This design comes from an exercise in tuning for small area and a short achievable clock period on the open sky130 flow, not from production work. RTL that was checked went through simulation tests only; none was proved equivalent to the original. Some runs may be left out. An edit can pass the tests and still lose a function that they never use. The RTL of runs 2 to 4 was laid out without a check of its function.

$ cat flow/run.sh
#!/bin/bash
# synth_recipe.tcl (not shown) runs the flow's synth.tcl, then flattens the netlist and writes it again
# the make line also repeats each setting of config.mk as NAME=value (left out here)
make -C /OpenROAD-flow-scripts/flow DESIGN_CONFIG=/design/flow/config.mk WORK_HOME=/design/flow/orfs CLKGATE_MAP_FILE= SYNTH_SCRIPT=/design/flow/synth_recipe.tcl finish
$ cat flow/design.v
`timescale 1ns / 1ps
module single_cycle_cpu_interrupt (clock, resetn, inst, d_f_mem, pc, m_addr, d_t_mem, wmem, rmem,intr0, intr1);
    input  clock, resetn;   
    input  [31:0] inst;     
    input  [31:0] d_f_mem;  
    output [31:0] pc;       
    output [31:0] m_addr;   
    output [31:0] d_t_mem;  
    output wmem;
    output rmem;
    input  intr0;           
    input  intr1;           
    wire [05:00] opcode = inst[31:26];
    wire [04:00] rs     = inst[25:21];
    wire [04:00] rt     = inst[20:16];
    wire [04:00] rd     = inst[15:11];
    wire [04:00] sa     = inst[10:06];
    wire [05:00] func   = inst[05:00];
    wire [15:00] imm    = inst[15:00];
    wire [25:00] addr   = inst[25:00];
    wire         sign   = inst[15];
    wire i_add  = (opcode == 6'h00) & (func == 6'h20);
    wire i_sub  = (opcode == 6'h00) & (func == 6'h22);
    wire i_and  = (opcode == 6'h00) & (func == 6'h24);
    wire i_or   = (opcode == 6'h00) & (func == 6'h25);
    wire i_xor  = (opcode == 6'h00) & (func == 6'h26);
    wire i_slt  = (opcode == 6'h00) & (func == 6'h2a);
    wire i_sll  = (opcode == 6'h00) & (func == 6'h00);
    wire i_srl  = (opcode == 6'h00) & (func == 6'h02);
    wire i_sra  = (opcode == 6'h00) & (func == 6'h03);
    wire i_sllv = (opcode == 6'h00) & (func == 6'h04);
    wire i_srlv = (opcode == 6'h00) & (func == 6'h06);
    wire i_srav = (opcode == 6'h00) & (func == 6'h07);    
    wire i_jr   = (opcode == 6'h00) & (func == 6'h08);    
    wire i_addi = (opcode == 6'h08);
    wire i_andi = (opcode == 6'h0c);
    wire i_ori  = (opcode == 6'h0d);
    wire i_xori = (opcode == 6'h0e);
    wire i_slti = (opcode == 6'h0a);
    wire i_lw   = (opcode == 6'h23);
    wire i_sw   = (opcode == 6'h2b);
    wire i_beq  = (opcode == 6'h04);
    wire i_bne  = (opcode == 6'h05);
    wire i_lui  = (opcode == 6'h0f);
    wire i_j    = (opcode == 6'h02);
    wire i_jal  = (opcode == 6'h03);
    wire i_eret = (opcode == 6'h10) & inst[25] & (func == 6'h18);  
    reg wreg, wmem, rmem;
    reg [31:0] ALU_out;
    reg [4:0]  dest_rn;
    reg [31:0] next_pc;
    reg [31:0] pc, epc;
    reg ie;
    always @ (posedge clock or negedge resetn) begin
        if (!resetn) begin 
            pc  <= 32'h00;
            epc <= 32'h00;
            ie  <= 1'b1;                  
        end else if (i_eret) begin
            pc  <= epc;                   
            ie  <= 1'b1;                  
        end else if (intr0 && ie) begin
            epc <= next_pc;               
            pc  <= 32'h08;                
            ie  <= 1'b0;                  
        end else if (intr1 && ie) begin
            epc <= next_pc;               
            pc  <= 32'h10;                
            ie  <= 1'b0;                  
        end else pc  <= next_pc;
    end
    wire [31:0] data_2_rf = i_lw ? d_f_mem : ALU_out;
    reg  [31:0] regfile [1:31];
    wire [31:0] a = (rs==0) ? 0 : regfile[rs];
    wire [31:0] b = (rt==0) ? 0 : regfile[rt];
    always @ (posedge clock) begin
        if (wreg && (dest_rn != 0)) begin
            regfile[dest_rn] <= data_2_rf;
        end
    end
    wire [31:0] pc_plus_4 = pc + 4;
    assign d_t_mem =   b;
    assign m_addr  =   ALU_out;
    always @(*) begin
        ALU_out = 0;
        dest_rn = rd;
        wreg    = 0;
        wmem    = 0;
        rmem    = 0;
        next_pc = pc_plus_4;
        case (1'b1)
            i_add: begin  
                ALU_out = a + b;
                wreg    = 1; end
            i_sub: begin  
                ALU_out = a - b;
                wreg    = 1; end
            i_and: begin  
                ALU_out = a & b;
                wreg    = 1; end
            i_or: begin  
                ALU_out = a | b;
                wreg    = 1; end
            i_xor: begin  
                ALU_out = a ^ b;
                wreg    = 1; end
            i_slt: begin  
                ALU_out = a < b;
                wreg    = 1; end            
            i_sll: begin  
                ALU_out = b << sa;
                wreg    = 1; end
            i_srl: begin  
                ALU_out = b >> sa;
                wreg    = 1; end
            i_sra: begin  
                ALU_out = $signed(b) >>> sa;
                wreg    = 1; end
            i_sllv: begin  
                ALU_out = b << a;
                wreg    = 1; end
            i_srlv: begin  
                ALU_out = b >> a;
                wreg    = 1; end
            i_srav: begin  
                ALU_out = $signed(b) >>> a;
                wreg    = 1; end
            i_jr: begin  
                next_pc = a; end
            i_addi: begin  
                ALU_out = a + {{16{sign}},imm};
                dest_rn = rt;
                wreg    = 1; end         
            i_andi: begin  
                ALU_out = a & {16'h0,imm};
                dest_rn = rt;
                wreg    = 1; end
            i_ori: begin  
                ALU_out = a | {16'h0,imm};
                dest_rn = rt;
                wreg    = 1; end
            i_xori: begin  
                ALU_out = a ^ {16'h0,imm};
                dest_rn = rt;
                wreg    = 1; end
            i_slti: begin  
                ALU_out = a < {16'h0,imm};
                dest_rn = rt;
                wreg    = 1; end                
            i_lw: begin  
                ALU_out = a + {{16{sign}},imm};
                dest_rn = rt;
                rmem    = 1;
                wreg    = 1; end
            i_sw: begin  
                ALU_out = a + {{16{sign}},imm};
                wmem    = 1; end
            i_beq: begin  
                if (a == b) 
                  next_pc = pc_plus_4 + {{14{sign}},imm,2'b00}; end
            i_bne: begin  
                if (a != b) 
                  next_pc = pc_plus_4 + {{14{sign}},imm,2'b00}; end
            i_lui: begin  
                ALU_out = {imm,16'h0};
                dest_rn = rt;
                wreg    = 1; end
            i_j: begin  
                next_pc = {pc_plus_4[31:28],addr,2'b00}; end
            i_jal: begin  
                ALU_out = pc_plus_4;
                wreg    = 1;
                dest_rn = 5'd31;
                next_pc = {pc_plus_4[31:28],addr,2'b00}; end
            default: ;
        endcase
    end
endmodule
$ cat flow/config.mk
export PLATFORM = sky130hd
export DESIGN_NAME = single_cycle_cpu_interrupt
export DESIGN_NICKNAME = single_cycle_cpu_interrupt
export VERILOG_FILES = /design/flow/design.v
export SDC_FILE = /design/flow/constraint.sdc
export NUM_CORES = 4
export LEC_CHECK = 0
export CAP_MARGIN = 20
export CORE_MARGIN = 2
export CORE_UTILIZATION = 35
export SETUP_SLACK_MARGIN = 0.3
export SLEW_MARGIN = 20
$ cat flow/constraint.sdc
create_clock -name core_clock -period 12.5 [get_ports {clock}]
set_input_delay 2.5000 -clock core_clock [delete_from_list [all_inputs] [get_ports {clock}]]
set_output_delay 2.5000 -clock core_clock [all_outputs]
set_load 0.01 [all_outputs]
==> impl_metrics.csv, run 1 <==
group,metric,value,unit
run_status,status,"timing/DRC/antenna clean",
floorplan,die_w,450,um
timing,max_slew_margin,16.7,%
worst_setup_path,endpoint,"m_addr[31]",
worst_setup_path,rr_endpoint,"regfile[2][31]",
cts,post_cts_resized,0,
place,place_area,76400,um^2
synthesis,postSynthCellCount,5952,
finish,multi_input_area,35800,um^2
cts,cts_setup_buffers,0,
place,hpwl,250000,um
synthesis,synth_commonest_cells,"edfxtp_1, mux2i_1, nor2_1, nand2_1, a21oi_1",
timing,finalMaxSlewViolations,0,
worst_setup_path,critPathMaxFanout,20,
finish,comb.multi_input.count,4277,
finish,largest_reg_flops,992,
finish,seq_cell_count,1057,
floorplan,placementRows,163,
timing,rsz0062_at_grt,"false",
worst_setup_path,slowest_delay,620,ps
worst_setup_path,cp_slowest_cell,"clkdlybuf4s50_1",
routing,drt_iter0_drc,8670,
worst_setup_path,cp.arrival,9560,ps
hold_path,hp-start,"epc[24]",
synthesis,yosysUniqueCellTypes,119,
synthesis,yosys-mux-area-fraction,20.3,%
worst_setup_path,worstSetupPathType,"primary input to output pin",
finish,largest-register,"regfile",
synthesis,syn_area_per_cell,11.7,um^2
synthesis,synthXorXnorAreaFrac,1.21,%
global_route,grt_pass1_wl,473000,um
floorplan,start_util,35.3,%
synthesis,synth_edf_count,992,
synthesis,synth_compound_area_share,16.2,%
floorplan,fp.dieH,450,um
timing,fin_ws,439,ps
finish,nonClockInverterCount,153,
synthesis,yosys_warnings,1,
finish,seq_share,39.0,%
cts,holdBufCountCts,0,
routing,avgViaCountPerCell,6.63,
synthesis,synth_top_family_by_area,"multiplexers",
worst_setup_path,end_kind,"output pin",
synthesis,synth-simple-area-share,9.03,%
global_route,grt_start_max_net_pins,76,
finish,clock_buffers,135,
routing,wl_met1,132000,um
finish,reg_top3,"regfile (992), epc (32), pc (32)",
worst_setup_path,worst_setup_path_start_kind,"primary input",
cts,path_clk_slew,60,ps
finish,dominant_cells,"multi-input gates",
synthesis,yosysMostFrequentCell,"edfxtp_1",
finish,buf_share,6.72,%
finish,clock_cell_area_share,4.88,%
global_route,gr-usage-met3,6.50,%
synthesis,synthArstFlopShare,6.15,%
global_route,grt.busiest_layer,"met2",
cts,worst_skew_pair.late_latency,780,ps
global_route,use_met2,51.5,%
floorplan,taps,2640,
timing,finalCritPeriodShare,96.5,%
global_route,antenna_found_initial,26,
global_route,grt.overflow.total,0,
timing,finClkSkew,67.0,ps
worst_setup_path,crit_start,"inst[18]",
floorplan,coreArea,197000,um^2
worst_setup_path,cpLargestDelayFamily,"compound AO/OA/AOI/OAI gates",
floorplan,ios,166,
worst_setup_path,critical_path_depth,27,
worst_setup_path,rrSetupSlack,5160,ps
timing,setup_viol,0,
synthesis,synth_area,69600,um^2
routing,routed-wl-met2,156000,um
worst_setup_path,crit_required,10000,ps
worst_setup_path,cp_common_cell,"buf_4",
Run 1, path with the least slack:
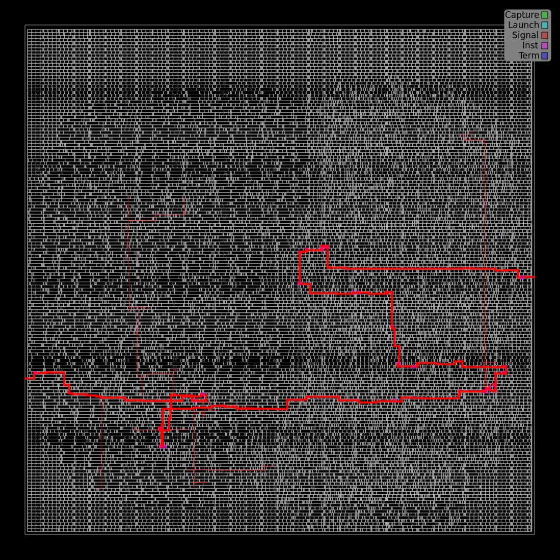
Core Util, Final: 40.8%
minimum clock period: 12060 ps

Run 1, selected gate families:
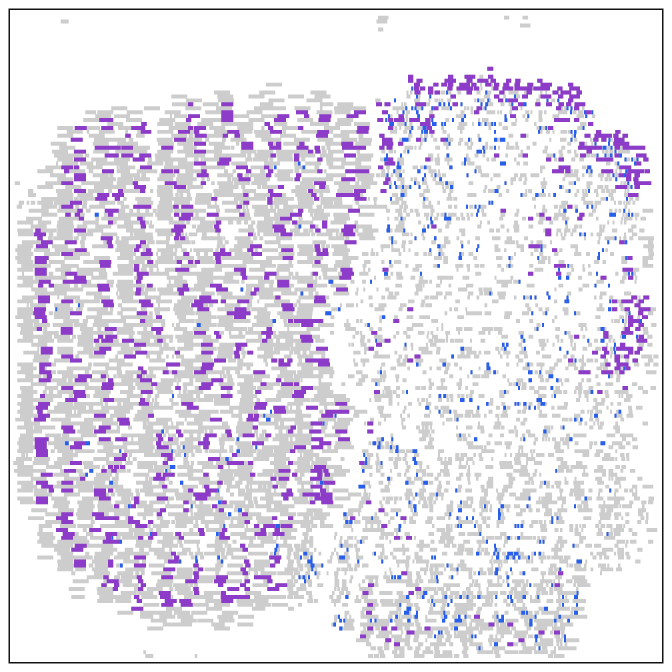
Key: multiplexers = purple [cells 950, where spread over the die]; NAND gates = blue [cells 618]
commonest non-fill, non-tap cell in the layout: edfxtp_1
Non-Filler Instances: 9000
fraction of area in multi-input gates: 44.5%

Run 1, port wiring:
Scale bar: 100 um.
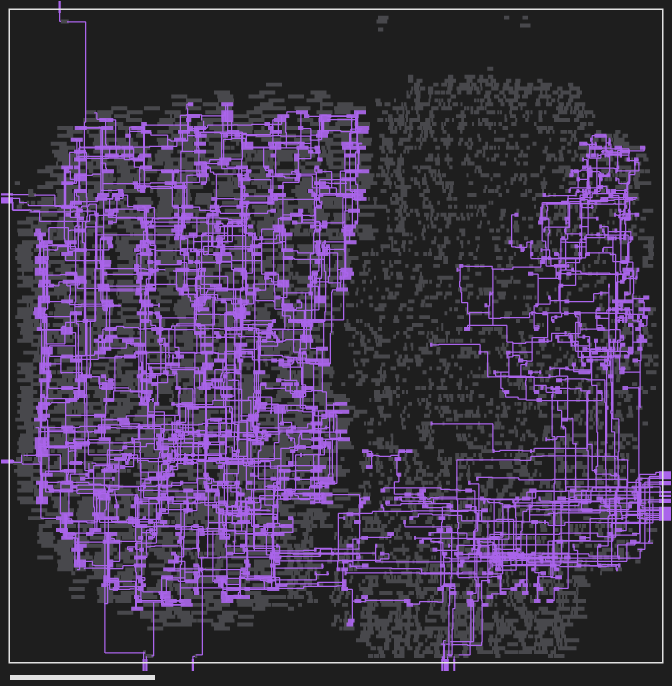
Key: inst = purple [direction input, edge 17 east, 8 south, 6 west, 1 north, end cells 1351, buffers 101, wire 35.9 mm]

Run 1, layout detail:
Scale bar: 5 um. Region (327, 327) to (347, 347) um. Cells in gray, sequential cells in the stronger gray; small squares are vias.
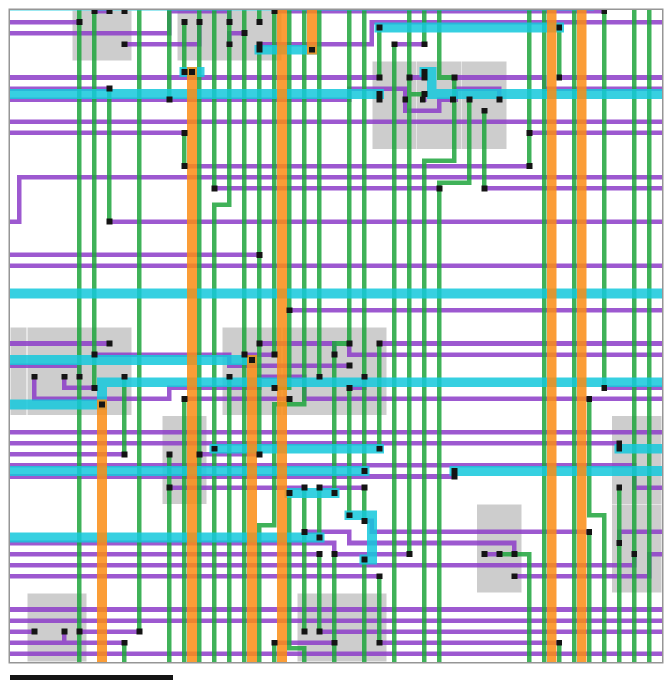
Key: metal 3 = cyan; metal 1 = purple; metal 4 = orange; metal 2 = green
Sequential cells in the window: 0. Most frequent: nand2_1 (4), o21ai_0 (2). 13 logic cells have their middle in the window.

==> run 2: a larger rewrite; changed files in full <==
==> flow/design.v <==
`timescale 1ns / 1ps
module single_cycle_cpu_interrupt (clock, resetn, inst, d_f_mem, pc, m_addr, d_t_mem, wmem, rmem, intr0, intr1);
    input  clock, resetn;
    input  [31:0] inst;
    input  [31:0] d_f_mem;
    output [31:0] pc;
    output [31:0] m_addr;
    output [31:0] d_t_mem;
    output wmem;
    output rmem;
    input  intr0;
    input  intr1;
    wire [5:0]  op  = inst[31:26];
    wire [4:0]  rs  = inst[25:21];
    wire [4:0]  rt  = inst[20:16];
    wire [4:0]  rd  = inst[15:11];
    wire [4:0]  sa  = inst[10:6];
    wire [5:0]  fn  = inst[5:0];
    wire [15:0] imm = inst[15:0];
    wire rtype  = (op == 6'h00);
    wire i_add  = rtype & (fn == 6'h20);
    wire i_sub  = rtype & (fn == 6'h22);
    wire i_and  = rtype & (fn == 6'h24);
    wire i_or   = rtype & (fn == 6'h25);
    wire i_xor  = rtype & (fn == 6'h26);
    wire i_slt  = rtype & (fn == 6'h2a);
    wire i_shf  = rtype & (fn[5:3] == 3'b000) & (fn[1:0] != 2'b01);   
    wire i_jr   = rtype & (fn == 6'h08);
    wire i_addi = (op == 6'h08);
    wire i_andi = (op == 6'h0c);
    wire i_ori  = (op == 6'h0d);
    wire i_xori = (op == 6'h0e);
    wire i_slti = (op == 6'h0a);
    wire i_lw   = (op == 6'h23);
    wire i_sw   = (op == 6'h2b);
    wire i_beq  = (op == 6'h04);
    wire i_bne  = (op == 6'h05);
    wire i_lui  = (op == 6'h0f);
    wire i_j    = (op == 6'h02);
    wire i_jal  = (op == 6'h03);
    wire i_eret = (op == 6'h10) & inst[25] & (fn == 6'h18);
    wire wreg = i_add | i_sub | i_and | i_or | i_xor | i_slt | i_shf |
                i_addi | i_andi | i_ori | i_xori | i_slti | i_lw | i_lui | i_jal;
    wire [4:0] dest = i_jal ? 5'd31 : (rtype ? rd : rt);
    wire [31:0] wd;
    wire [31:1] we;
    wire [31:0] q [1:31];
    genvar g, i;
    generate
        for (g = 1; g < 32; g = g + 1) begin : R
            assign we[g] = wreg & (dest == g);
            wire [31:0] d;
            reg  [31:0] r;
            always @(posedge clock) r <= d;
            assign q[g] = r;
            for (i = 0; i < 32; i = i + 1) begin : B
                rf_hold h (.we(we[g]), .wen(~we[g]), .d(wd[i]), .q(r[i]), .y(d[i]));
            end
        end
    endgenerate
    wire [32:0] sela, selb;
    generate
        for (g = 1; g < 32; g = g + 1) begin : S
            assign sela[g] = (rs == g);
            assign selb[g] = (rt == g);
        end
    endgenerate
    assign sela[0] = 1'b0; assign sela[32] = 1'b0;
    assign selb[0] = 1'b0; assign selb[32] = 1'b0;
    wire [31:0] a, b;
    generate
        for (i = 0; i < 32; i = i + 1) begin : P
            wire [10:0] na, nb;
            for (g = 0; g < 11; g = g + 1) begin : G
                rf_sel3 ua (.s0(sela[3*g]), .s1(sela[3*g+1]), .s2(sela[3*g+2]),
                            .d0(3*g   == 0 ? 1'b0 : q[3*g   == 0 ? 1 : 3*g  ][i]),
                            .d1(q[3*g+1][i]),
                            .d2(3*g+2 > 31 ? 1'b0 : q[3*g+2 > 31 ? 31 : 3*g+2][i]),
                            .y(na[g]));
                rf_sel3 ub (.s0(selb[3*g]), .s1(selb[3*g+1]), .s2(selb[3*g+2]),
                            .d0(3*g   == 0 ? 1'b0 : q[3*g   == 0 ? 1 : 3*g  ][i]),
                            .d1(q[3*g+1][i]),
                            .d2(3*g+2 > 31 ? 1'b0 : q[3*g+2 > 31 ? 31 : 3*g+2][i]),
                            .y(nb[g]));
            end
            assign a[i] = ~&na;
            assign b[i] = ~&nb;
        end
    endgenerate
    wire        sext   = i_addi | i_lw | i_sw;
    wire [31:0] immx   = {{16{sext & imm[15]}}, imm};
    wire        use_b  = rtype | i_beq | i_bne;
    wire [31:0] opb    = use_b ? b : immx;
    wire        subx   = rtype ? (fn[1] | fn[3]) : i_slti;   
    wire [32:0] sum    = {1'b0, a} + {1'b0, opb ^ {32{subx}}} + {32'h0, subx};
    wire        lt     = ~sum[32];                           
    wire [31:0] x_and = a & opb;
    wire [31:0] x_or  = a | opb;
    wire [31:0] x_xor = a ^ opb;
    wire        eq    = ~|x_xor;
    wire        left  = ~fn[1];
    wire        fill  = fn[0] & b[31];
    wire [4:0]  shamt = fn[2] ? a[4:0] : sa;
    wire        big   = fn[2] & (|a[31:5]);
    reg  [31:0] bx, sr, shres;
    integer k;
    always @(*) begin
        for (k = 0; k < 32; k = k + 1) bx[k] = left ? b[31-k] : b[k];
        sr = $signed({fill, bx}) >>> shamt;
        if (big) sr = {32{fill}};
        for (k = 0; k < 32; k = k + 1) shres[k] = left ? sr[31-k] : sr[k];
    end
    reg  [31:0] pc, epc;
    reg         ie;
    wire [31:0] pc4   = pc + 32'd4;
    wire [31:0] brt   = pc4 + {{14{imm[15]}}, imm, 2'b00};
    wire [31:0] jt    = {pc4[31:28], inst[25:0], 2'b00};
    wire        taken = (i_beq & eq) | (i_bne & ~eq);
    wire [31:0] next_pc = i_jr ? a : (i_j | i_jal) ? jt : taken ? brt : pc4;
    wire sel_add = i_add | i_sub | i_addi;
    wire sel_lt  = i_slt | i_slti;
    wire sel_and = i_and | i_andi;
    wire sel_or  = i_or  | i_ori;
    wire sel_xor = i_xor | i_xori;
    assign wd = ({32{sel_add}} & sum[31:0]) |
                ({32{sel_lt }} & {31'h0, lt}) |
                ({32{sel_and}} & x_and) |
                ({32{sel_or }} & x_or) |
                ({32{sel_xor}} & x_xor) |
                ({32{i_shf  }} & shres) |
                ({32{i_lui  }} & {imm, 16'h0}) |
                ({32{i_jal  }} & pc4) |
                ({32{i_lw   }} & d_f_mem);
    assign m_addr  = sum[31:0];
    assign d_t_mem = b;
    assign wmem    = i_sw;
    assign rmem    = i_lw;
    always @(posedge clock or negedge resetn) begin
        if (!resetn) begin
            pc  <= 32'h0;
            epc <= 32'h0;
            ie  <= 1'b1;
        end else if (i_eret) begin
            pc  <= epc;
            ie  <= 1'b1;
        end else if (ie && (intr0 || intr1)) begin
            epc <= next_pc;
            pc  <= intr0 ? 32'h08 : 32'h10;
            ie  <= 1'b0;
        end else begin
            pc  <= next_pc;
        end
    end
endmodule
module rf_hold (we, wen, d, q, y);
    input we, wen, d, q;
    output y;
    assign y = (we & d) | (wen & q);
endmodule
module rf_sel3 (s0, s1, s2, d0, d1, d2, y);
    input s0, s1, s2, d0, d1, d2;
    output y;
    assign y = ~((s0 & d0) | (s1 & d1) | (s2 & d2));
endmodule
==> flow/config.mk <==
export PLATFORM = sky130hd
export DESIGN_NAME = single_cycle_cpu_interrupt
export DESIGN_NICKNAME = single_cycle_cpu_interrupt
export VERILOG_FILES = /design/flow/design.v
export SDC_FILE = /design/flow/constraint.sdc
export NUM_CORES = 4
export LEC_CHECK = 0
export CAP_MARGIN = 20
export CORE_MARGIN = 2
export CORE_UTILIZATION = 50
export SETUP_SLACK_MARGIN = 4
export SLEW_MARGIN = 20
export SYNTH_HIERARCHICAL = 1
export SYNTH_MINIMUM_KEEP_SIZE = 0
==> run 2 against run 1 <==
  * Clock-buffer cell count rose by 16
  * Sequential cell count did not move
  * Global-route usage rose by 19 points
  * Non-clock buffer count rose by 112
  * Final cell count fell by 19%
  * Critical path type unchanged
  * Utilization rose by 25 points
  * Highest routed layer unchanged
  * Worst setup slack improved by 2000 ps
  * Final area fell by 18%
==> impl_metrics.csv, run 2 <==
group,metric,value,unit
run_status,status,"timing/DRC/antenna clean",
global_route,grt_pass1_wl,397000,um
place,hpwl,191000,um
cts,path_clk_slew,60,ps
worst_setup_path,cp_slowest_cell,"nor2_4",
routing,routed-wl-met2,111000,um
floorplan,dieArea,104000,um^2
floorplan,taps,1357,
cts,holdBufCountCts,0,
synthesis,synth_area,50900,um^2
synthesis,synthXorXnorAreaFrac,2.00,%
global_route,use_met1,63.8,%
worst_setup_path,crit_required,10000,ps
synthesis,yosysMostFrequentCell,"a22o_1",
global_route,antenna_found_initial,29,
synthesis,yosys_warnings,7,
global_route,grt.overflow.total,0,
finish,fin_cells,7328,
cts,root_buffer,"clkbuf_16",
worst_setup_path,rrSetupSlack,6040,ps
synthesis,yosys-mux-area-fraction,2.82,%
finish,final_cell_mix,"a22o_1, dfxtp_1, a222oi_1",
finish,largest-register,"R.r",
synthesis,synth_compound_area_share,39.1,%
floorplan,die_w,323,um
cts,cts_setup_buffers,227,
place,place_area,58000,um^2
synthesis,synth-simple-area-share,8.58,%
finish,comb.multi_input.count,3784,
worst_setup_path,slowest_delay,540,ps
timing,finClkSkew,49.5,ps
floorplan,placementRows,116,
global_route,use_met2,72.5,%
timing,rsz0062_at_grt,"true",
timing,max_slew_margin,14.6,%
routing,wl_met1,98400,um
global_route,grt_start_max_net_pins,66,
synthesis,yosysUniqueCellTypes,87,
cts,post_cts_resized,442,
finish,multi_input_area,31500,um^2
finish,nonClockInverterCount,154,
worst_setup_path,critical_path_depth,22,
timing,finalCritPeriodShare,80.4,%
finish,clock_cell_area_share,5.66,%
floorplan,ios,166,
worst_setup_path,crit_start,"inst[25]",
timing,setup_viol,0,
finish,seq_share,32.6,%
finish,dominant_cells,"multi-input gates",
finish,seq_cell_count,1057,
finish,buf_share,10.4,%
finish,utilization,65.6,%
worst_setup_path,cp.arrival,7550,ps
finish,clock_buffers,151,
routing,num_vias,58200,
routing,avgViaCountPerCell,7.94,
synthesis,synth_ff_type,"dfxtp_1",
worst_setup_path,cpLargestDelayFamily,"simple AND/OR/NAND/NOR gates",
synthesis,synthArstFlopShare,6.15,%
worst_setup_path,rr_endpoint,"epc[26]",
cts,worst_skew_pair.late_latency,760,ps
synthesis,synth_edf_count,0,
worst_setup_path,worstSetupPathType,"primary input to output pin",
timing,finalMaxSlewViolations,0,
floorplan,start_util,50.6,%
routing,drt_iter0_drc,15000,
worst_setup_path,endpoint,"m_addr[27]",
synthesis,synth_commonest_cells,"a22o_1, dfxtp_1, a222oi_1, nand2_1, nor2_1",
hold_path,hp-start,"epc[6]",
synthesis,syn_area_per_cell,10.5,um^2
place,dpl.cell_count,6808,
timing,final.min_clock_period,10050,ps
worst_setup_path,worst_setup_path_start_kind,"primary input",
synthesis,synth_top_family_by_area,"compound AO/OA/AOI/OAI gates",
Run 2, port wiring:
Scale bar: 100 um.
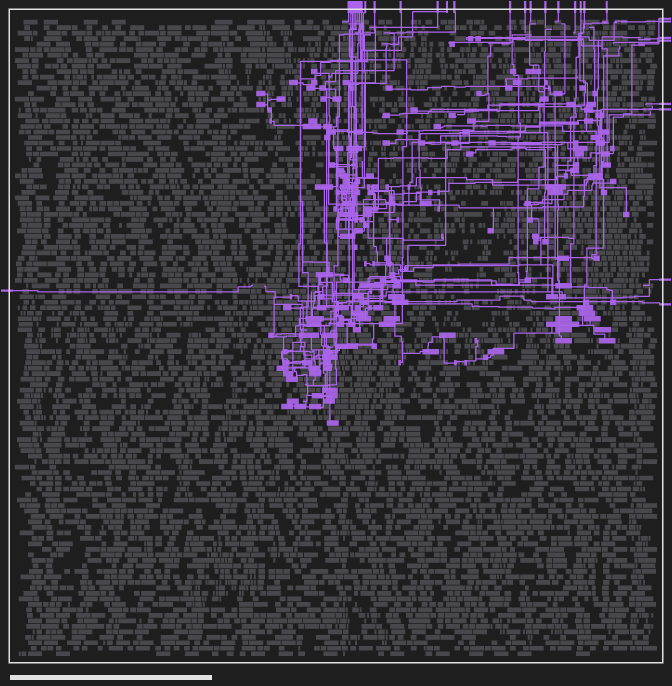
Key: inst = purple [direction input, edge 23 north, 8 east, 1 west, end cells 243, buffers 58, wire 9960 um]

Run 2, sizing map:
Scale bar: 100 um.
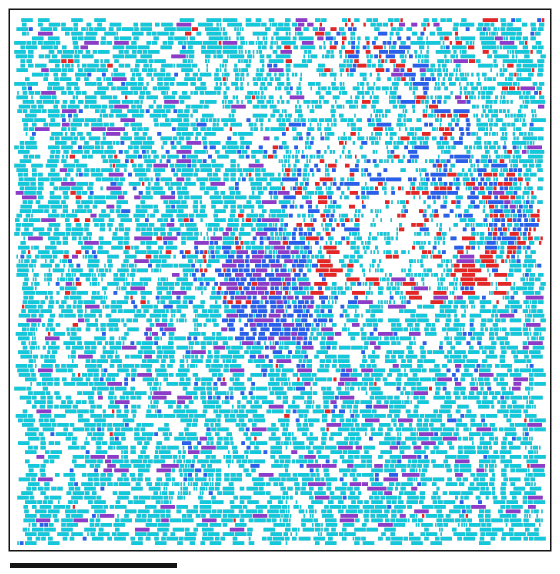
Key: _6 and larger = purple [cells 270, share 4.5%]; _0 and _1 cells = cyan [cells 4735, share 80%]; _3 and _4 cells = blue [cells 652, share 11%]; _2 cells = red [cells 294, share 4.9%]
Synth-to-Final Area Change: 29.6%
bufs w/o clock: 757
setup slack after layout: 2450 ps

Run 2, selected gate families:
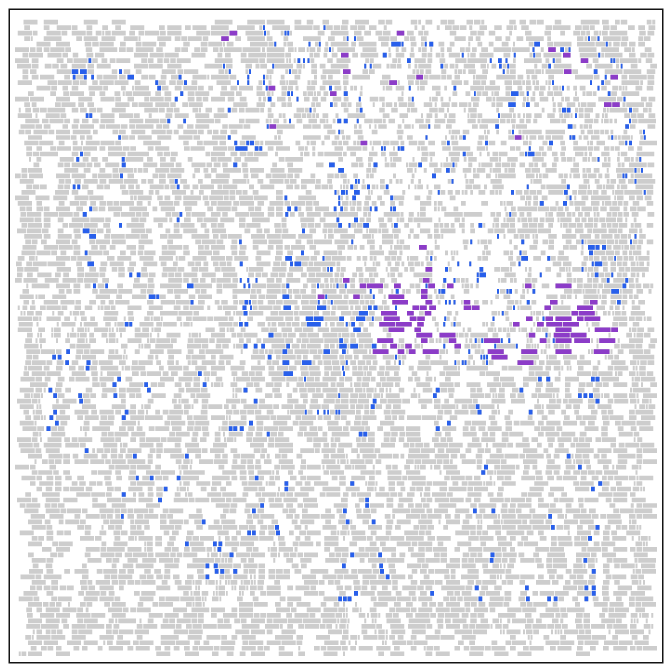
fraction of area in multi-input gates: 47.8%
commonest non-fill, non-tap cell in the layout: a22o_1

## Run 3: what changed since run 2
--- a/flow/config.mk
+++ b/flow/config.mk
@@ -10,3 +10,3 @@
 export CORE_UTILIZATION = 50
-export SETUP_SLACK_MARGIN = 4
+export SETUP_SLACK_MARGIN = 5
 export SLEW_MARGIN = 20
==> run 3 against run 2 <==
  * The run now fails in global routing (5_1_grt)
  * Synthesized area unchanged
  * Synthesized cell count did not move
==> impl_metrics.csv, run 3 <==
group,metric,value,unit
floorplan,placementRows,116,
synthesis,synthXorXnorAreaFrac,2.00,%
synthesis,yosysUniqueCellTypes,87,
synthesis,synth_edf_count,0,
global_route,use_met2,74.2,%
synthesis,yosysTopAreaCellShare,39.1,%
floorplan,ios,166,
floorplan,die_w,323,um
global_route,grt_start_max_net_pins,66,
synthesis,yosys_warnings,7,
synthesis,syn_area_per_cell,10.5,um^2
run_status,status,"did not finish",
global_route,use_met1,64.9,%
synthesis,synth_area,50900,um^2
synthesis,synth_top_family_by_area,"compound AO/OA/AOI/OAI gates",
synthesis,synth_commonest_cells,"a22o_1, dfxtp_1, a222oi_1, nand2_1, nor2_1",
cts,htreeDepth,3,
synthesis,synth-simple-area-share,8.58,%
cts,root_buffer,"clkbuf_16",
synthesis,synth_compound_area_share,39.1,%
cts,post_cts_resized,672,
global_route,grt_usage,56.2,%
run_status,haltStage,"global routing (5_1_grt)",
synthesis,yosys-mux-area-fraction,2.82,%
synthesis,synth_ff_type,"dfxtp_1",
global_route,grt.busiest_layer,"met2",
synthesis,yosysMostFrequentCell,"a22o_1",
floorplan,start_util,50.6,%
place,place_congestion,1.09,
synthesis,synthArstFlopShare,6.15,%
place,place_area,58200,um^2
cts,holdBufCountCts,0,
synthesis,synth.largest_area_cell,"dfxtp_1",
synthesis,ys_seq_elements,1057,
place,preCtsSetupSlack,349,ps
synthesis,synth_area_leaders,"dfxtp_1, a22o_1, a222oi_1",
global_route,gr-usage-met3,32.0,%
run_status,stop_error,"[ERROR GRT-0232] Routing congestion too high. Check the congestion heatmap in the GUI.",
cts,cts_buffer_depth,3,
synthesis,synthAdderAreaFrac,3.15,%
cts,cts_buffers,108,
synthesis,yosysSeqAreaShare,42.3,%
place,dpl.cell_count,6825,
global_route,grt.overflow.total,1,
place,port_buffers,165,
cts,cts_setup_buffers,299,
cts,cts.sinks,1057,
place,hpwl,190000,um
floorplan,fp.dieH,323,um
synthesis,postSynthCellCount,4853,
--- run 4 (changed files replaced; the others as in run 3) ---
==> flow/design.v <==
`timescale 1ns / 1ps
module single_cycle_cpu_interrupt (clock, resetn, inst, d_f_mem, pc, m_addr, d_t_mem, wmem, rmem, intr0, intr1);
    input  clock, resetn;
    input  [31:0] inst;
    input  [31:0] d_f_mem;
    output [31:0] pc;
    output [31:0] m_addr;
    output [31:0] d_t_mem;
    output wmem;
    output rmem;
    input  intr0;
    input  intr1;
    wire [5:0]  op  = inst[31:26];
    wire [4:0]  rs  = inst[25:21];
    wire [4:0]  rt  = inst[20:16];
    wire [4:0]  rd  = inst[15:11];
    wire [4:0]  sa  = inst[10:6];
    wire [5:0]  fn  = inst[5:0];
    wire [15:0] imm = inst[15:0];
    wire rtype  = (op == 6'h00);
    wire i_add  = rtype & (fn == 6'h20);
    wire i_sub  = rtype & (fn == 6'h22);
    wire i_and  = rtype & (fn == 6'h24);
    wire i_or   = rtype & (fn == 6'h25);
    wire i_xor  = rtype & (fn == 6'h26);
    wire i_slt  = rtype & (fn == 6'h2a);
    wire i_shf  = rtype & (fn[5:3] == 3'b000) & (fn[1:0] != 2'b01);   
    wire i_jr   = rtype & (fn == 6'h08);
    wire i_addi = (op == 6'h08);
    wire i_andi = (op == 6'h0c);
    wire i_ori  = (op == 6'h0d);
    wire i_xori = (op == 6'h0e);
    wire i_slti = (op == 6'h0a);
    wire i_lw   = (op == 6'h23);
    wire i_sw   = (op == 6'h2b);
    wire i_beq  = (op == 6'h04);
    wire i_bne  = (op == 6'h05);
    wire i_lui  = (op == 6'h0f);
    wire i_j    = (op == 6'h02);
    wire i_jal  = (op == 6'h03);
    wire i_eret = (op == 6'h10) & inst[25] & (fn == 6'h18);
    wire wreg = i_add | i_sub | i_and | i_or | i_xor | i_slt | i_shf |
                i_addi | i_andi | i_ori | i_xori | i_slti | i_lw | i_lui | i_jal;
    wire [4:0] dest = i_jal ? 5'd31 : (rtype ? rd : rt);
    wire [31:0] wd;
    wire [31:1] we;
    wire [31:0] q [1:31];
    genvar g, i;
    generate
        for (g = 1; g < 32; g = g + 1) begin : R
            assign we[g] = wreg & (dest == g);
            wire [31:0] d;
            reg  [31:0] r;
            always @(posedge clock) r <= d;
            assign q[g] = r;
            for (i = 0; i < 32; i = i + 1) begin : B
                rf_hold h (.we(we[g]), .wen(~we[g]), .d(wd[i]), .q(r[i]), .y(d[i]));
            end
        end
    endgenerate
    wire [31:1] sela, selb;
    generate
        for (g = 1; g < 32; g = g + 1) begin : S
            assign sela[g] = (rs == g);
            assign selb[g] = (rt == g);
        end
    endgenerate
    wire [31:0] a, b;
    generate
        for (i = 0; i < 32; i = i + 1) begin : P
            wire [9:0] na, nb;
            for (g = 0; g < 10; g = g + 1) begin : G
                rf_sel3 ua (.s0(sela[3*g+1]), .s1(sela[3*g+2]), .s2(sela[3*g+3]),
                            .d0(q[3*g+1][i]), .d1(q[3*g+2][i]), .d2(q[3*g+3][i]),
                            .y(na[g]));
                rf_sel3 ub (.s0(selb[3*g+1]), .s1(selb[3*g+2]), .s2(selb[3*g+3]),
                            .d0(q[3*g+1][i]), .d1(q[3*g+2][i]), .d2(q[3*g+3][i]),
                            .y(nb[g]));
            end
            assign a[i] = ~&{na, ~(sela[31] & q[31][i])};
            assign b[i] = ~&{nb, ~(selb[31] & q[31][i])};
        end
    endgenerate
    wire        sext   = i_addi;
    wire [31:0] immx   = {{16{sext & imm[15]}}, imm};
    wire        use_b  = rtype | i_beq | i_bne;
    wire [31:0] opb    = use_b ? b : immx;
    wire        subx   = rtype ? (fn[1] & ~fn[2]) : i_slti;   
    wire [31:0] bb     = opb ^ {32{subx}};
    wire [31:0] p      = a ^ bb;
    wire [31:0] gg     = a & bb;
    wire [31:0] gk [0:5];
    wire [31:0] pk [0:5];
    assign gk[0] = {gg[31:1], gg[0] | (p[0] & subx)};
    assign pk[0] = p;
    genvar l;
    generate
        for (l = 0; l < 5; l = l + 1) begin : KS
            for (i = 0; i < 32; i = i + 1) begin : N
                if (i >= (1 << l)) begin : C
                    assign gk[l+1][i] = gk[l][i] | (pk[l][i] & gk[l][i - (1 << l)]);
                    assign pk[l+1][i] = pk[l][i] & pk[l][i - (1 << l)];
                end else begin : W
                    assign gk[l+1][i] = gk[l][i];
                    assign pk[l+1][i] = pk[l][i];
                end
            end
        end
    endgenerate
    wire [31:0] sum = p ^ {gk[5][30:0], subx};
    wire        lt  = ~gk[5][31];                        
    wire [31:0] x_and = gg;
    wire [31:0] x_or  = gg | p;
    wire [31:0] x_xor = p;
    wire        eq    = ~|p;
    wire        left  = ~fn[1];
    wire        fill  = fn[0] & b[31];
    wire [4:0]  shamt = fn[2] ? a[4:0] : sa;
    wire        big   = fn[2] & (|a[31:5]);
    reg  [31:0] bx, sr, shres;
    integer k;
    always @(*) begin
        for (k = 0; k < 32; k = k + 1) bx[k] = left ? b[31-k] : b[k];
        sr = $signed({fill, bx}) >>> shamt;
        if (big) sr = {32{fill}};
        for (k = 0; k < 32; k = k + 1) shres[k] = left ? sr[31-k] : sr[k];
    end
    reg  [31:0] pc, epc;
    reg         ie;
    wire [29:0] pu = pc[31:2];
    wire [7:0]  gall;                                    
    wire [7:0]  gin;                                     
    wire [29:0] pinc;
    generate
        for (i = 0; i < 8; i = i + 1) begin : IG
            if (i < 7) begin : F
                assign gall[i] = &pu[4*i+3:4*i];
            end else begin : L
                assign gall[i] = &pu[29:28];
            end
            if (i == 0) begin : Z
                assign gin[i] = 1'b1;
            end else begin : NZ
                assign gin[i] = &gall[i-1:0];
            end
        end
        for (i = 0; i < 30; i = i + 1) begin : IB
            if (i % 4 == 0) begin : Z
                assign pinc[i] = pu[i] ^ gin[i/4];
            end else begin : NZ
                assign pinc[i] = pu[i] ^ (gin[i/4] & (&pu[i-1:4*(i/4)]));
            end
        end
    endgenerate
    wire [31:0] pc4 = {pinc, pc[1:0]};
    wire [29:0] bo  = {{14{imm[15]}}, imm};
    wire [29:0] bp  = pu ^ bo;                           
    wire [29:0] bg  = pu & bo;
    wire [29:0] bg0 = {bg[29:1], bg[0] | bp[0]};
    reg  [29:0] cg, cp, bc;
    integer m, n, st;
    always @(*) begin
        cg = bg0; cp = bp;
        for (st = 1; st < 32; st = st * 2)
            for (n = 2 * st - 1; n < 30; n = n + 2 * st) begin
                cg[n] = cg[n] | (cp[n] & cg[n - st]);
                cp[n] = cp[n] & cp[n - st];
            end
        for (st = 8; st >= 1; st = st / 2)
            for (n = 3 * st - 1; n < 30; n = n + 2 * st) begin
                cg[n] = cg[n] | (cp[n] & cg[n - st]);
                cp[n] = cp[n] & cp[n - st];
            end
        bc = {cg[28:0], 1'b1};                           
    end
    wire [31:0] brt   = {bp ^ bc, pc[1:0]};
    wire [31:0] jt    = {pc4[31:28], inst[25:0], 2'b00};
    wire        taken = (i_beq & eq) | (i_bne & ~eq);
    wire [31:0] next_pc = i_jr ? a : (i_j | i_jal) ? jt : taken ? brt : pc4;
    wire sel_add = i_add | i_sub | i_addi;
    wire sel_lt  = i_slt | i_slti;
    wire sel_and = i_and | i_andi;
    wire sel_or  = i_or  | i_ori;
    wire sel_xor = i_xor | i_xori;
    assign wd = ({32{sel_add}} & sum[31:0]) |
                ({32{sel_lt }} & {31'h0, lt}) |
                ({32{sel_and}} & x_and) |
                ({32{sel_or }} & x_or) |
                ({32{sel_xor}} & x_xor) |
                ({32{i_shf  }} & shres) |
                ({32{i_lui  }} & {imm, 16'h0}) |
                ({32{i_jal  }} & pc4) |
                ({32{i_lw   }} & d_f_mem);
    wire [31:0] mim = {{16{imm[15]}}, imm};
    wire [31:0] mp  = a ^ mim;
    wire [31:0] mgk [0:5];
    wire [31:0] mpk [0:5];
    assign mgk[0] = a & mim;
    assign mpk[0] = mp;
    generate
        for (l = 0; l < 5; l = l + 1) begin : MKS
            for (i = 0; i < 32; i = i + 1) begin : N
                if (i >= (1 << l)) begin : C
                    assign mgk[l+1][i] = mgk[l][i] | (mpk[l][i] & mgk[l][i - (1 << l)]);
                    assign mpk[l+1][i] = mpk[l][i] & mpk[l][i - (1 << l)];
                end else begin : W
                    assign mgk[l+1][i] = mgk[l][i];
                    assign mpk[l+1][i] = mpk[l][i];
                end
            end
        end
    endgenerate
    assign m_addr  = mp ^ {mgk[5][30:0], 1'b0};
    assign d_t_mem = b;
    assign wmem    = i_sw;
    assign rmem    = i_lw;
    always @(posedge clock or negedge resetn) begin
        if (!resetn) begin
            pc  <= 32'h0;
            epc <= 32'h0;
            ie  <= 1'b1;
        end else if (i_eret) begin
            pc  <= epc;
            ie  <= 1'b1;
        end else if (ie && (intr0 || intr1)) begin
            epc <= next_pc;
            pc  <= intr0 ? 32'h08 : 32'h10;
            ie  <= 1'b0;
        end else begin
            pc  <= next_pc;
        end
    end
endmodule
module rf_hold (we, wen, d, q, y);
    input we, wen, d, q;
    output y;
    assign y = (we & d) | (wen & q);
endmodule
module rf_sel3 (s0, s1, s2, d0, d1, d2, y);
    input s0, s1, s2, d0, d1, d2;
    output y;
    assign y = ~((s0 & d0) | (s1 & d1) | (s2 & d2));
endmodule
==> flow/config.mk <==
export PLATFORM = sky130hd
export DESIGN_NAME = single_cycle_cpu_interrupt
export DESIGN_NICKNAME = single_cycle_cpu_interrupt
export VERILOG_FILES = /design/flow/design.v
export SDC_FILE = /design/flow/constraint.sdc
export NUM_CORES = 4
export LEC_CHECK = 0
export CAP_MARGIN = 20
export CORE_MARGIN = 2
export CORE_UTILIZATION = 45
export CTS_BUF_LIST = sky130_fd_sc_hd__clkbuf_8
export SETUP_SLACK_MARGIN = 4
export SLEW_MARGIN = 20
export SYNTH_HIERARCHICAL = 1
export SYNTH_MINIMUM_KEEP_SIZE = 0
Run 4, sizing map:
Scale bar: 100 um.
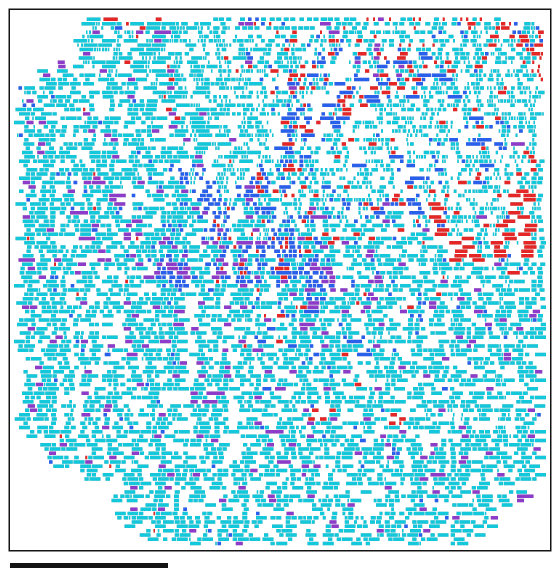
Final Cell Area: 63400 um^2
setup slack after layout: 2560 ps
Synth-to-Final Area Change: 23.4%

Run 4, layout detail:
Scale bar: 5 um. Region (246, 246) to (266, 266) um. Cells in gray, sequential cells in the stronger gray; small squares are vias.
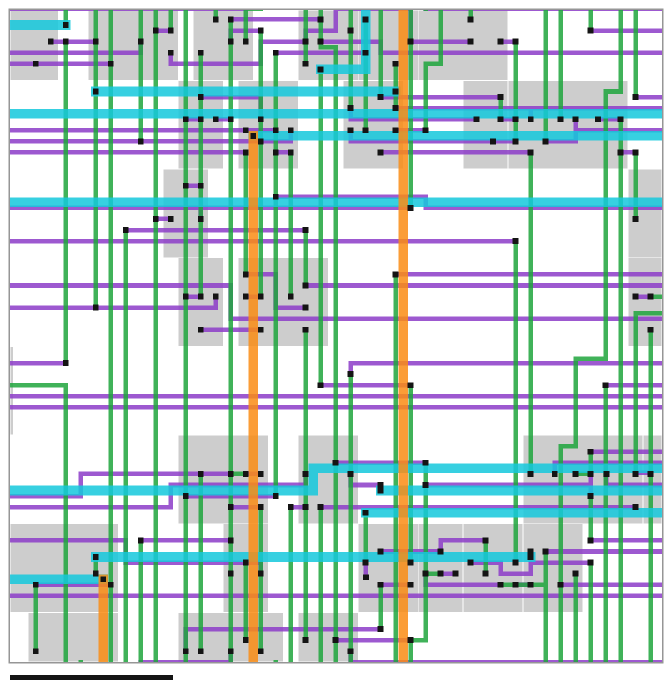

Run 4, port wiring:
Scale bar: 100 um.
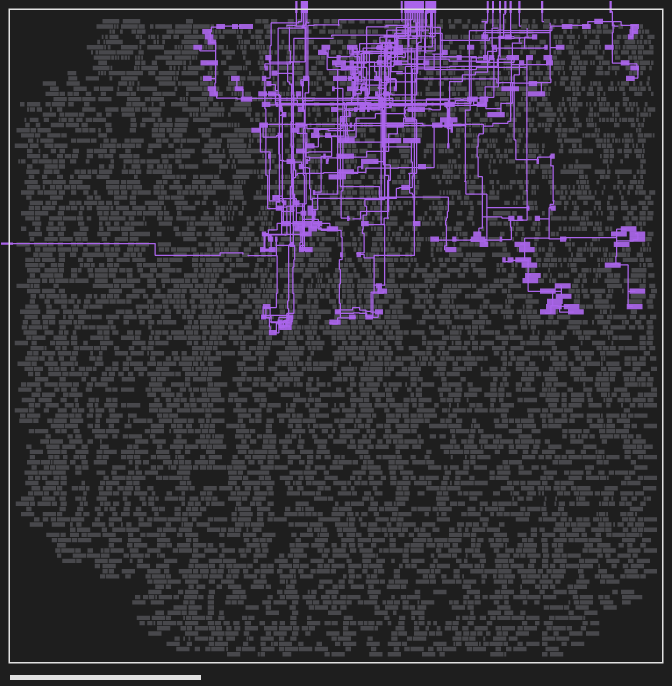
Key: inst = purple [direction input, edge 31 north, 1 west, end cells 246, buffers 40, wire 8060 um]

==> run 4 against run 3 <==
  * Now clean on timing, DRC and antenna
  * Synthesized cell count rose by 1.1%
  * Synthesized area rose by 1.0%
==> impl_metrics.csv, run 4 <==
group,metric,value,unit
worst_setup_path,timing.rr.start,"R[25].r[22]",
finish,seq_cell_count,1057,
timing,setup_tns,0,ps
synthesis,synth_ff_type,"dfxtp_1",
routing,drt-total-wl,279000,um
place,port_buffers,165,
run_status,status,"timing/DRC/antenna clean",
global_route,use_met2,60.3,%
global_route,gr-usage-met3,22.7,%
synthesis,yosysUniqueCellTypes,100,
routing,met3_wirelength,48300,um
synthesis,yosysTopAreaCellShare,38.7,%
synthesis,yosys-mux-area-fraction,2.96,%
global_route,grt.overflow.total,0,
cts,holdBufCountCts,0,
floorplan,placementRows,123,
place,place_area,56600,um^2
routing,drt_iter0_drc,13700,
floorplan,dieArea,117000,um^2
synthesis,synth_top_family_by_area,"compound AO/OA/AOI/OAI gates",
synthesis,synth.largest_area_cell,"dfxtp_1",
cts,cts.sinks,1057,
routing,routed-wl-met2,106000,um
place,place_congestion,1.05,
timing,finalMaxSlewViolations,0,
synthesis,syn_area_per_cell,10.5,um^2
timing,clock.fmax,101,MHz
cts,cts_setup_buffers,145,
finish,reg_top3,"R.r (992), epc (32), pc (32)",
global_route,grt_usage,45.3,%
cts,cts_buffer_depth,3,
cts,root_buffer,"clkbuf_8",
floorplan,ios,166,
global_route,grt_start_max_net_pins,66,
hold_path,min_to,"pc[22]",
worst_setup_path,cp.arrival,7440,ps
synthesis,ys_seq_elements,1057,
finish,seq_share,33.9,%
hold_path,min_path_type,"flop to flop",
finish,multi_input_area,30500,um^2
routing,first_pass_iters,17,
place,preCtsSetupSlack,674,ps
hold_path,hp-start,"epc[22]",
synthesis,synth_commonest_cells,"a22o_1, dfxtp_1, a222oi_1, nand2_1, nor2_1",
floorplan,taps,1500,
floorplan,start_util,45.5,%
finish,nFillCells,9841,
synthesis,synth_area_leaders,"dfxtp_1, a22o_1, a222oi_1",
floorplan,die_w,342,um
floorplan,fp.dieH,342,um
finish,utilization,56.2,%
timing,whs,478,ps
timing,hold_violations,0,
worst_setup_path,slowest_delay,740,ps
cts,htreeDepth,4,
floorplan,coreArea,113000,um^2
job,cap_violations,0,
timing,final.min_clock_period,9940,ps
finish,antennaDiodeCount,6,
worst_setup_path,crit_required,10000,ps
worst_setup_path,critPathMaxFanout,7,
synthesis,yosysMostFrequentCell,"a22o_1",
synthesis,yosysSeqAreaShare,41.8,%
global_route,grt.busiest_layer,"met2",
finish,multi_input_area_share,48.2,%
worst_setup_path,cpLargestDelayFamily,"compound AO/OA/AOI/OAI gates",
cts,path_clk_slew,60,ps
worst_setup_path,crit_buf_inv,4,
finish,drive_gt1_share,19.0,%
cts,cts_buffers,176,
synthesis,postSynthCellCount,4906,
global_route,use_met1,59.0,%
synthesis,synthArstFlopShare,6.15,%
synthesis,yosys_warnings,7,
cts,post_cts_resized,339,
synthesis,synthAdderAreaFrac,3.85,%
place,dpl.cell_count,6635,
finish,ff_latch_area,21500,um^2
synthesis,synth_edf_count,0,
synthesis,synth-simple-area-share,8.38,%
finish,clock_cell_area_share,5.65,%
routing,avgViaCountPerCell,7.85,
timing,tightest_slew,1250,ps
global_route,grt_pass1_vias,50600,
routing,wire_per_inst,38.8,um
finish,clock_buffers,210,
finish,final_cell_mix,"a22o_1, dfxtp_1, a222oi_1",
worst_setup_path,worst_setup_path_start_kind,"primary input",
place,hpwl,184000,um
worst_setup_path,rr_endpoint,"R[5].r[25]",
synthesis,synth_compound_area_share,38.9,%
synthesis,synthXorXnorAreaFrac,1.84,%
synthesis,synth_area,51400,um^2
Run 4, selected gate families:
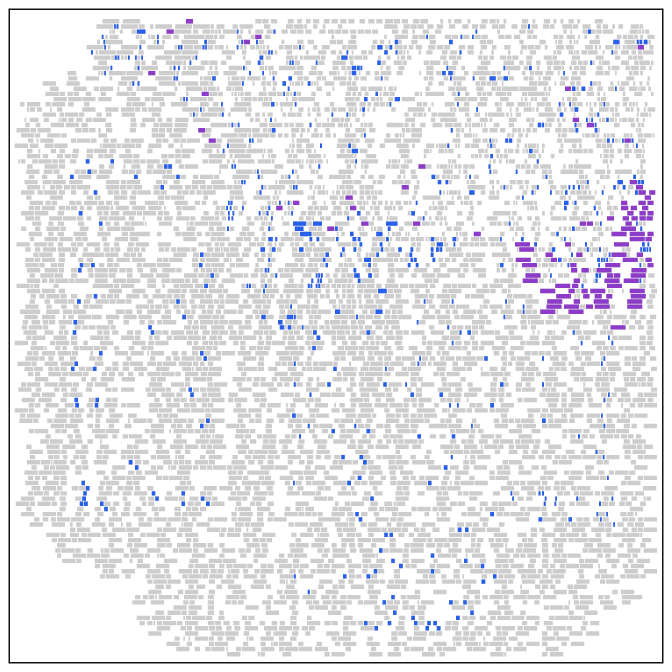

## Run 5: what changed since run 4
--- a/flow/design.v
+++ b/flow/design.v
@@ -67,3 +67,3 @@
     endgenerate
-    wire [31:0] a, b;
+    wire [31:0] a, b, am;
     generate
@@ -71,2 +71,4 @@
             wire [9:0] na, nb;
+            wire [2:0] xa, xb;
+            wire       an, bn, amn;
             for (g = 0; g < 10; g = g + 1) begin : G
@@ -79,4 +81,14 @@
             end
-            assign a[i] = ~&{na, ~(sela[31] & q[31][i])};
-            assign b[i] = ~&{nb, ~(selb[31] & q[31][i])};
+            rf_nand4 a0 (.a(na[0]), .b(na[1]), .c(na[2]), .d(na[3]), .y(xa[0]));
+            rf_nand4 a1 (.a(na[4]), .b(na[5]), .c(na[6]), .d(na[7]), .y(xa[1]));
+            rf_nand3 a2 (.a(na[8]), .b(na[9]), .c(~(sela[31] & q[31][i])), .y(xa[2]));
+            rf_nor3  a3 (.a(xa[0]), .b(xa[1]), .c(xa[2]), .y(an));
+            rf_nor3  a4 (.a(xa[0]), .b(xa[1]), .c(xa[2]), .y(amn));
+            rf_nand4 b0 (.a(nb[0]), .b(nb[1]), .c(nb[2]), .d(nb[3]), .y(xb[0]));
+            rf_nand4 b1 (.a(nb[4]), .b(nb[5]), .c(nb[6]), .d(nb[7]), .y(xb[1]));
+            rf_nand3 b2 (.a(nb[8]), .b(nb[9]), .c(~(selb[31] & q[31][i])), .y(xb[2]));
+            rf_nor3  b3 (.a(xb[0]), .b(xb[1]), .c(xb[2]), .y(bn));
+            assign a[i]  = ~an;
+            assign am[i] = ~amn;
+            assign b[i]  = ~bn;
         end
@@ -100,4 +112,4 @@
                 if (i >= (1 << l)) begin : C
-                    assign gk[l+1][i] = gk[l][i] | (pk[l][i] & gk[l][i - (1 << l)]);
-                    assign pk[l+1][i] = pk[l][i] & pk[l][i - (1 << l)];
+                    ks_node n (.gi(gk[l][i]), .pi(pk[l][i]), .gj(gk[l][i - (1 << l)]),
+                               .pj(pk[l][i - (1 << l)]), .go(gk[l+1][i]), .po(pk[l+1][i]));
                 end else begin : W
@@ -194,6 +206,6 @@
     wire [31:0] mim = {{16{imm[15]}}, imm};
-    wire [31:0] mp  = a ^ mim;
+    wire [31:0] mp  = am ^ mim;
     wire [31:0] mgk [0:5];
     wire [31:0] mpk [0:5];
-    assign mgk[0] = a & mim;
+    assign mgk[0] = am & mim;
     assign mpk[0] = mp;
@@ -203,4 +215,4 @@
                 if (i >= (1 << l)) begin : C
-                    assign mgk[l+1][i] = mgk[l][i] | (mpk[l][i] & mgk[l][i - (1 << l)]);
-                    assign mpk[l+1][i] = mpk[l][i] & mpk[l][i - (1 << l)];
+                    ks_node n (.gi(mgk[l][i]), .pi(mpk[l][i]), .gj(mgk[l][i - (1 << l)]),
+                               .pj(mpk[l][i - (1 << l)]), .go(mgk[l+1][i]), .po(mpk[l+1][i]));
                 end else begin : W
@@ -243 +255,22 @@
 endmodule
+module rf_nand4 (a, b, c, d, y);
+    input a, b, c, d;
+    output y;
+    assign y = ~(a & b & c & d);
+endmodule
+module rf_nand3 (a, b, c, y);
+    input a, b, c;
+    output y;
+    assign y = ~(a & b & c);
+endmodule
+module rf_nor3 (a, b, c, y);
+    input a, b, c;
+    output y;
+    assign y = ~(a | b | c);
+endmodule
+module ks_node (gi, pi, gj, pj, go, po);
+    input gi, pi, gj, pj;
+    output go, po;
+    assign go = gi | (pi & gj);
+    assign po = pi & pj;
+endmodule
Run 5, selected gate families:
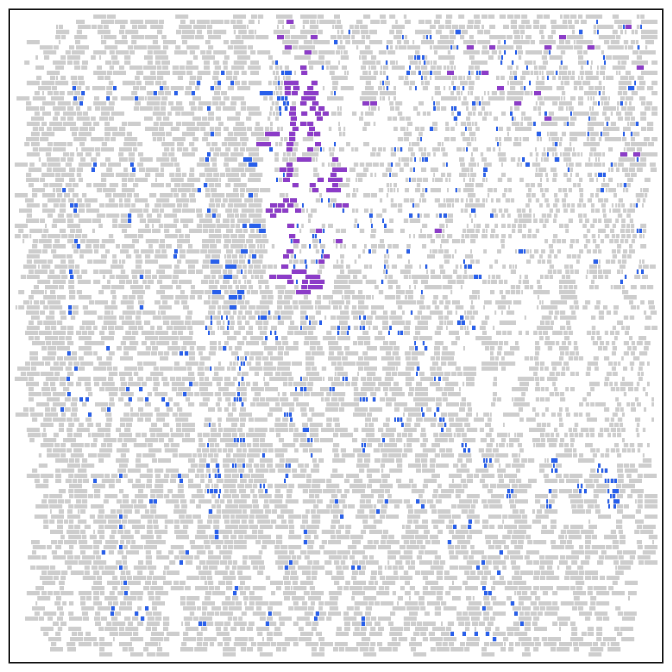
fraction of area in multi-input gates: 48.8%
Non-Filler Instances: 7613

Run 5, port wiring:
Scale bar: 100 um.
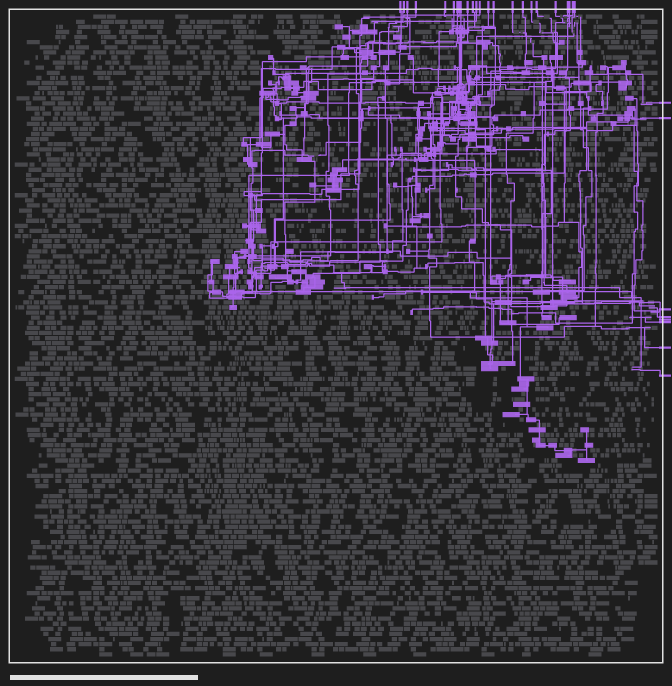
Key: inst = purple [direction input, edge 24 north, 8 east, end cells 284, buffers 55, wire 12100 um]

Run 5, layout detail:
Scale bar: 5 um. Region (251, 251) to (271, 271) um. Cells in gray, sequential cells in the stronger gray; small squares are vias.
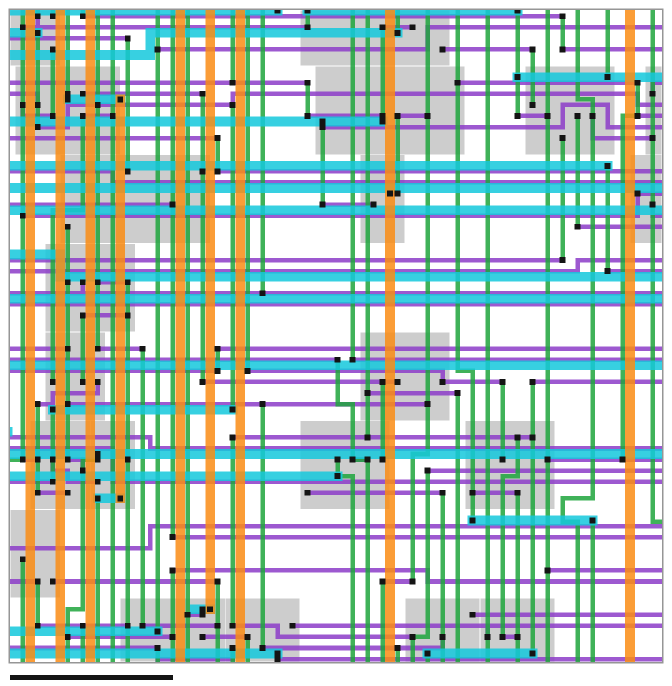
Key: metal 1 = purple; metal 2 = green; metal 4 = orange; metal 3 = cyan
Sequential cells in the window: 0. 19 logic cells have their middle in the window. Most frequent: o21ai_0 (3), ha_1 (3), a21o_1 (3).

==> run 5 against run 4 <==
  * Still clean on timing, DRC and antenna
  * Via count up 4.4%
  * Final area is 5.1% higher
  * First-iteration DRC count fell by 1.7%
  * Highest routed layer unchanged
==> impl_metrics.csv, run 5 <==
group,metric,value,unit
routing,drt_iter0_drc,13400,
cts,root_buffer,"clkbuf_8",
hold_path,hp-start,"epc[31]",
synthesis,yosys_warnings,7,
finish,fin_area,66600,um^2
routing,first_pass_iters,14,
cts,htreeDepth,4,
timing,whs,482,ps
finish,seq_share,32.3,%
global_route,grt_usage,47.4,%
finish,reg_top3,"R.r (992), epc (32), pc (32)",
finish,clock_cell_area_share,5.73,%
global_route,use_met2,63.8,%
routing,routed-wl-met2,116000,um
finish,final_cell_mix,"a22o_1, dfxtp_1, a222oi_1",
job,cap_violations,0,
routing,wire_per_inst,39.8,um
cts,path_clk_slew,60,ps
hold_path,min_to,"epc[31]",
synthesis,postSynthCellCount,5151,
floorplan,placementRows,126,
timing,tightest_slew,1200,ps
place,preCtsSetupSlack,1730,ps
floorplan,dieArea,121000,um^2
worst_setup_path,crit_buf_inv,6,
finish,ff_latch_area,21500,um^2
finish,clock_buffers,226,
place,dpl.cell_count,6949,
floorplan,fp.dieH,348,um
timing,hold_violations,0,
worst_setup_path,cp.arrival,6490,ps
global_route,use_met1,61.3,%
finish,area_delta_synth_final,25.3,%
finish,antennaDiodeCount,6,
cts,cts_buffers,178,
finish,drive_gt1_share,20.4,%
run_status,status,"timing/DRC/antenna clean",
floorplan,start_util,45.2,%
floorplan,die_w,348,um
global_route,grt.busiest_layer,"met2",
floorplan,coreArea,118000,um^2
synthesis,synth_area,53100,um^2
global_route,grt_pass1_vias,53600,
routing,drt-total-wl,303000,um
finish,multi_input_area,32500,um^2
cts,cts_setup_buffers,231,
global_route,gr-usage-met3,19.5,%
timing,setup_tns,0,ps
timing,final.min_clock_period,8990,ps
worst_setup_path,cpLargestDelayFamily,"simple AND/OR/NAND/NOR gates",
worst_setup_path,critPathMaxFanout,8,
synthesis,syn_area_per_cell,10.3,um^2
cts,cts_buffer_depth,3,
Run 5, path with the least slack:
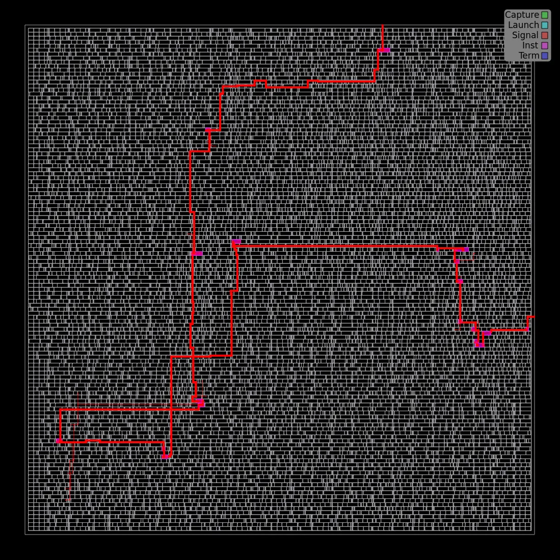

## Run 6: what changed since run 5
--- a/flow/design.v
+++ b/flow/design.v
@@ -196,11 +196,16 @@
     wire sel_xor = i_xor | i_xori;
-    assign wd = ({32{sel_add}} & sum[31:0]) |
-                ({32{sel_lt }} & {31'h0, lt}) |
-                ({32{sel_and}} & x_and) |
-                ({32{sel_or }} & x_or) |
-                ({32{sel_xor}} & x_xor) |
-                ({32{i_shf  }} & shres) |
-                ({32{i_lui  }} & {imm, 16'h0}) |
-                ({32{i_jal  }} & pc4) |
-                ({32{i_lw   }} & d_f_mem);
+    wire [31:0] wd_early = ({32{sel_and}} & x_and) |
+                           ({32{sel_or }} & x_or) |
+                           ({32{sel_xor}} & x_xor) |
+                           ({32{i_shf  }} & shres) |
+                           ({32{i_lui  }} & {imm, 16'h0}) |
+                           ({32{i_jal  }} & pc4) |
+                           ({32{i_lw   }} & d_f_mem) |
+                           {31'h0, sel_add & sum[0]};
+    rf_ao21 w0 (.a(sel_lt), .b(lt), .c(wd_early[0]), .y(wd[0]));
+    generate
+        for (i = 1; i < 32; i = i + 1) begin : WD
+            rf_ao21 w (.a(sel_add), .b(sum[i]), .c(wd_early[i]), .y(wd[i]));
+        end
+    endgenerate
     wire [31:0] mim = {{16{imm[15]}}, imm};
@@ -276 +281,6 @@
 endmodule
+module rf_ao21 (a, b, c, y);
+    input a, b, c;
+    output y;
+    assign y = (a & b) | c;
+endmodule
Run 6, path with the least slack:
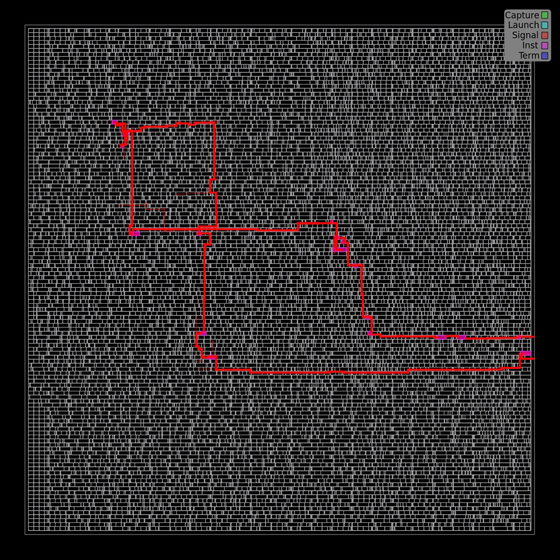
Core Util, Final: 56.4%
minimum clock period: 8900 ps

Run 6, layout detail:
Scale bar: 5 um. Region (251, 251) to (271, 271) um. Cells in gray, sequential cells in the stronger gray; small squares are vias.
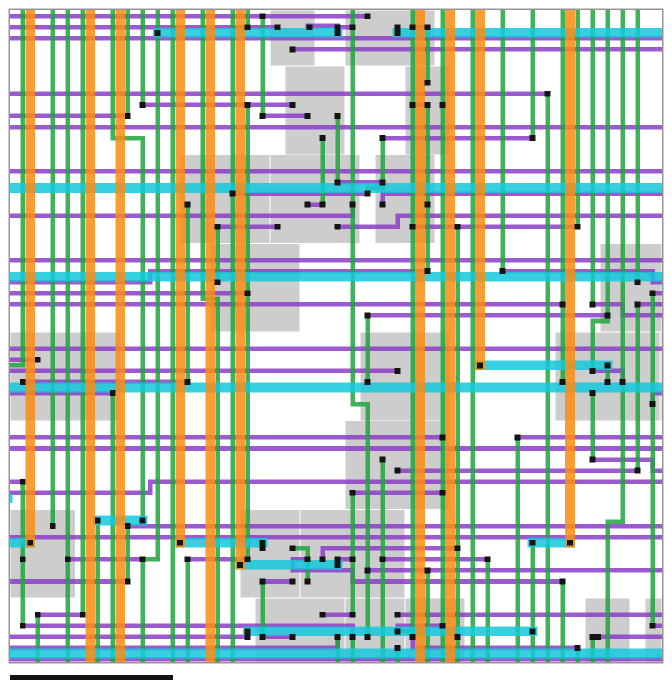

==> run 6 against run 5 <==
  * Still clean on timing, DRC and antenna
  * Die area grew 0.13%
  * Via count decreased by 1.5%
==> impl_metrics.csv, run 6 <==
group,metric,value,unit
run_status,status,"timing/DRC/antenna clean",
routing,highest_layer,"met5",
global_route,grt.busiest_layer,"met2",
synthesis,yosys_warnings,7,
finish,drive_gt1_share,20.4,%
worst_setup_path,critical_path_depth,18,
floorplan,start_util,45.2,%
place,preCtsSetupSlack,1550,ps
hold_path,min_to,"epc[3]",
cts,root_buffer,"clkbuf_8",
worst_setup_path,crit_buf_inv,5,
global_route,use_met2,67.0,%
hold_path,hp-start,"epc[3]",
routing,drt_iter0_drc,13300,
finish,fin_area,66400,um^2
floorplan,coreArea,118000,um^2
routing,met3_wirelength,46600,um
global_route,use_met1,59.3,%
hold_path,min_path_type,"flop to flop",
cts,cts_setup_buffers,246,
finish,comb.multi_input.count,3799,
worst_setup_path,cp.arrival,6400,ps
cts,cts_buffers,175,
synthesis,syn_area_per_cell,10.4,um^2
timing,setup_tns,0,ps
timing,hold_violations,0,
global_route,grt.overflow.total,0,
finish,multi_input_area,32600,um^2
place,hpwl,194000,um
routing,wire_per_inst,40.1,um
routing,routed-wl-met2,119000,um
finish,nonClockInverterCount,174,
worst_setup_path,worst_setup_path_start_kind,"primary input",
synthesis,postSynthCellCount,5115,
finish,area_delta_synth_final,24.7,%
global_route,gr-usage-met3,18.0,%
job,cap_violations,0,
timing,whs,474,ps
cts,htreeDepth,4,
floorplan,placementRows,126,
synthesis,synth_area,53200,um^2
finish,seq_share,32.4,%
worst_setup_path,cpLargestDelayFamily,"compound AO/OA/AOI/OAI gates",
cts,cts_buffer_depth,3,
global_route,grt_pass1_vias,53500,
place,dpl.cell_count,6914,
cts,post_cts_resized,354,
timing,tightest_slew,1260,ps
routing,first_pass_iters,25,
floorplan,fp.dieH,348,um
cts,path_clk_slew,60,ps
finish,fin_nets,6080,
routing,avgViaCountPerCell,7.69,
floorplan,dieArea,121000,um^2
finish,final_cell_mix,"a22o_1, dfxtp_1, a222oi_1",
floorplan,die_w,348,um
finish,clock_buffers,211,
worst_setup_path,critPathMaxFanout,16,
global_route,antenna_found_initial,18,
global_route,grt_usage,47.7,%
finish,clock_cell_area_share,5.27,%
finish,reg_top3,"R.r (992), epc (32), pc (32)",
routing,drt-total-wl,302000,um
finish,ff_latch_area,21500,um^2
finish,antennaDiodeCount,4,
Run 6, selected gate families:
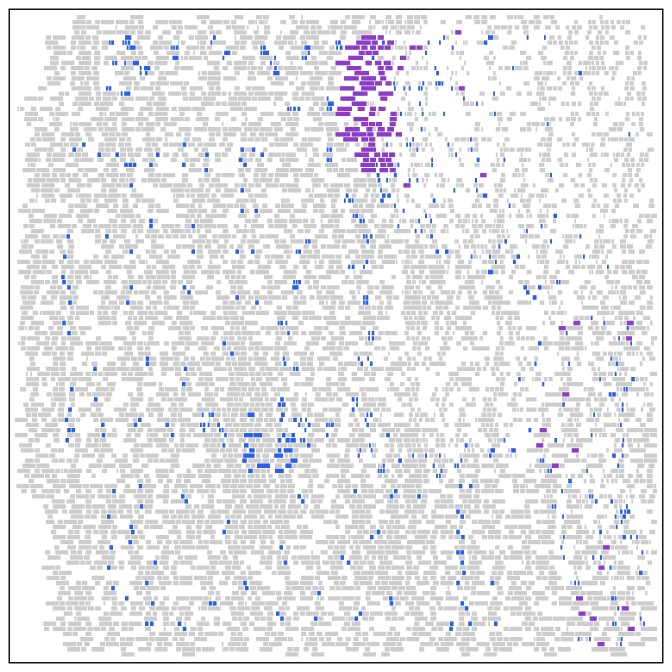
Key: multiplexers = purple [cells 102]; NAND gates = blue [cells 492, where spread over the die]
Non-Filler Instances: 7535
fraction of area in multi-input gates: 49.2%

Run 6, port wiring:
Scale bar: 100 um.
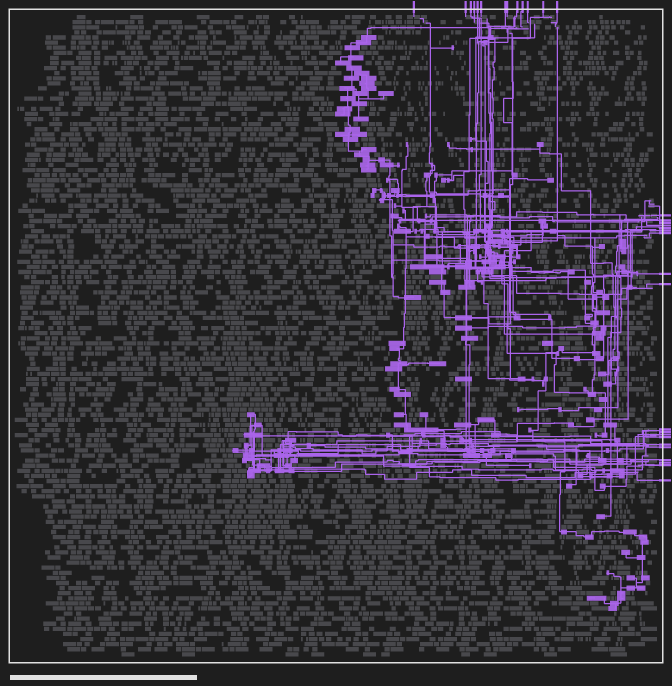

## Run 7: what changed since run 6
--- a/flow/config.mk
+++ b/flow/config.mk
@@ -10,3 +10,5 @@
 export CORE_UTILIZATION = 45
-export CTS_BUF_LIST = sky130_fd_sc_hd__clkbuf_8
+export CTS_BUF_LIST = sky130_fd_sc_hd__clkbuf_16
+export CTS_CLUSTER_DIAMETER = 70
+export CTS_CLUSTER_SIZE = 24
 export SETUP_SLACK_MARGIN = 4
Run 7, port wiring:
Scale bar: 100 um.
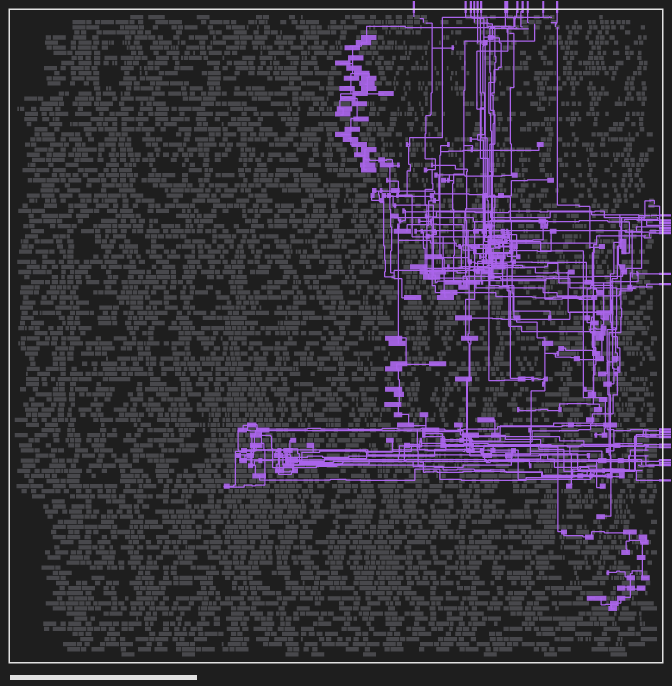
Top Ports: 166
IO Port Bufs: 165

Run 7, sizing map:
Scale bar: 100 um.
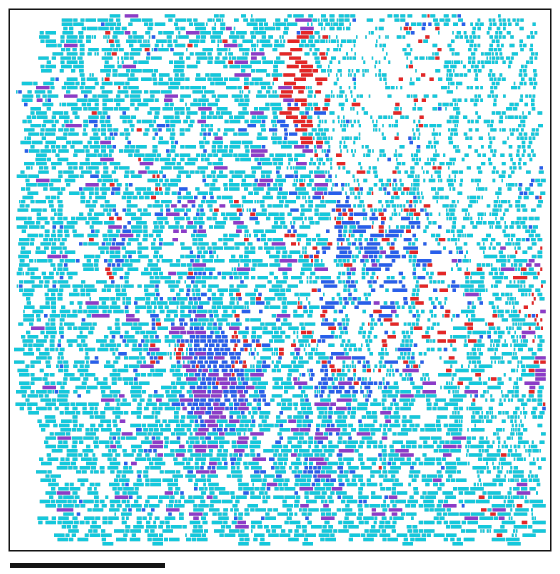
setup slack after layout: 3620 ps
bufs w/o clock: 678
Final Cell Area: 65900 um^2

==> run 7 against run 6 <==
  * Global-route usage fell by 0.58 points
  * Synthesized cell count unchanged
  * Still clean
  * Die area did not move
  * Largest cell class unchanged
  * Hold slack better by 2.2 ps
  * Register-to-register slack is essentially flat
  * Via count down 0.26%
==> impl_metrics.csv, run 7 <==
group,metric,value,unit
floorplan,dieArea,121000,um^2
floorplan,placementRows,126,
finish,ff_latch_area,21500,um^2
floorplan,fp.dieH,348,um
routing,drt_iter0_drc,13200,
global_route,use_met2,65.9,%
timing,final.min_clock_period,8880,ps
cts,htreeDepth,3,
routing,routed-wl-met2,119000,um
worst_setup_path,critical_path_depth,15,
worst_setup_path,critPathMaxFanout,7,
job,cap_violations,0,
routing,drt-total-wl,301000,um
worst_setup_path,cpLargestDelayFamily,"buffers and inverters",
run_status,status,"timing/DRC/antenna clean",
finish,seq_share,32.6,%
cts,path_clk_slew,60,ps
floorplan,start_util,45.2,%
cts,root_buffer,"clkbuf_16",
worst_setup_path,worst_setup_path_start_kind,"primary input",
finish,final_cell_mix,"a22o_1, dfxtp_1, a222oi_1",
timing,tightest_slew,1270,ps
place,dpl.cell_count,6914,
global_route,grt.overflow.total,0,
finish,drive_gt1_share,19.3,%
cts,cts_setup_buffers,236,
routing,wire_per_inst,40.8,um
finish,nonClockInverterCount,174,
finish,area_delta_synth_final,23.8,%
finish,clock_buffers,74,
finish,reg_top3,"R.r (992), epc (32), pc (32)",
routing,met3_wirelength,46800,um
timing,whs,477,ps
cts,cts_buffer_depth,3,
hold_path,min_to,"epc[3]",
place,preCtsSetupSlack,1550,ps
worst_setup_path,cp.arrival,6380,ps
routing,first_pass_iters,20,
place,hpwl,194000,um
cts,cts_buffers,73,
global_route,grt_pass1_vias,52400,
Run 7, path with the least slack:
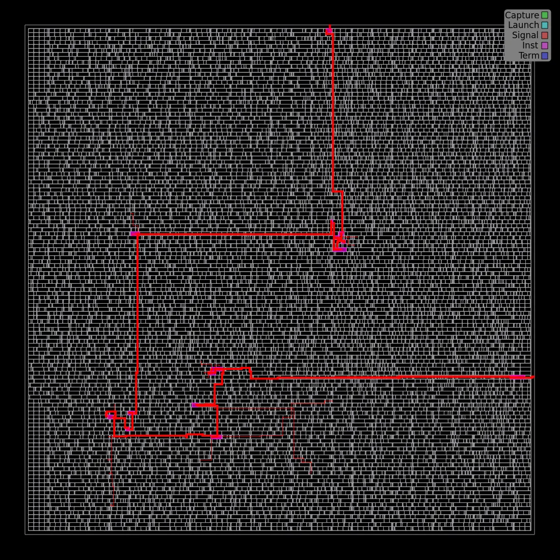
Non-Filler Instances: 7390
Core Util, Final: 56.0%

## Run 8: what changed since run 7
--- a/flow/design.v
+++ b/flow/design.v
@@ -112,7 +112,12 @@
                 if (i >= (1 << l)) begin : C
-                    ks_node n (.gi(gk[l][i]), .pi(pk[l][i]), .gj(gk[l][i - (1 << l)]),
-                               .pj(pk[l][i - (1 << l)]), .go(gk[l+1][i]), .po(pk[l+1][i]));
+                    if (l % 2 == 0) begin : E
+                        ks_an n (.gi(gk[l][i]), .pi(pk[l][i]), .gj(gk[l][i - (1 << l)]),
+                                 .pj(pk[l][i - (1 << l)]), .go(gk[l+1][i]), .po(pk[l+1][i]));
+                    end else begin : O
+                        ks_oa n (.gi(gk[l][i]), .pi(pk[l][i]), .gj(gk[l][i - (1 << l)]),
+                                 .pj(pk[l][i - (1 << l)]), .go(gk[l+1][i]), .po(pk[l+1][i]));
+                    end
                 end else begin : W
-                    assign gk[l+1][i] = gk[l][i];
-                    assign pk[l+1][i] = pk[l][i];
+                    assign gk[l+1][i] = ~gk[l][i];
+                    assign pk[l+1][i] = ~pk[l][i];
                 end
@@ -121,4 +126,4 @@
     endgenerate
-    wire [31:0] sum = p ^ {gk[5][30:0], subx};
-    wire        lt  = ~gk[5][31];                        
+    wire [31:0] sum = p ^ {~gk[5][30:0], subx};
+    wire        lt  = gk[5][31];                         
     wire [31:0] x_and = gg;
@@ -131,3 +136,3 @@
     wire        big   = fn[2] & (|a[31:5]);
-    reg  [31:0] bx, sr, shres;
+    reg  [31:0] bx, sr, srr;
     integer k;
@@ -136,5 +141,7 @@
         sr = $signed({fill, bx}) >>> shamt;
-        if (big) sr = {32{fill}};
-        for (k = 0; k < 32; k = k + 1) shres[k] = left ? sr[31-k] : sr[k];
+        for (k = 0; k < 32; k = k + 1) srr[k] = sr[31-k];
     end
+    wire sel_shr  = i_shf & ~left & ~big;
+    wire sel_shl  = i_shf & left & ~big;
+    wire sel_fill = i_shf & big & fill;
     reg  [31:0] pc, epc;
@@ -199,3 +206,5 @@
                            ({32{sel_xor}} & x_xor) |
-                           ({32{i_shf  }} & shres) |
+                           ({32{sel_shr}} & sr) |
+                           ({32{sel_shl}} & srr) |
+                           {32{sel_fill}} |
                            ({32{i_lui  }} & {imm, 16'h0}) |
@@ -220,7 +229,12 @@
                 if (i >= (1 << l)) begin : C
-                    ks_node n (.gi(mgk[l][i]), .pi(mpk[l][i]), .gj(mgk[l][i - (1 << l)]),
-                               .pj(mpk[l][i - (1 << l)]), .go(mgk[l+1][i]), .po(mpk[l+1][i]));
+                    if (l % 2 == 0) begin : E
+                        ks_an n (.gi(mgk[l][i]), .pi(mpk[l][i]), .gj(mgk[l][i - (1 << l)]),
+                                 .pj(mpk[l][i - (1 << l)]), .go(mgk[l+1][i]), .po(mpk[l+1][i]));
+                    end else begin : O
+                        ks_oa n (.gi(mgk[l][i]), .pi(mpk[l][i]), .gj(mgk[l][i - (1 << l)]),
+                                 .pj(mpk[l][i - (1 << l)]), .go(mgk[l+1][i]), .po(mpk[l+1][i]));
+                    end
                 end else begin : W
-                    assign mgk[l+1][i] = mgk[l][i];
-                    assign mpk[l+1][i] = mpk[l][i];
+                    assign mgk[l+1][i] = ~mgk[l][i];
+                    assign mpk[l+1][i] = ~mpk[l][i];
                 end
@@ -229,3 +243,3 @@
     endgenerate
-    assign m_addr  = mp ^ {mgk[5][30:0], 1'b0};
+    assign m_addr  = mp ^ {~mgk[5][30:0], 1'b0};
     assign d_t_mem = b;
@@ -275,7 +289,13 @@
 endmodule
-module ks_node (gi, pi, gj, pj, go, po);
+module ks_an (gi, pi, gj, pj, go, po);
     input gi, pi, gj, pj;
     output go, po;
-    assign go = gi | (pi & gj);
-    assign po = pi & pj;
+    assign go = ~(gi | (pi & gj));
+    assign po = ~(pi & pj);
+endmodule
+module ks_oa (gi, pi, gj, pj, go, po);
+    input gi, pi, gj, pj;
+    output go, po;
+    assign go = ~(gi & (pi | gj));
+    assign po = ~(pi | pj);
 endmodule
--- a/flow/config.mk
+++ b/flow/config.mk
@@ -10,5 +10,3 @@
 export CORE_UTILIZATION = 45
-export CTS_BUF_LIST = sky130_fd_sc_hd__clkbuf_16
-export CTS_CLUSTER_DIAMETER = 70
-export CTS_CLUSTER_SIZE = 24
+export CTS_BUF_LIST = sky130_fd_sc_hd__clkbuf_8
 export SETUP_SLACK_MARGIN = 4
==> run 8 against run 7 <==
  * Highest routed layer unchanged
  * Via count is 1.1% higher
  * Sequential share of layout area decreased by 0.28 points
  * First-iteration DRC count is 1.1% higher
  * Clock-buffer cell count increased by 148
  * Clock skew increased by 10 ps
  * Non-clock buffer count fell by 5
  * Still clean on timing, DRC and antenna
  * Hold slack better by 8.1 ps
  * Final area increased by 0.88%
==> impl_metrics.csv, run 8 <==
group,metric,value,unit
floorplan,start_util,45.5,%
hold_path,min_to,"epc[31]",
timing,whs,485,ps
finish,reg_top3,"R.r (992), epc (32), pc (32)",
timing,tightest_slew,1230,ps
finish,seq_share,32.3,%
timing,final.min_clock_period,8890,ps
global_route,grt.overflow.total,0,
finish,area_delta_synth_final,25.4,%
finish,nonClockInverterCount,185,
cts,cts_buffer_depth,3,
floorplan,dieArea,121000,um^2
routing,first_pass_iters,15,
finish,final_cell_mix,"a22o_1, dfxtp_1, a222oi_1",
floorplan,ios,166,
place,preCtsSetupSlack,1530,ps
worst_setup_path,cpLargestDelayFamily,"compound AO/OA/AOI/OAI gates",
global_route,grt_pass1_vias,53000,
cts,cts_buffers,175,
cts,htreeDepth,4,
floorplan,fp.dieH,347,um
run_status,status,"timing/DRC/antenna clean",
finish,fin_cells,7532,
global_route,use_met2,65.4,%
routing,drt-total-wl,300000,um
routing,routed-wl-met2,119000,um
routing,wire_per_inst,39.8,um
job,cap_violations,0,
finish,buffers,673,
finish,ff_latch_area,21500,um^2
worst_setup_path,critPathMaxFanout,31,
place,hpwl,190000,um
finish,clock_buffers,222,
cts,root_buffer,"clkbuf_8",
cts,path_clk_slew,60,ps
finish,fin_area,66500,um^2
place,port_buffers,165,
place,dpl.cell_count,6891,
Run 8, selected gate families:
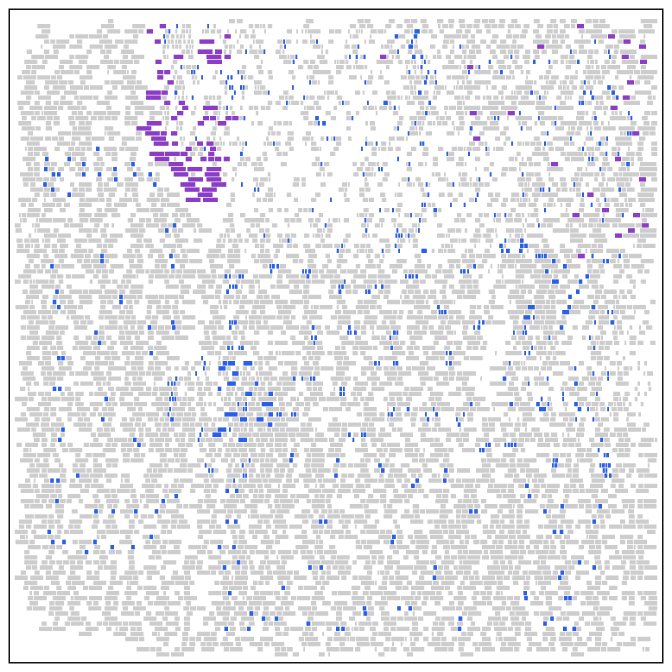
Key: NAND gates = blue [cells 566, where spread over the die]; multiplexers = purple [cells 95, where a band across the top]

Run 8, port wiring:
Scale bar: 100 um.
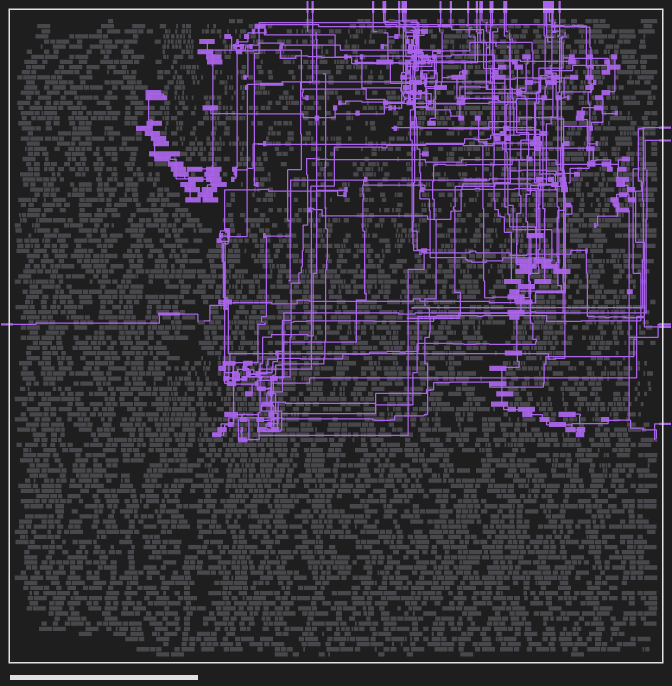

Run 8, path with the least slack:
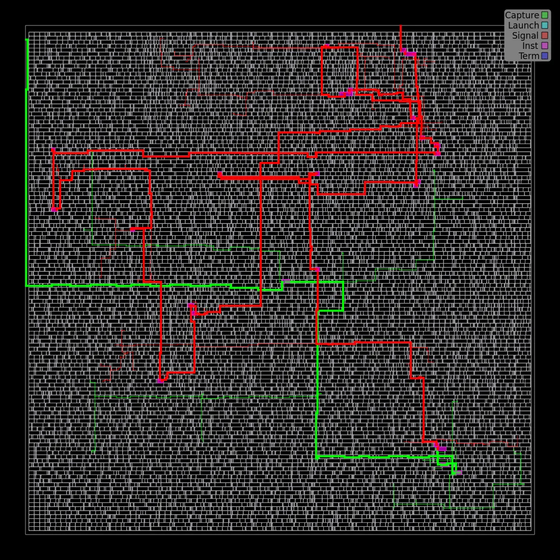
setup tns final: 0 ps
setup slack after layout: 3610 ps

Run 8, layout detail:
Scale bar: 5 um. Region (250, 250) to (270, 270) um. Cells in gray, sequential cells in the stronger gray; small squares are vias.
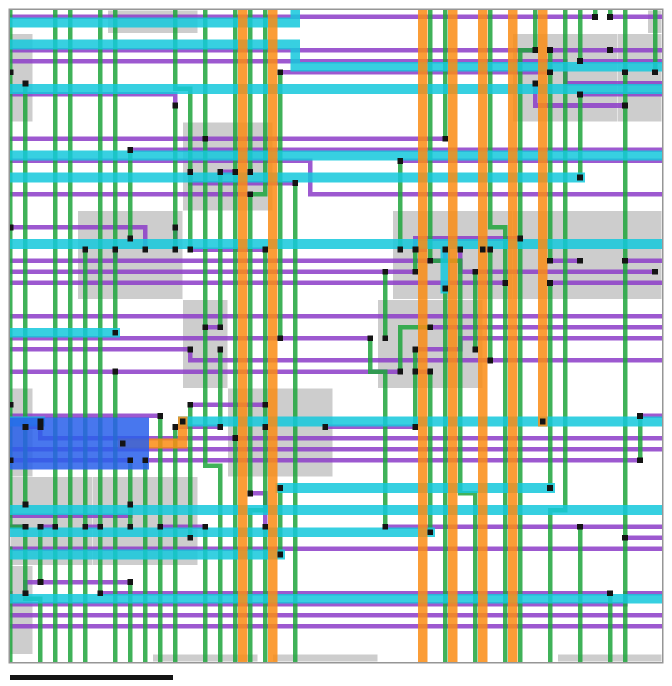

## Run 9: what changed since run 8
--- a/flow/config.mk
+++ b/flow/config.mk
@@ -10,3 +10,5 @@
 export CORE_UTILIZATION = 45
-export CTS_BUF_LIST = sky130_fd_sc_hd__clkbuf_8
+export CTS_BUF_LIST = sky130_fd_sc_hd__clkbuf_16
+export CTS_CLUSTER_DIAMETER = 70
+export CTS_CLUSTER_SIZE = 24
 export SETUP_SLACK_MARGIN = 4
Run 9, layout detail:
Scale bar: 5 um. Region (250, 250) to (270, 270) um. Cells in gray, sequential cells in the stronger gray; small squares are vias.
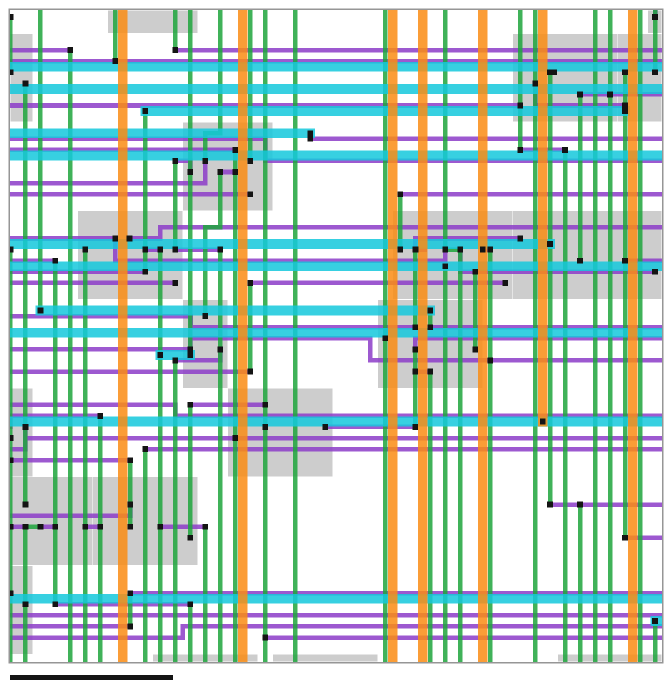

Run 9, path with the least slack:
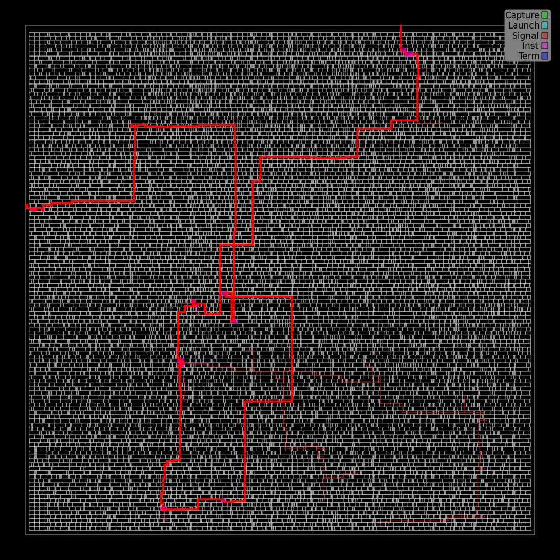
setup slack after layout: 3810 ps
Core Util, Final: 55.9%
minimum clock period: 8690 ps
Non-Filler Instances: 7328

==> run 9 against run 8 <==
  * Die area is the same
  * Synthesized cell count is the same
  * Global-route usage shrank 0.37 points
  * Still clean
  * Final cell count shrank 2.7%
  * Critical path depth shrank 9
  * Critical endpoint is now d_t_mem[17]
==> impl_metrics.csv, run 9 <==
group,metric,value,unit
timing,setup_viol,0,
floorplan,start_util,45.5,%
timing,tightest_slew,1190,ps
hold_path,min_to,"pc[2]",
cts,worst_skew_pair.late_latency,700,ps
routing,wire_per_inst,40.4,um
cts,cts_buffer_depth,3,
place,place_area,58300,um^2
place,dpl.cell_count,6891,
global_route,grt.overflow.total,0,
global_route,grt.busiest_layer,"met2",
worst_setup_path,endpoint,"d_t_mem[17]",
finish,seq_share,33.0,%
finish,ff_latch_area,21500,um^2
routing,drt-total-wl,296000,um
run_status,status,"timing/DRC/antenna clean",
timing,finalCritPeriodShare,69.5,%
global_route,grt_pass1_vias,51900,
routing,wl_met1,108000,um
cts,cts.sinks,1057,
job,cap_violations,0,
place,hpwl,190000,um
place,port_buffers,165,
routing,met3_wirelength,47500,um
timing,setup_tns,0,ps
global_route,use_met2,65.2,%
worst_setup_path,slowest_delay,630,ps
finish,buf_share,9.53,%
finish,reg_top3,"R.r (992), epc (32), pc (32)",
floorplan,ios,166,
worst_setup_path,cpLargestDelayFamily,"buffers and inverters",
cts,htreeDepth,3,
worst_setup_path,critPathMaxFanout,32,
routing,first_pass_iters,15,
finish,fin_nets,5963,
timing,whs,490,ps
floorplan,fp.dieH,347,um
routing,routed-wl-met2,117000,um
finish,multi_input_area,32400,um^2
place,preCtsSetupSlack,1530,ps
finish,nonClockInverterCount,185,
synthesis,synth_area,53000,um^2
hold_path,hp-start,"epc[2]",
finish,final_cell_mix,"a22o_1, dfxtp_1, a222oi_1",
routing,highest_layer,"met5",
cts,root_buffer,"clkbuf_16",
cts,cts_buffers,72,
synthesis,yosys_warnings,7,
cts,path_clk_slew,80,ps
floorplan,dieArea,121000,um^2
finish,clock_buffers,74,
worst_setup_path,rrSetupSlack,6250,ps
worst_setup_path,rr_endpoint,"R[13].r[21]",
Run 9, sizing map:
Scale bar: 100 um.
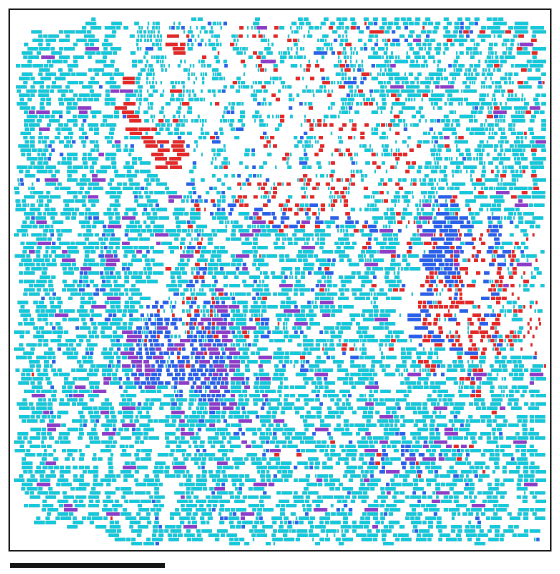
Key: _0 and _1 cells = cyan [cells 4457, share 77%]; _2 cells = red [cells 502, share 8.7%]; _6 and larger = purple [cells 217, share 3.7%]; _3 and _4 cells = blue [cells 625, share 11%]
bufs w/o clock: 667
Synth-to-Final Area Change: 22.8%
Final Cell Area: 65100 um^2

## Run 10: what changed since run 9
--- a/flow/config.mk
+++ b/flow/config.mk
@@ -13,3 +13,3 @@
 export CTS_CLUSTER_SIZE = 24
-export SETUP_SLACK_MARGIN = 4
+export SETUP_SLACK_MARGIN = 4.5
 export SLEW_MARGIN = 20
Run 10, port wiring:
Scale bar: 100 um.
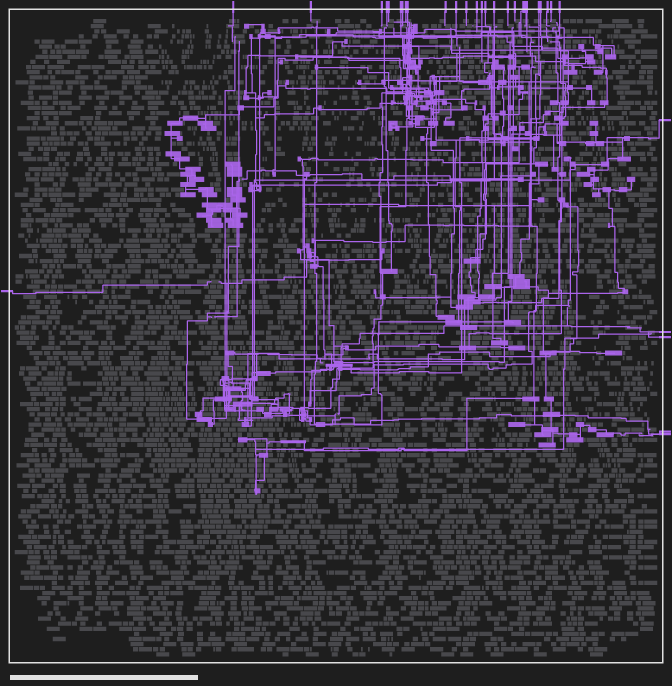
Key: inst = purple [direction input, edge 26 north, 5 east, 1 west, end cells 271, buffers 67, wire 13200 um]

Run 10, layout detail:
Scale bar: 5 um. Region (250, 250) to (270, 270) um. Cells in gray, sequential cells in the stronger gray; small squares are vias.
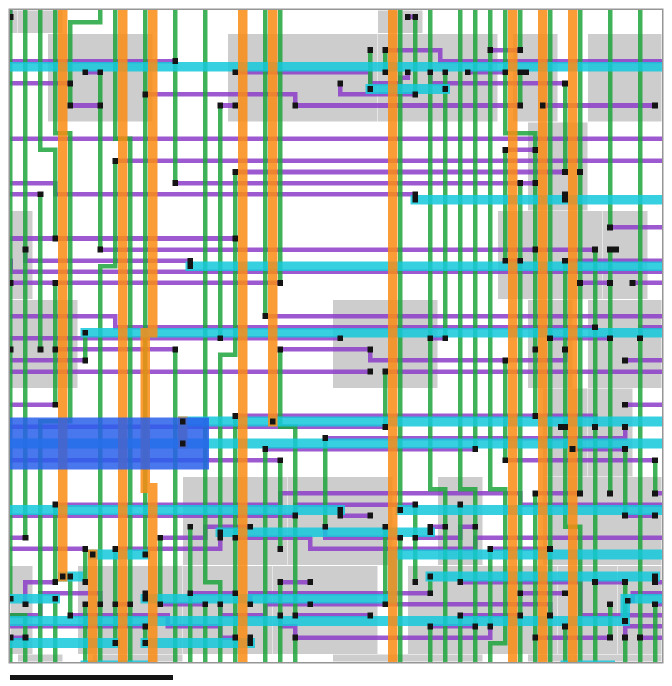
Key: metal 2 = green; metal 5 = blue; metal 3 = cyan; metal 1 = purple; metal 4 = orange
21 logic cells have their middle in the window. Sequential cells in the window: 0.

==> run 10 against run 9 <==
  * Still clean
  * Register-to-register slack gained 350 ps
  * Synthesized cell count is the same
  * Sequential share of layout area shrank 1.1 points
  * Via count grew 2.5%
  * Global-route usage grew 1.9 points
  * Critical endpoint is now m_addr[24]
==> impl_metrics.csv, run 10 <==
group,metric,value,unit
run_status,status,"timing/DRC/antenna clean",
global_route,grt_usage,48.3,%
worst_setup_path,rrSetupSlack,6600,ps
finish,dominant_cells,"multi-input gates",
worst_setup_path,slowest_delay,410,ps
timing,setup_viol,0,
global_route,grt_pass1_vias,53400,
worst_setup_path,rr_endpoint,"R[17].r[24]",
timing,finalMaxSlewViolations,0,
cts,cts_buffer_depth,3,
cts,cts.sinks,1057,
worst_setup_path,reg2regPathDepth,16,
timing,clock.fmax,115,MHz
hold_path,hp-start,"epc[31]",
routing,wire_per_inst,41.1,um
finish,buf_share,11.4,%
worst_setup_path,crit_start,"inst[22]",
finish,final_common_cell,"a22o_1",
timing,finClkSkew,66.0,ps
worst_setup_path,cpLargestDelayFamily,"simple AND/OR/NAND/NOR gates",
place,place_area,58400,um^2
timing,final.min_clock_period,8690,ps
place,preCtsSetupSlack,1690,ps
synthesis,synth_area,53000,um^2
timing,finalCritPeriodShare,69.5,%
cts,root_buffer,"clkbuf_16",
floorplan,placementRows,125,
worst_setup_path,crit_required,10000,ps
timing,whs,490,ps
cts,htreeDepth,3,
finish,reg_top3,"R.r (992), epc (32), pc (32)",
worst_setup_path,critPathMaxFanout,32,
cts,path_clk_slew,90,ps
timing,hold_violations,0,
global_route,grt.busiest_layer,"met2",
finish,nFillCells,10100,
job,cap_violations,0,
synthesis,postSynthCellCount,5101,
hold_path,min_path_type,"flop to flop",
global_route,gr-usage-met3,20.1,%
routing,drtAntennaViolNets,0,
finish,utilization,57.9,%
timing,setup_tns,0,ps
finish,nonClockInverterCount,185,
worst_setup_path,endpoint,"m_addr[24]",
global_route,use_met2,67.6,%
hold_path,min_to,"epc[31]",
floorplan,start_util,45.5,%
routing,drt-total-wl,307000,um
finish,clock_buffers,73,
routing,highest_layer,"met5",
finish,ff_latch_area,21500,um^2
hold_path,hold_depth,2,
place,hpwl,192000,um
place,dpl.cell_count,6897,
finish,fin_nets,6104,
finish,fin_cells,7480,
routing,routed-wl-met2,121000,um
place,place_congestion,1.04,
finish,antennaDiodeCount,8,
synthesis,yosys_warnings,7,
routing,wl_met1,111000,um
place,port_buffers,165,
global_route,grt.overflow.total,0,
routing,met3_wirelength,49900,um
cts,worst_skew_pair.late_latency,740,ps
finish,seq_share,31.8,%
global_route,antenna_found_initial,19,
finish,final_cell_mix,"a22o_1, dfxtp_1, a222oi_1",
worst_setup_path,timing.rr.start,"R[1].r[17]",
finish,clock_cell_area_share,3.86,%
finish,multi_input_area,33100,um^2
finish,multi_input_area_share,49.1,%
worst_setup_path,cp_slowest_cell,"a222oi_1",
floorplan,dieArea,121000,um^2
floorplan,ios,166,
timing,tightest_slew,1280,ps
routing,avgViaCountPerCell,7.88,
floorplan,fp.dieH,347,um
routing,first_pass_iters,17,
routing,num_vias,58900,
routing,drc_errors,0,
worst_setup_path,cp.arrival,6190,ps
cts,cts_buffers,73,
Run 10, sizing map:
Scale bar: 100 um.
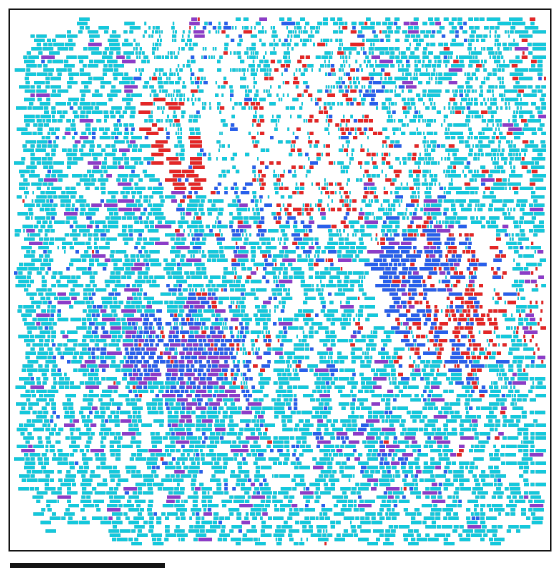
Synth-to-Final Area Change: 27.2%
bufs w/o clock: 805
Final Cell Area: 67500 um^2
setup slack after layout: 3810 ps

Run 10, path with the least slack:
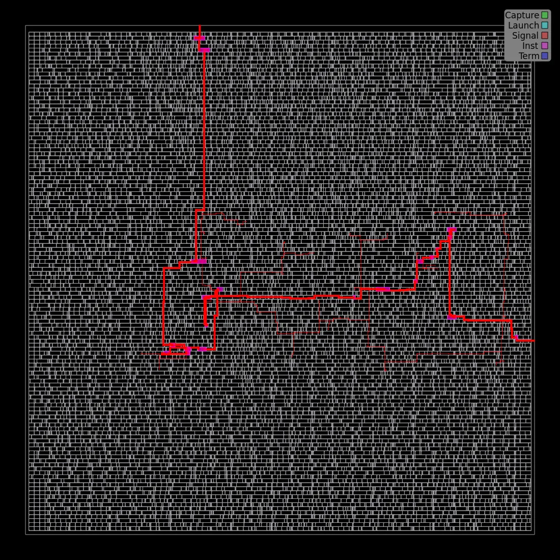

## Run 11: what changed since run 10
--- a/flow/design.v
+++ b/flow/design.v
@@ -103,27 +103,8 @@
     wire [31:0] gg     = a & bb;
-    wire [31:0] gk [0:5];
-    wire [31:0] pk [0:5];
-    assign gk[0] = {gg[31:1], gg[0] | (p[0] & subx)};
-    assign pk[0] = p;
+    wire [31:0] g0 = {gg[31:1], gg[0] | (p[0] & subx)};
+    wire [31:0] gn5;                                     
     genvar l;
-    generate
-        for (l = 0; l < 5; l = l + 1) begin : KS
-            for (i = 0; i < 32; i = i + 1) begin : N
-                if (i >= (1 << l)) begin : C
-                    if (l % 2 == 0) begin : E
-                        ks_an n (.gi(gk[l][i]), .pi(pk[l][i]), .gj(gk[l][i - (1 << l)]),
-                                 .pj(pk[l][i - (1 << l)]), .go(gk[l+1][i]), .po(pk[l+1][i]));
-                    end else begin : O
-                        ks_oa n (.gi(gk[l][i]), .pi(pk[l][i]), .gj(gk[l][i - (1 << l)]),
-                                 .pj(pk[l][i - (1 << l)]), .go(gk[l+1][i]), .po(pk[l+1][i]));
-                    end
-                end else begin : W
-                    assign gk[l+1][i] = ~gk[l][i];
-                    assign pk[l+1][i] = ~pk[l][i];
-                end
-            end
-        end
-    endgenerate
-    wire [31:0] sum = p ^ {~gk[5][30:0], subx};
-    wire        lt  = gk[5][31];                         
+    ks32 aks (.g(g0), .p(p), .gn(gn5));
+    wire [31:0] sum = p ^ {~gn5[30:0], subx};
+    wire        lt  = gn5[31];                         
     wire [31:0] x_and = gg;
@@ -221,25 +202,5 @@
     wire [31:0] mp  = am ^ mim;
-    wire [31:0] mgk [0:5];
-    wire [31:0] mpk [0:5];
-    assign mgk[0] = am & mim;
-    assign mpk[0] = mp;
-    generate
-        for (l = 0; l < 5; l = l + 1) begin : MKS
-            for (i = 0; i < 32; i = i + 1) begin : N
-                if (i >= (1 << l)) begin : C
-                    if (l % 2 == 0) begin : E
-                        ks_an n (.gi(mgk[l][i]), .pi(mpk[l][i]), .gj(mgk[l][i - (1 << l)]),
-                                 .pj(mpk[l][i - (1 << l)]), .go(mgk[l+1][i]), .po(mpk[l+1][i]));
-                    end else begin : O
-                        ks_oa n (.gi(mgk[l][i]), .pi(mpk[l][i]), .gj(mgk[l][i - (1 << l)]),
-                                 .pj(mpk[l][i - (1 << l)]), .go(mgk[l+1][i]), .po(mpk[l+1][i]));
-                    end
-                end else begin : W
-                    assign mgk[l+1][i] = ~mgk[l][i];
-                    assign mpk[l+1][i] = ~mpk[l][i];
-                end
-            end
-        end
-    endgenerate
-    assign m_addr  = mp ^ {~mgk[5][30:0], 1'b0};
+    wire [31:0] mgn5;
+    ks32 mks (.g(am & mim), .p(mp), .gn(mgn5));
+    assign m_addr  = mp ^ {~mgn5[30:0], 1'b0};
     assign d_t_mem = b;
@@ -306 +267,29 @@
 endmodule
+module ks32 (g, p, gn);
+    input  [31:0] g, p;
+    output [31:0] gn;
+    wire [31:0] gk [0:5];
+    wire [31:0] pk [0:5];
+    assign gk[0] = g;
+    assign pk[0] = p;
+    genvar l, i;
+    generate
+        for (l = 0; l < 5; l = l + 1) begin : L
+            for (i = 0; i < 32; i = i + 1) begin : N
+                if (i >= (1 << l)) begin : C
+                    if (l % 2 == 0) begin : E
+                        assign gk[l+1][i] = ~(gk[l][i] | (pk[l][i] & gk[l][i - (1 << l)]));
+                        assign pk[l+1][i] = ~(pk[l][i] & pk[l][i - (1 << l)]);
+                    end else begin : O
+                        assign gk[l+1][i] = ~(gk[l][i] & (pk[l][i] | gk[l][i - (1 << l)]));
+                        assign pk[l+1][i] = ~(pk[l][i] | pk[l][i - (1 << l)]);
+                    end
+                end else begin : W
+                    assign gk[l+1][i] = ~gk[l][i];
+                    assign pk[l+1][i] = ~pk[l][i];
+                end
+            end
+        end
+    endgenerate
+    assign gn = gk[5];
+endmodule
--- a/flow/config.mk
+++ b/flow/config.mk
@@ -13,3 +13,3 @@
 export CTS_CLUSTER_SIZE = 24
-export SETUP_SLACK_MARGIN = 4.5
+export SETUP_SLACK_MARGIN = 4
 export SLEW_MARGIN = 20
Run 11, path with the least slack:
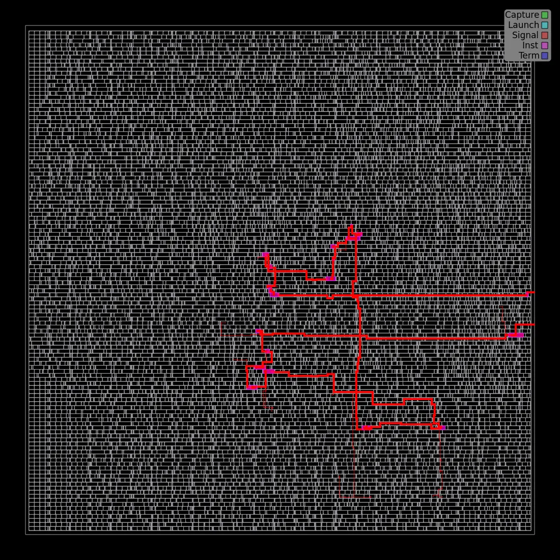
Core Util, Final: 55.8%
Non-Filler Instances: 7176
minimum clock period: 9100 ps
setup slack after layout: 3400 ps

Run 11, sizing map:
Scale bar: 100 um.
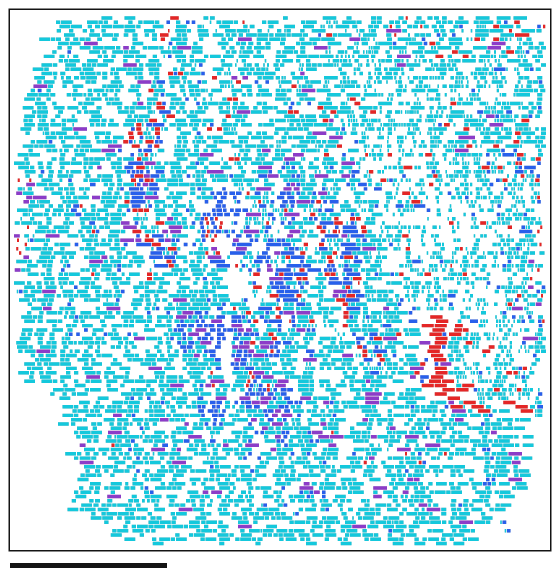
Key: _6 and larger = purple [cells 205, share 3.6%]; _2 cells = red [cells 271, share 4.8%]; _0 and _1 cells = cyan [cells 4569, share 81%]; _3 and _4 cells = blue [cells 615, share 11%]
Synth-to-Final Area Change: 22.9%
bufs w/o clock: 654

Run 11, port wiring:
Scale bar: 100 um.
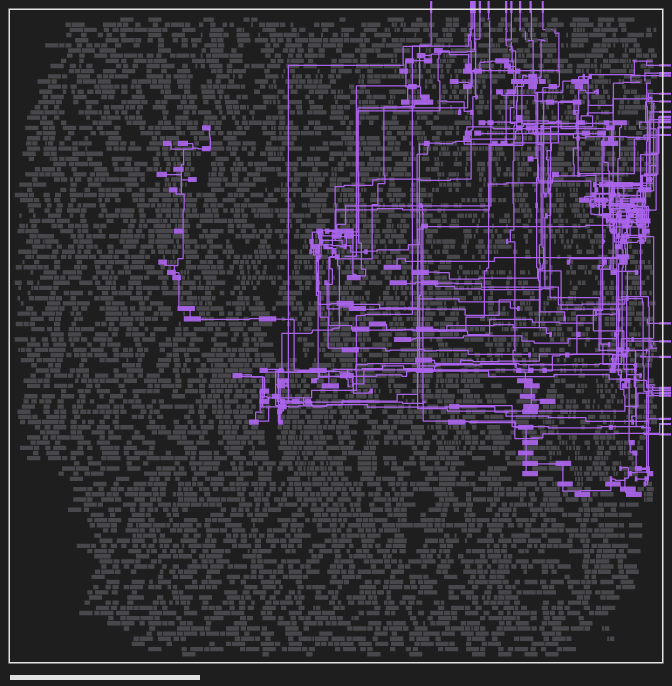
Key: inst = purple [direction input, edge 21 east, 11 north, end cells 278, buffers 59, wire 12000 um]

==> run 11 against run 10 <==
  * Clock-buffer cell count down 3
  * Final cell count down 4.1%
  * Sequential share of layout area up 1.8 points
  * Global-route usage down 2.1 points
  * Hold slack worse by 8.8 ps
  * Maximum frequency down 4.5%
  * Critical endpoint is now m_addr[16]
  * Final area down 5.4%
  * Synthesized cell count down 2.4%
  * Register-to-register slack worse by 280 ps
  * Die area down 2.1%
==> impl_metrics.csv, run 11 <==
group,metric,value,unit
worst_setup_path,cp.arrival,6600,ps
finish,dominant_cells,"multi-input gates",
place,dpl.cell_count,6764,
finish,clock_buffers,70,
place,hpwl,180000,um
global_route,antenna_found_initial,8,
cts,holdBufCountCts,0,
run_status,status,"timing/DRC/antenna clean",
routing,drtAntennaViolNets,0,
floorplan,dieArea,118000,um^2
timing,tightest_slew,1250,ps
routing,wire_per_inst,39.6,um
finish,ff_latch_area,21500,um^2
hold_path,min_path_type,"flop to flop",
finish,nFillCells,10000,
worst_setup_path,cp_slowest_cell,"a222oi_1",
finish,final_cell_mix,"a22o_1, dfxtp_1, a222oi_1",
worst_setup_path,timing.rr.start,"R[19].r[27]",
worst_setup_path,reg2regPathDepth,15,
global_route,grt.overflow.total,0,
worst_setup_path,rr_endpoint,"R[21].r[1]",
cts,cts_buffers,69,
timing,setup_viol,0,
cts,htreeDepth,3,
routing,avgViaCountPerCell,7.78,
timing,setup_tns,0,ps
floorplan,fp.dieH,344,um
routing,first_pass_iters,17,
worst_setup_path,crit_required,10000,ps
floorplan,start_util,45.4,%
routing,routed-wl-met2,113000,um
timing,finalCritPeriodShare,72.8,%
cts,tritoncts,"built",
floorplan,ios,166,
worst_setup_path,crit_start,"inst[25]",
finish,multi_input_area,31300,um^2
finish,final_common_cell,"a22o_1",
worst_setup_path,critPathMaxFanout,15,
finish,reg_top3,"R.r (992), epc (32), pc (32)",
worst_setup_path,slowest_delay,520,ps
finish,clock_cell_area_share,3.67,%
place,port_buffers,165,
hold_path,hold_depth,1,
global_route,grt_pass1_vias,51400,
place,place_area,57300,um^2
routing,drt-total-wl,284000,um
cts,cts.sinks,1057,
routing,num_vias,55800,
place,preCtsSetupSlack,1130,ps
global_route,grt.busiest_layer,"met2",
worst_setup_path,rrSetupSlack,6320,ps
global_route,use_met2,64.9,%
finish,seq_share,33.7,%
finish,buf_share,9.36,%
place,place_congestion,1.07,
synthesis,postSynthCellCount,4979,
timing,clock.fmax,110,MHz
cts,path_clk_slew,90,ps
finish,fin_nets,5828,
routing,highest_layer,"met5",
timing,finalMaxSlewViolations,0,
cts,root_buffer,"clkbuf_16",
routing,wl_met1,99100,um
finish,fin_area,63800,um^2
floorplan,placementRows,124,
hold_path,hp-start,"epc[19]",
hold_path,min_to,"pc[19]",
cts,worst_skew_pair.late_latency,710,ps
routing,met3_wirelength,45700,um
timing,finClkSkew,45.8,ps
global_route,grt_pass1_wl,394000,um
timing,whs,481,ps
finish,antennaDiodeCount,4,
global_route,gr-usage-met3,18.6,%
worst_setup_path,cpLargestDelayFamily,"buffers and inverters",

==> static timing again, ports no longer ideal <==
How much do the figures lean on ideal ports? The routed layouts below were timed once more, with nothing changed but the port constraints.
Step 1: set_driving_cell puts a clkbuf_16 on clock and a buf_2 on each other input, an assumption about the parent block.
Step 2 also shifts input and output timing later by t, the mid clock arrival at the registers, as if the neighbouring blocks saw the same clock.
Three values: ideal, step 1, step 2; two values: the first two.
run	t (ns)	slack for setup (ns)	worst setup path at the end	worst slew at a driven data input, ns
run 1	0.837	0.439 / 0.408 / 0.408	input to output	0.06
run 2	0.812	2.446 / 2.285 / 2.285	input to output	0.23
run 4	0.951	2.555 / 2.468 / 2.468	input to output	0.16
run 5	1.030	3.515 / 3.386 / 2.641	input to register	0.20
run 6	0.976	3.599 / 3.409 / 2.954	input to register	0.26
run 7	0.783	3.617 / 3.376 / 3.022	input to register	0.27
run 8	0.994	3.612 / 3.577 / 2.663	input to register	0.31
run 9	0.768	3.810 / 3.728 / 2.995	input to register	0.25
run 10	0.789	3.810 / 3.745 / 3.624	input to register	0.15
run 11	0.770	3.397 / 3.260 / 3.151	input to register	0.27
After both steps every run listed still meets setup and hold. For run 8, which loses most, drivers alone change the setup slack by -0.035 ns; drivers and shift together by -0.949 ns.
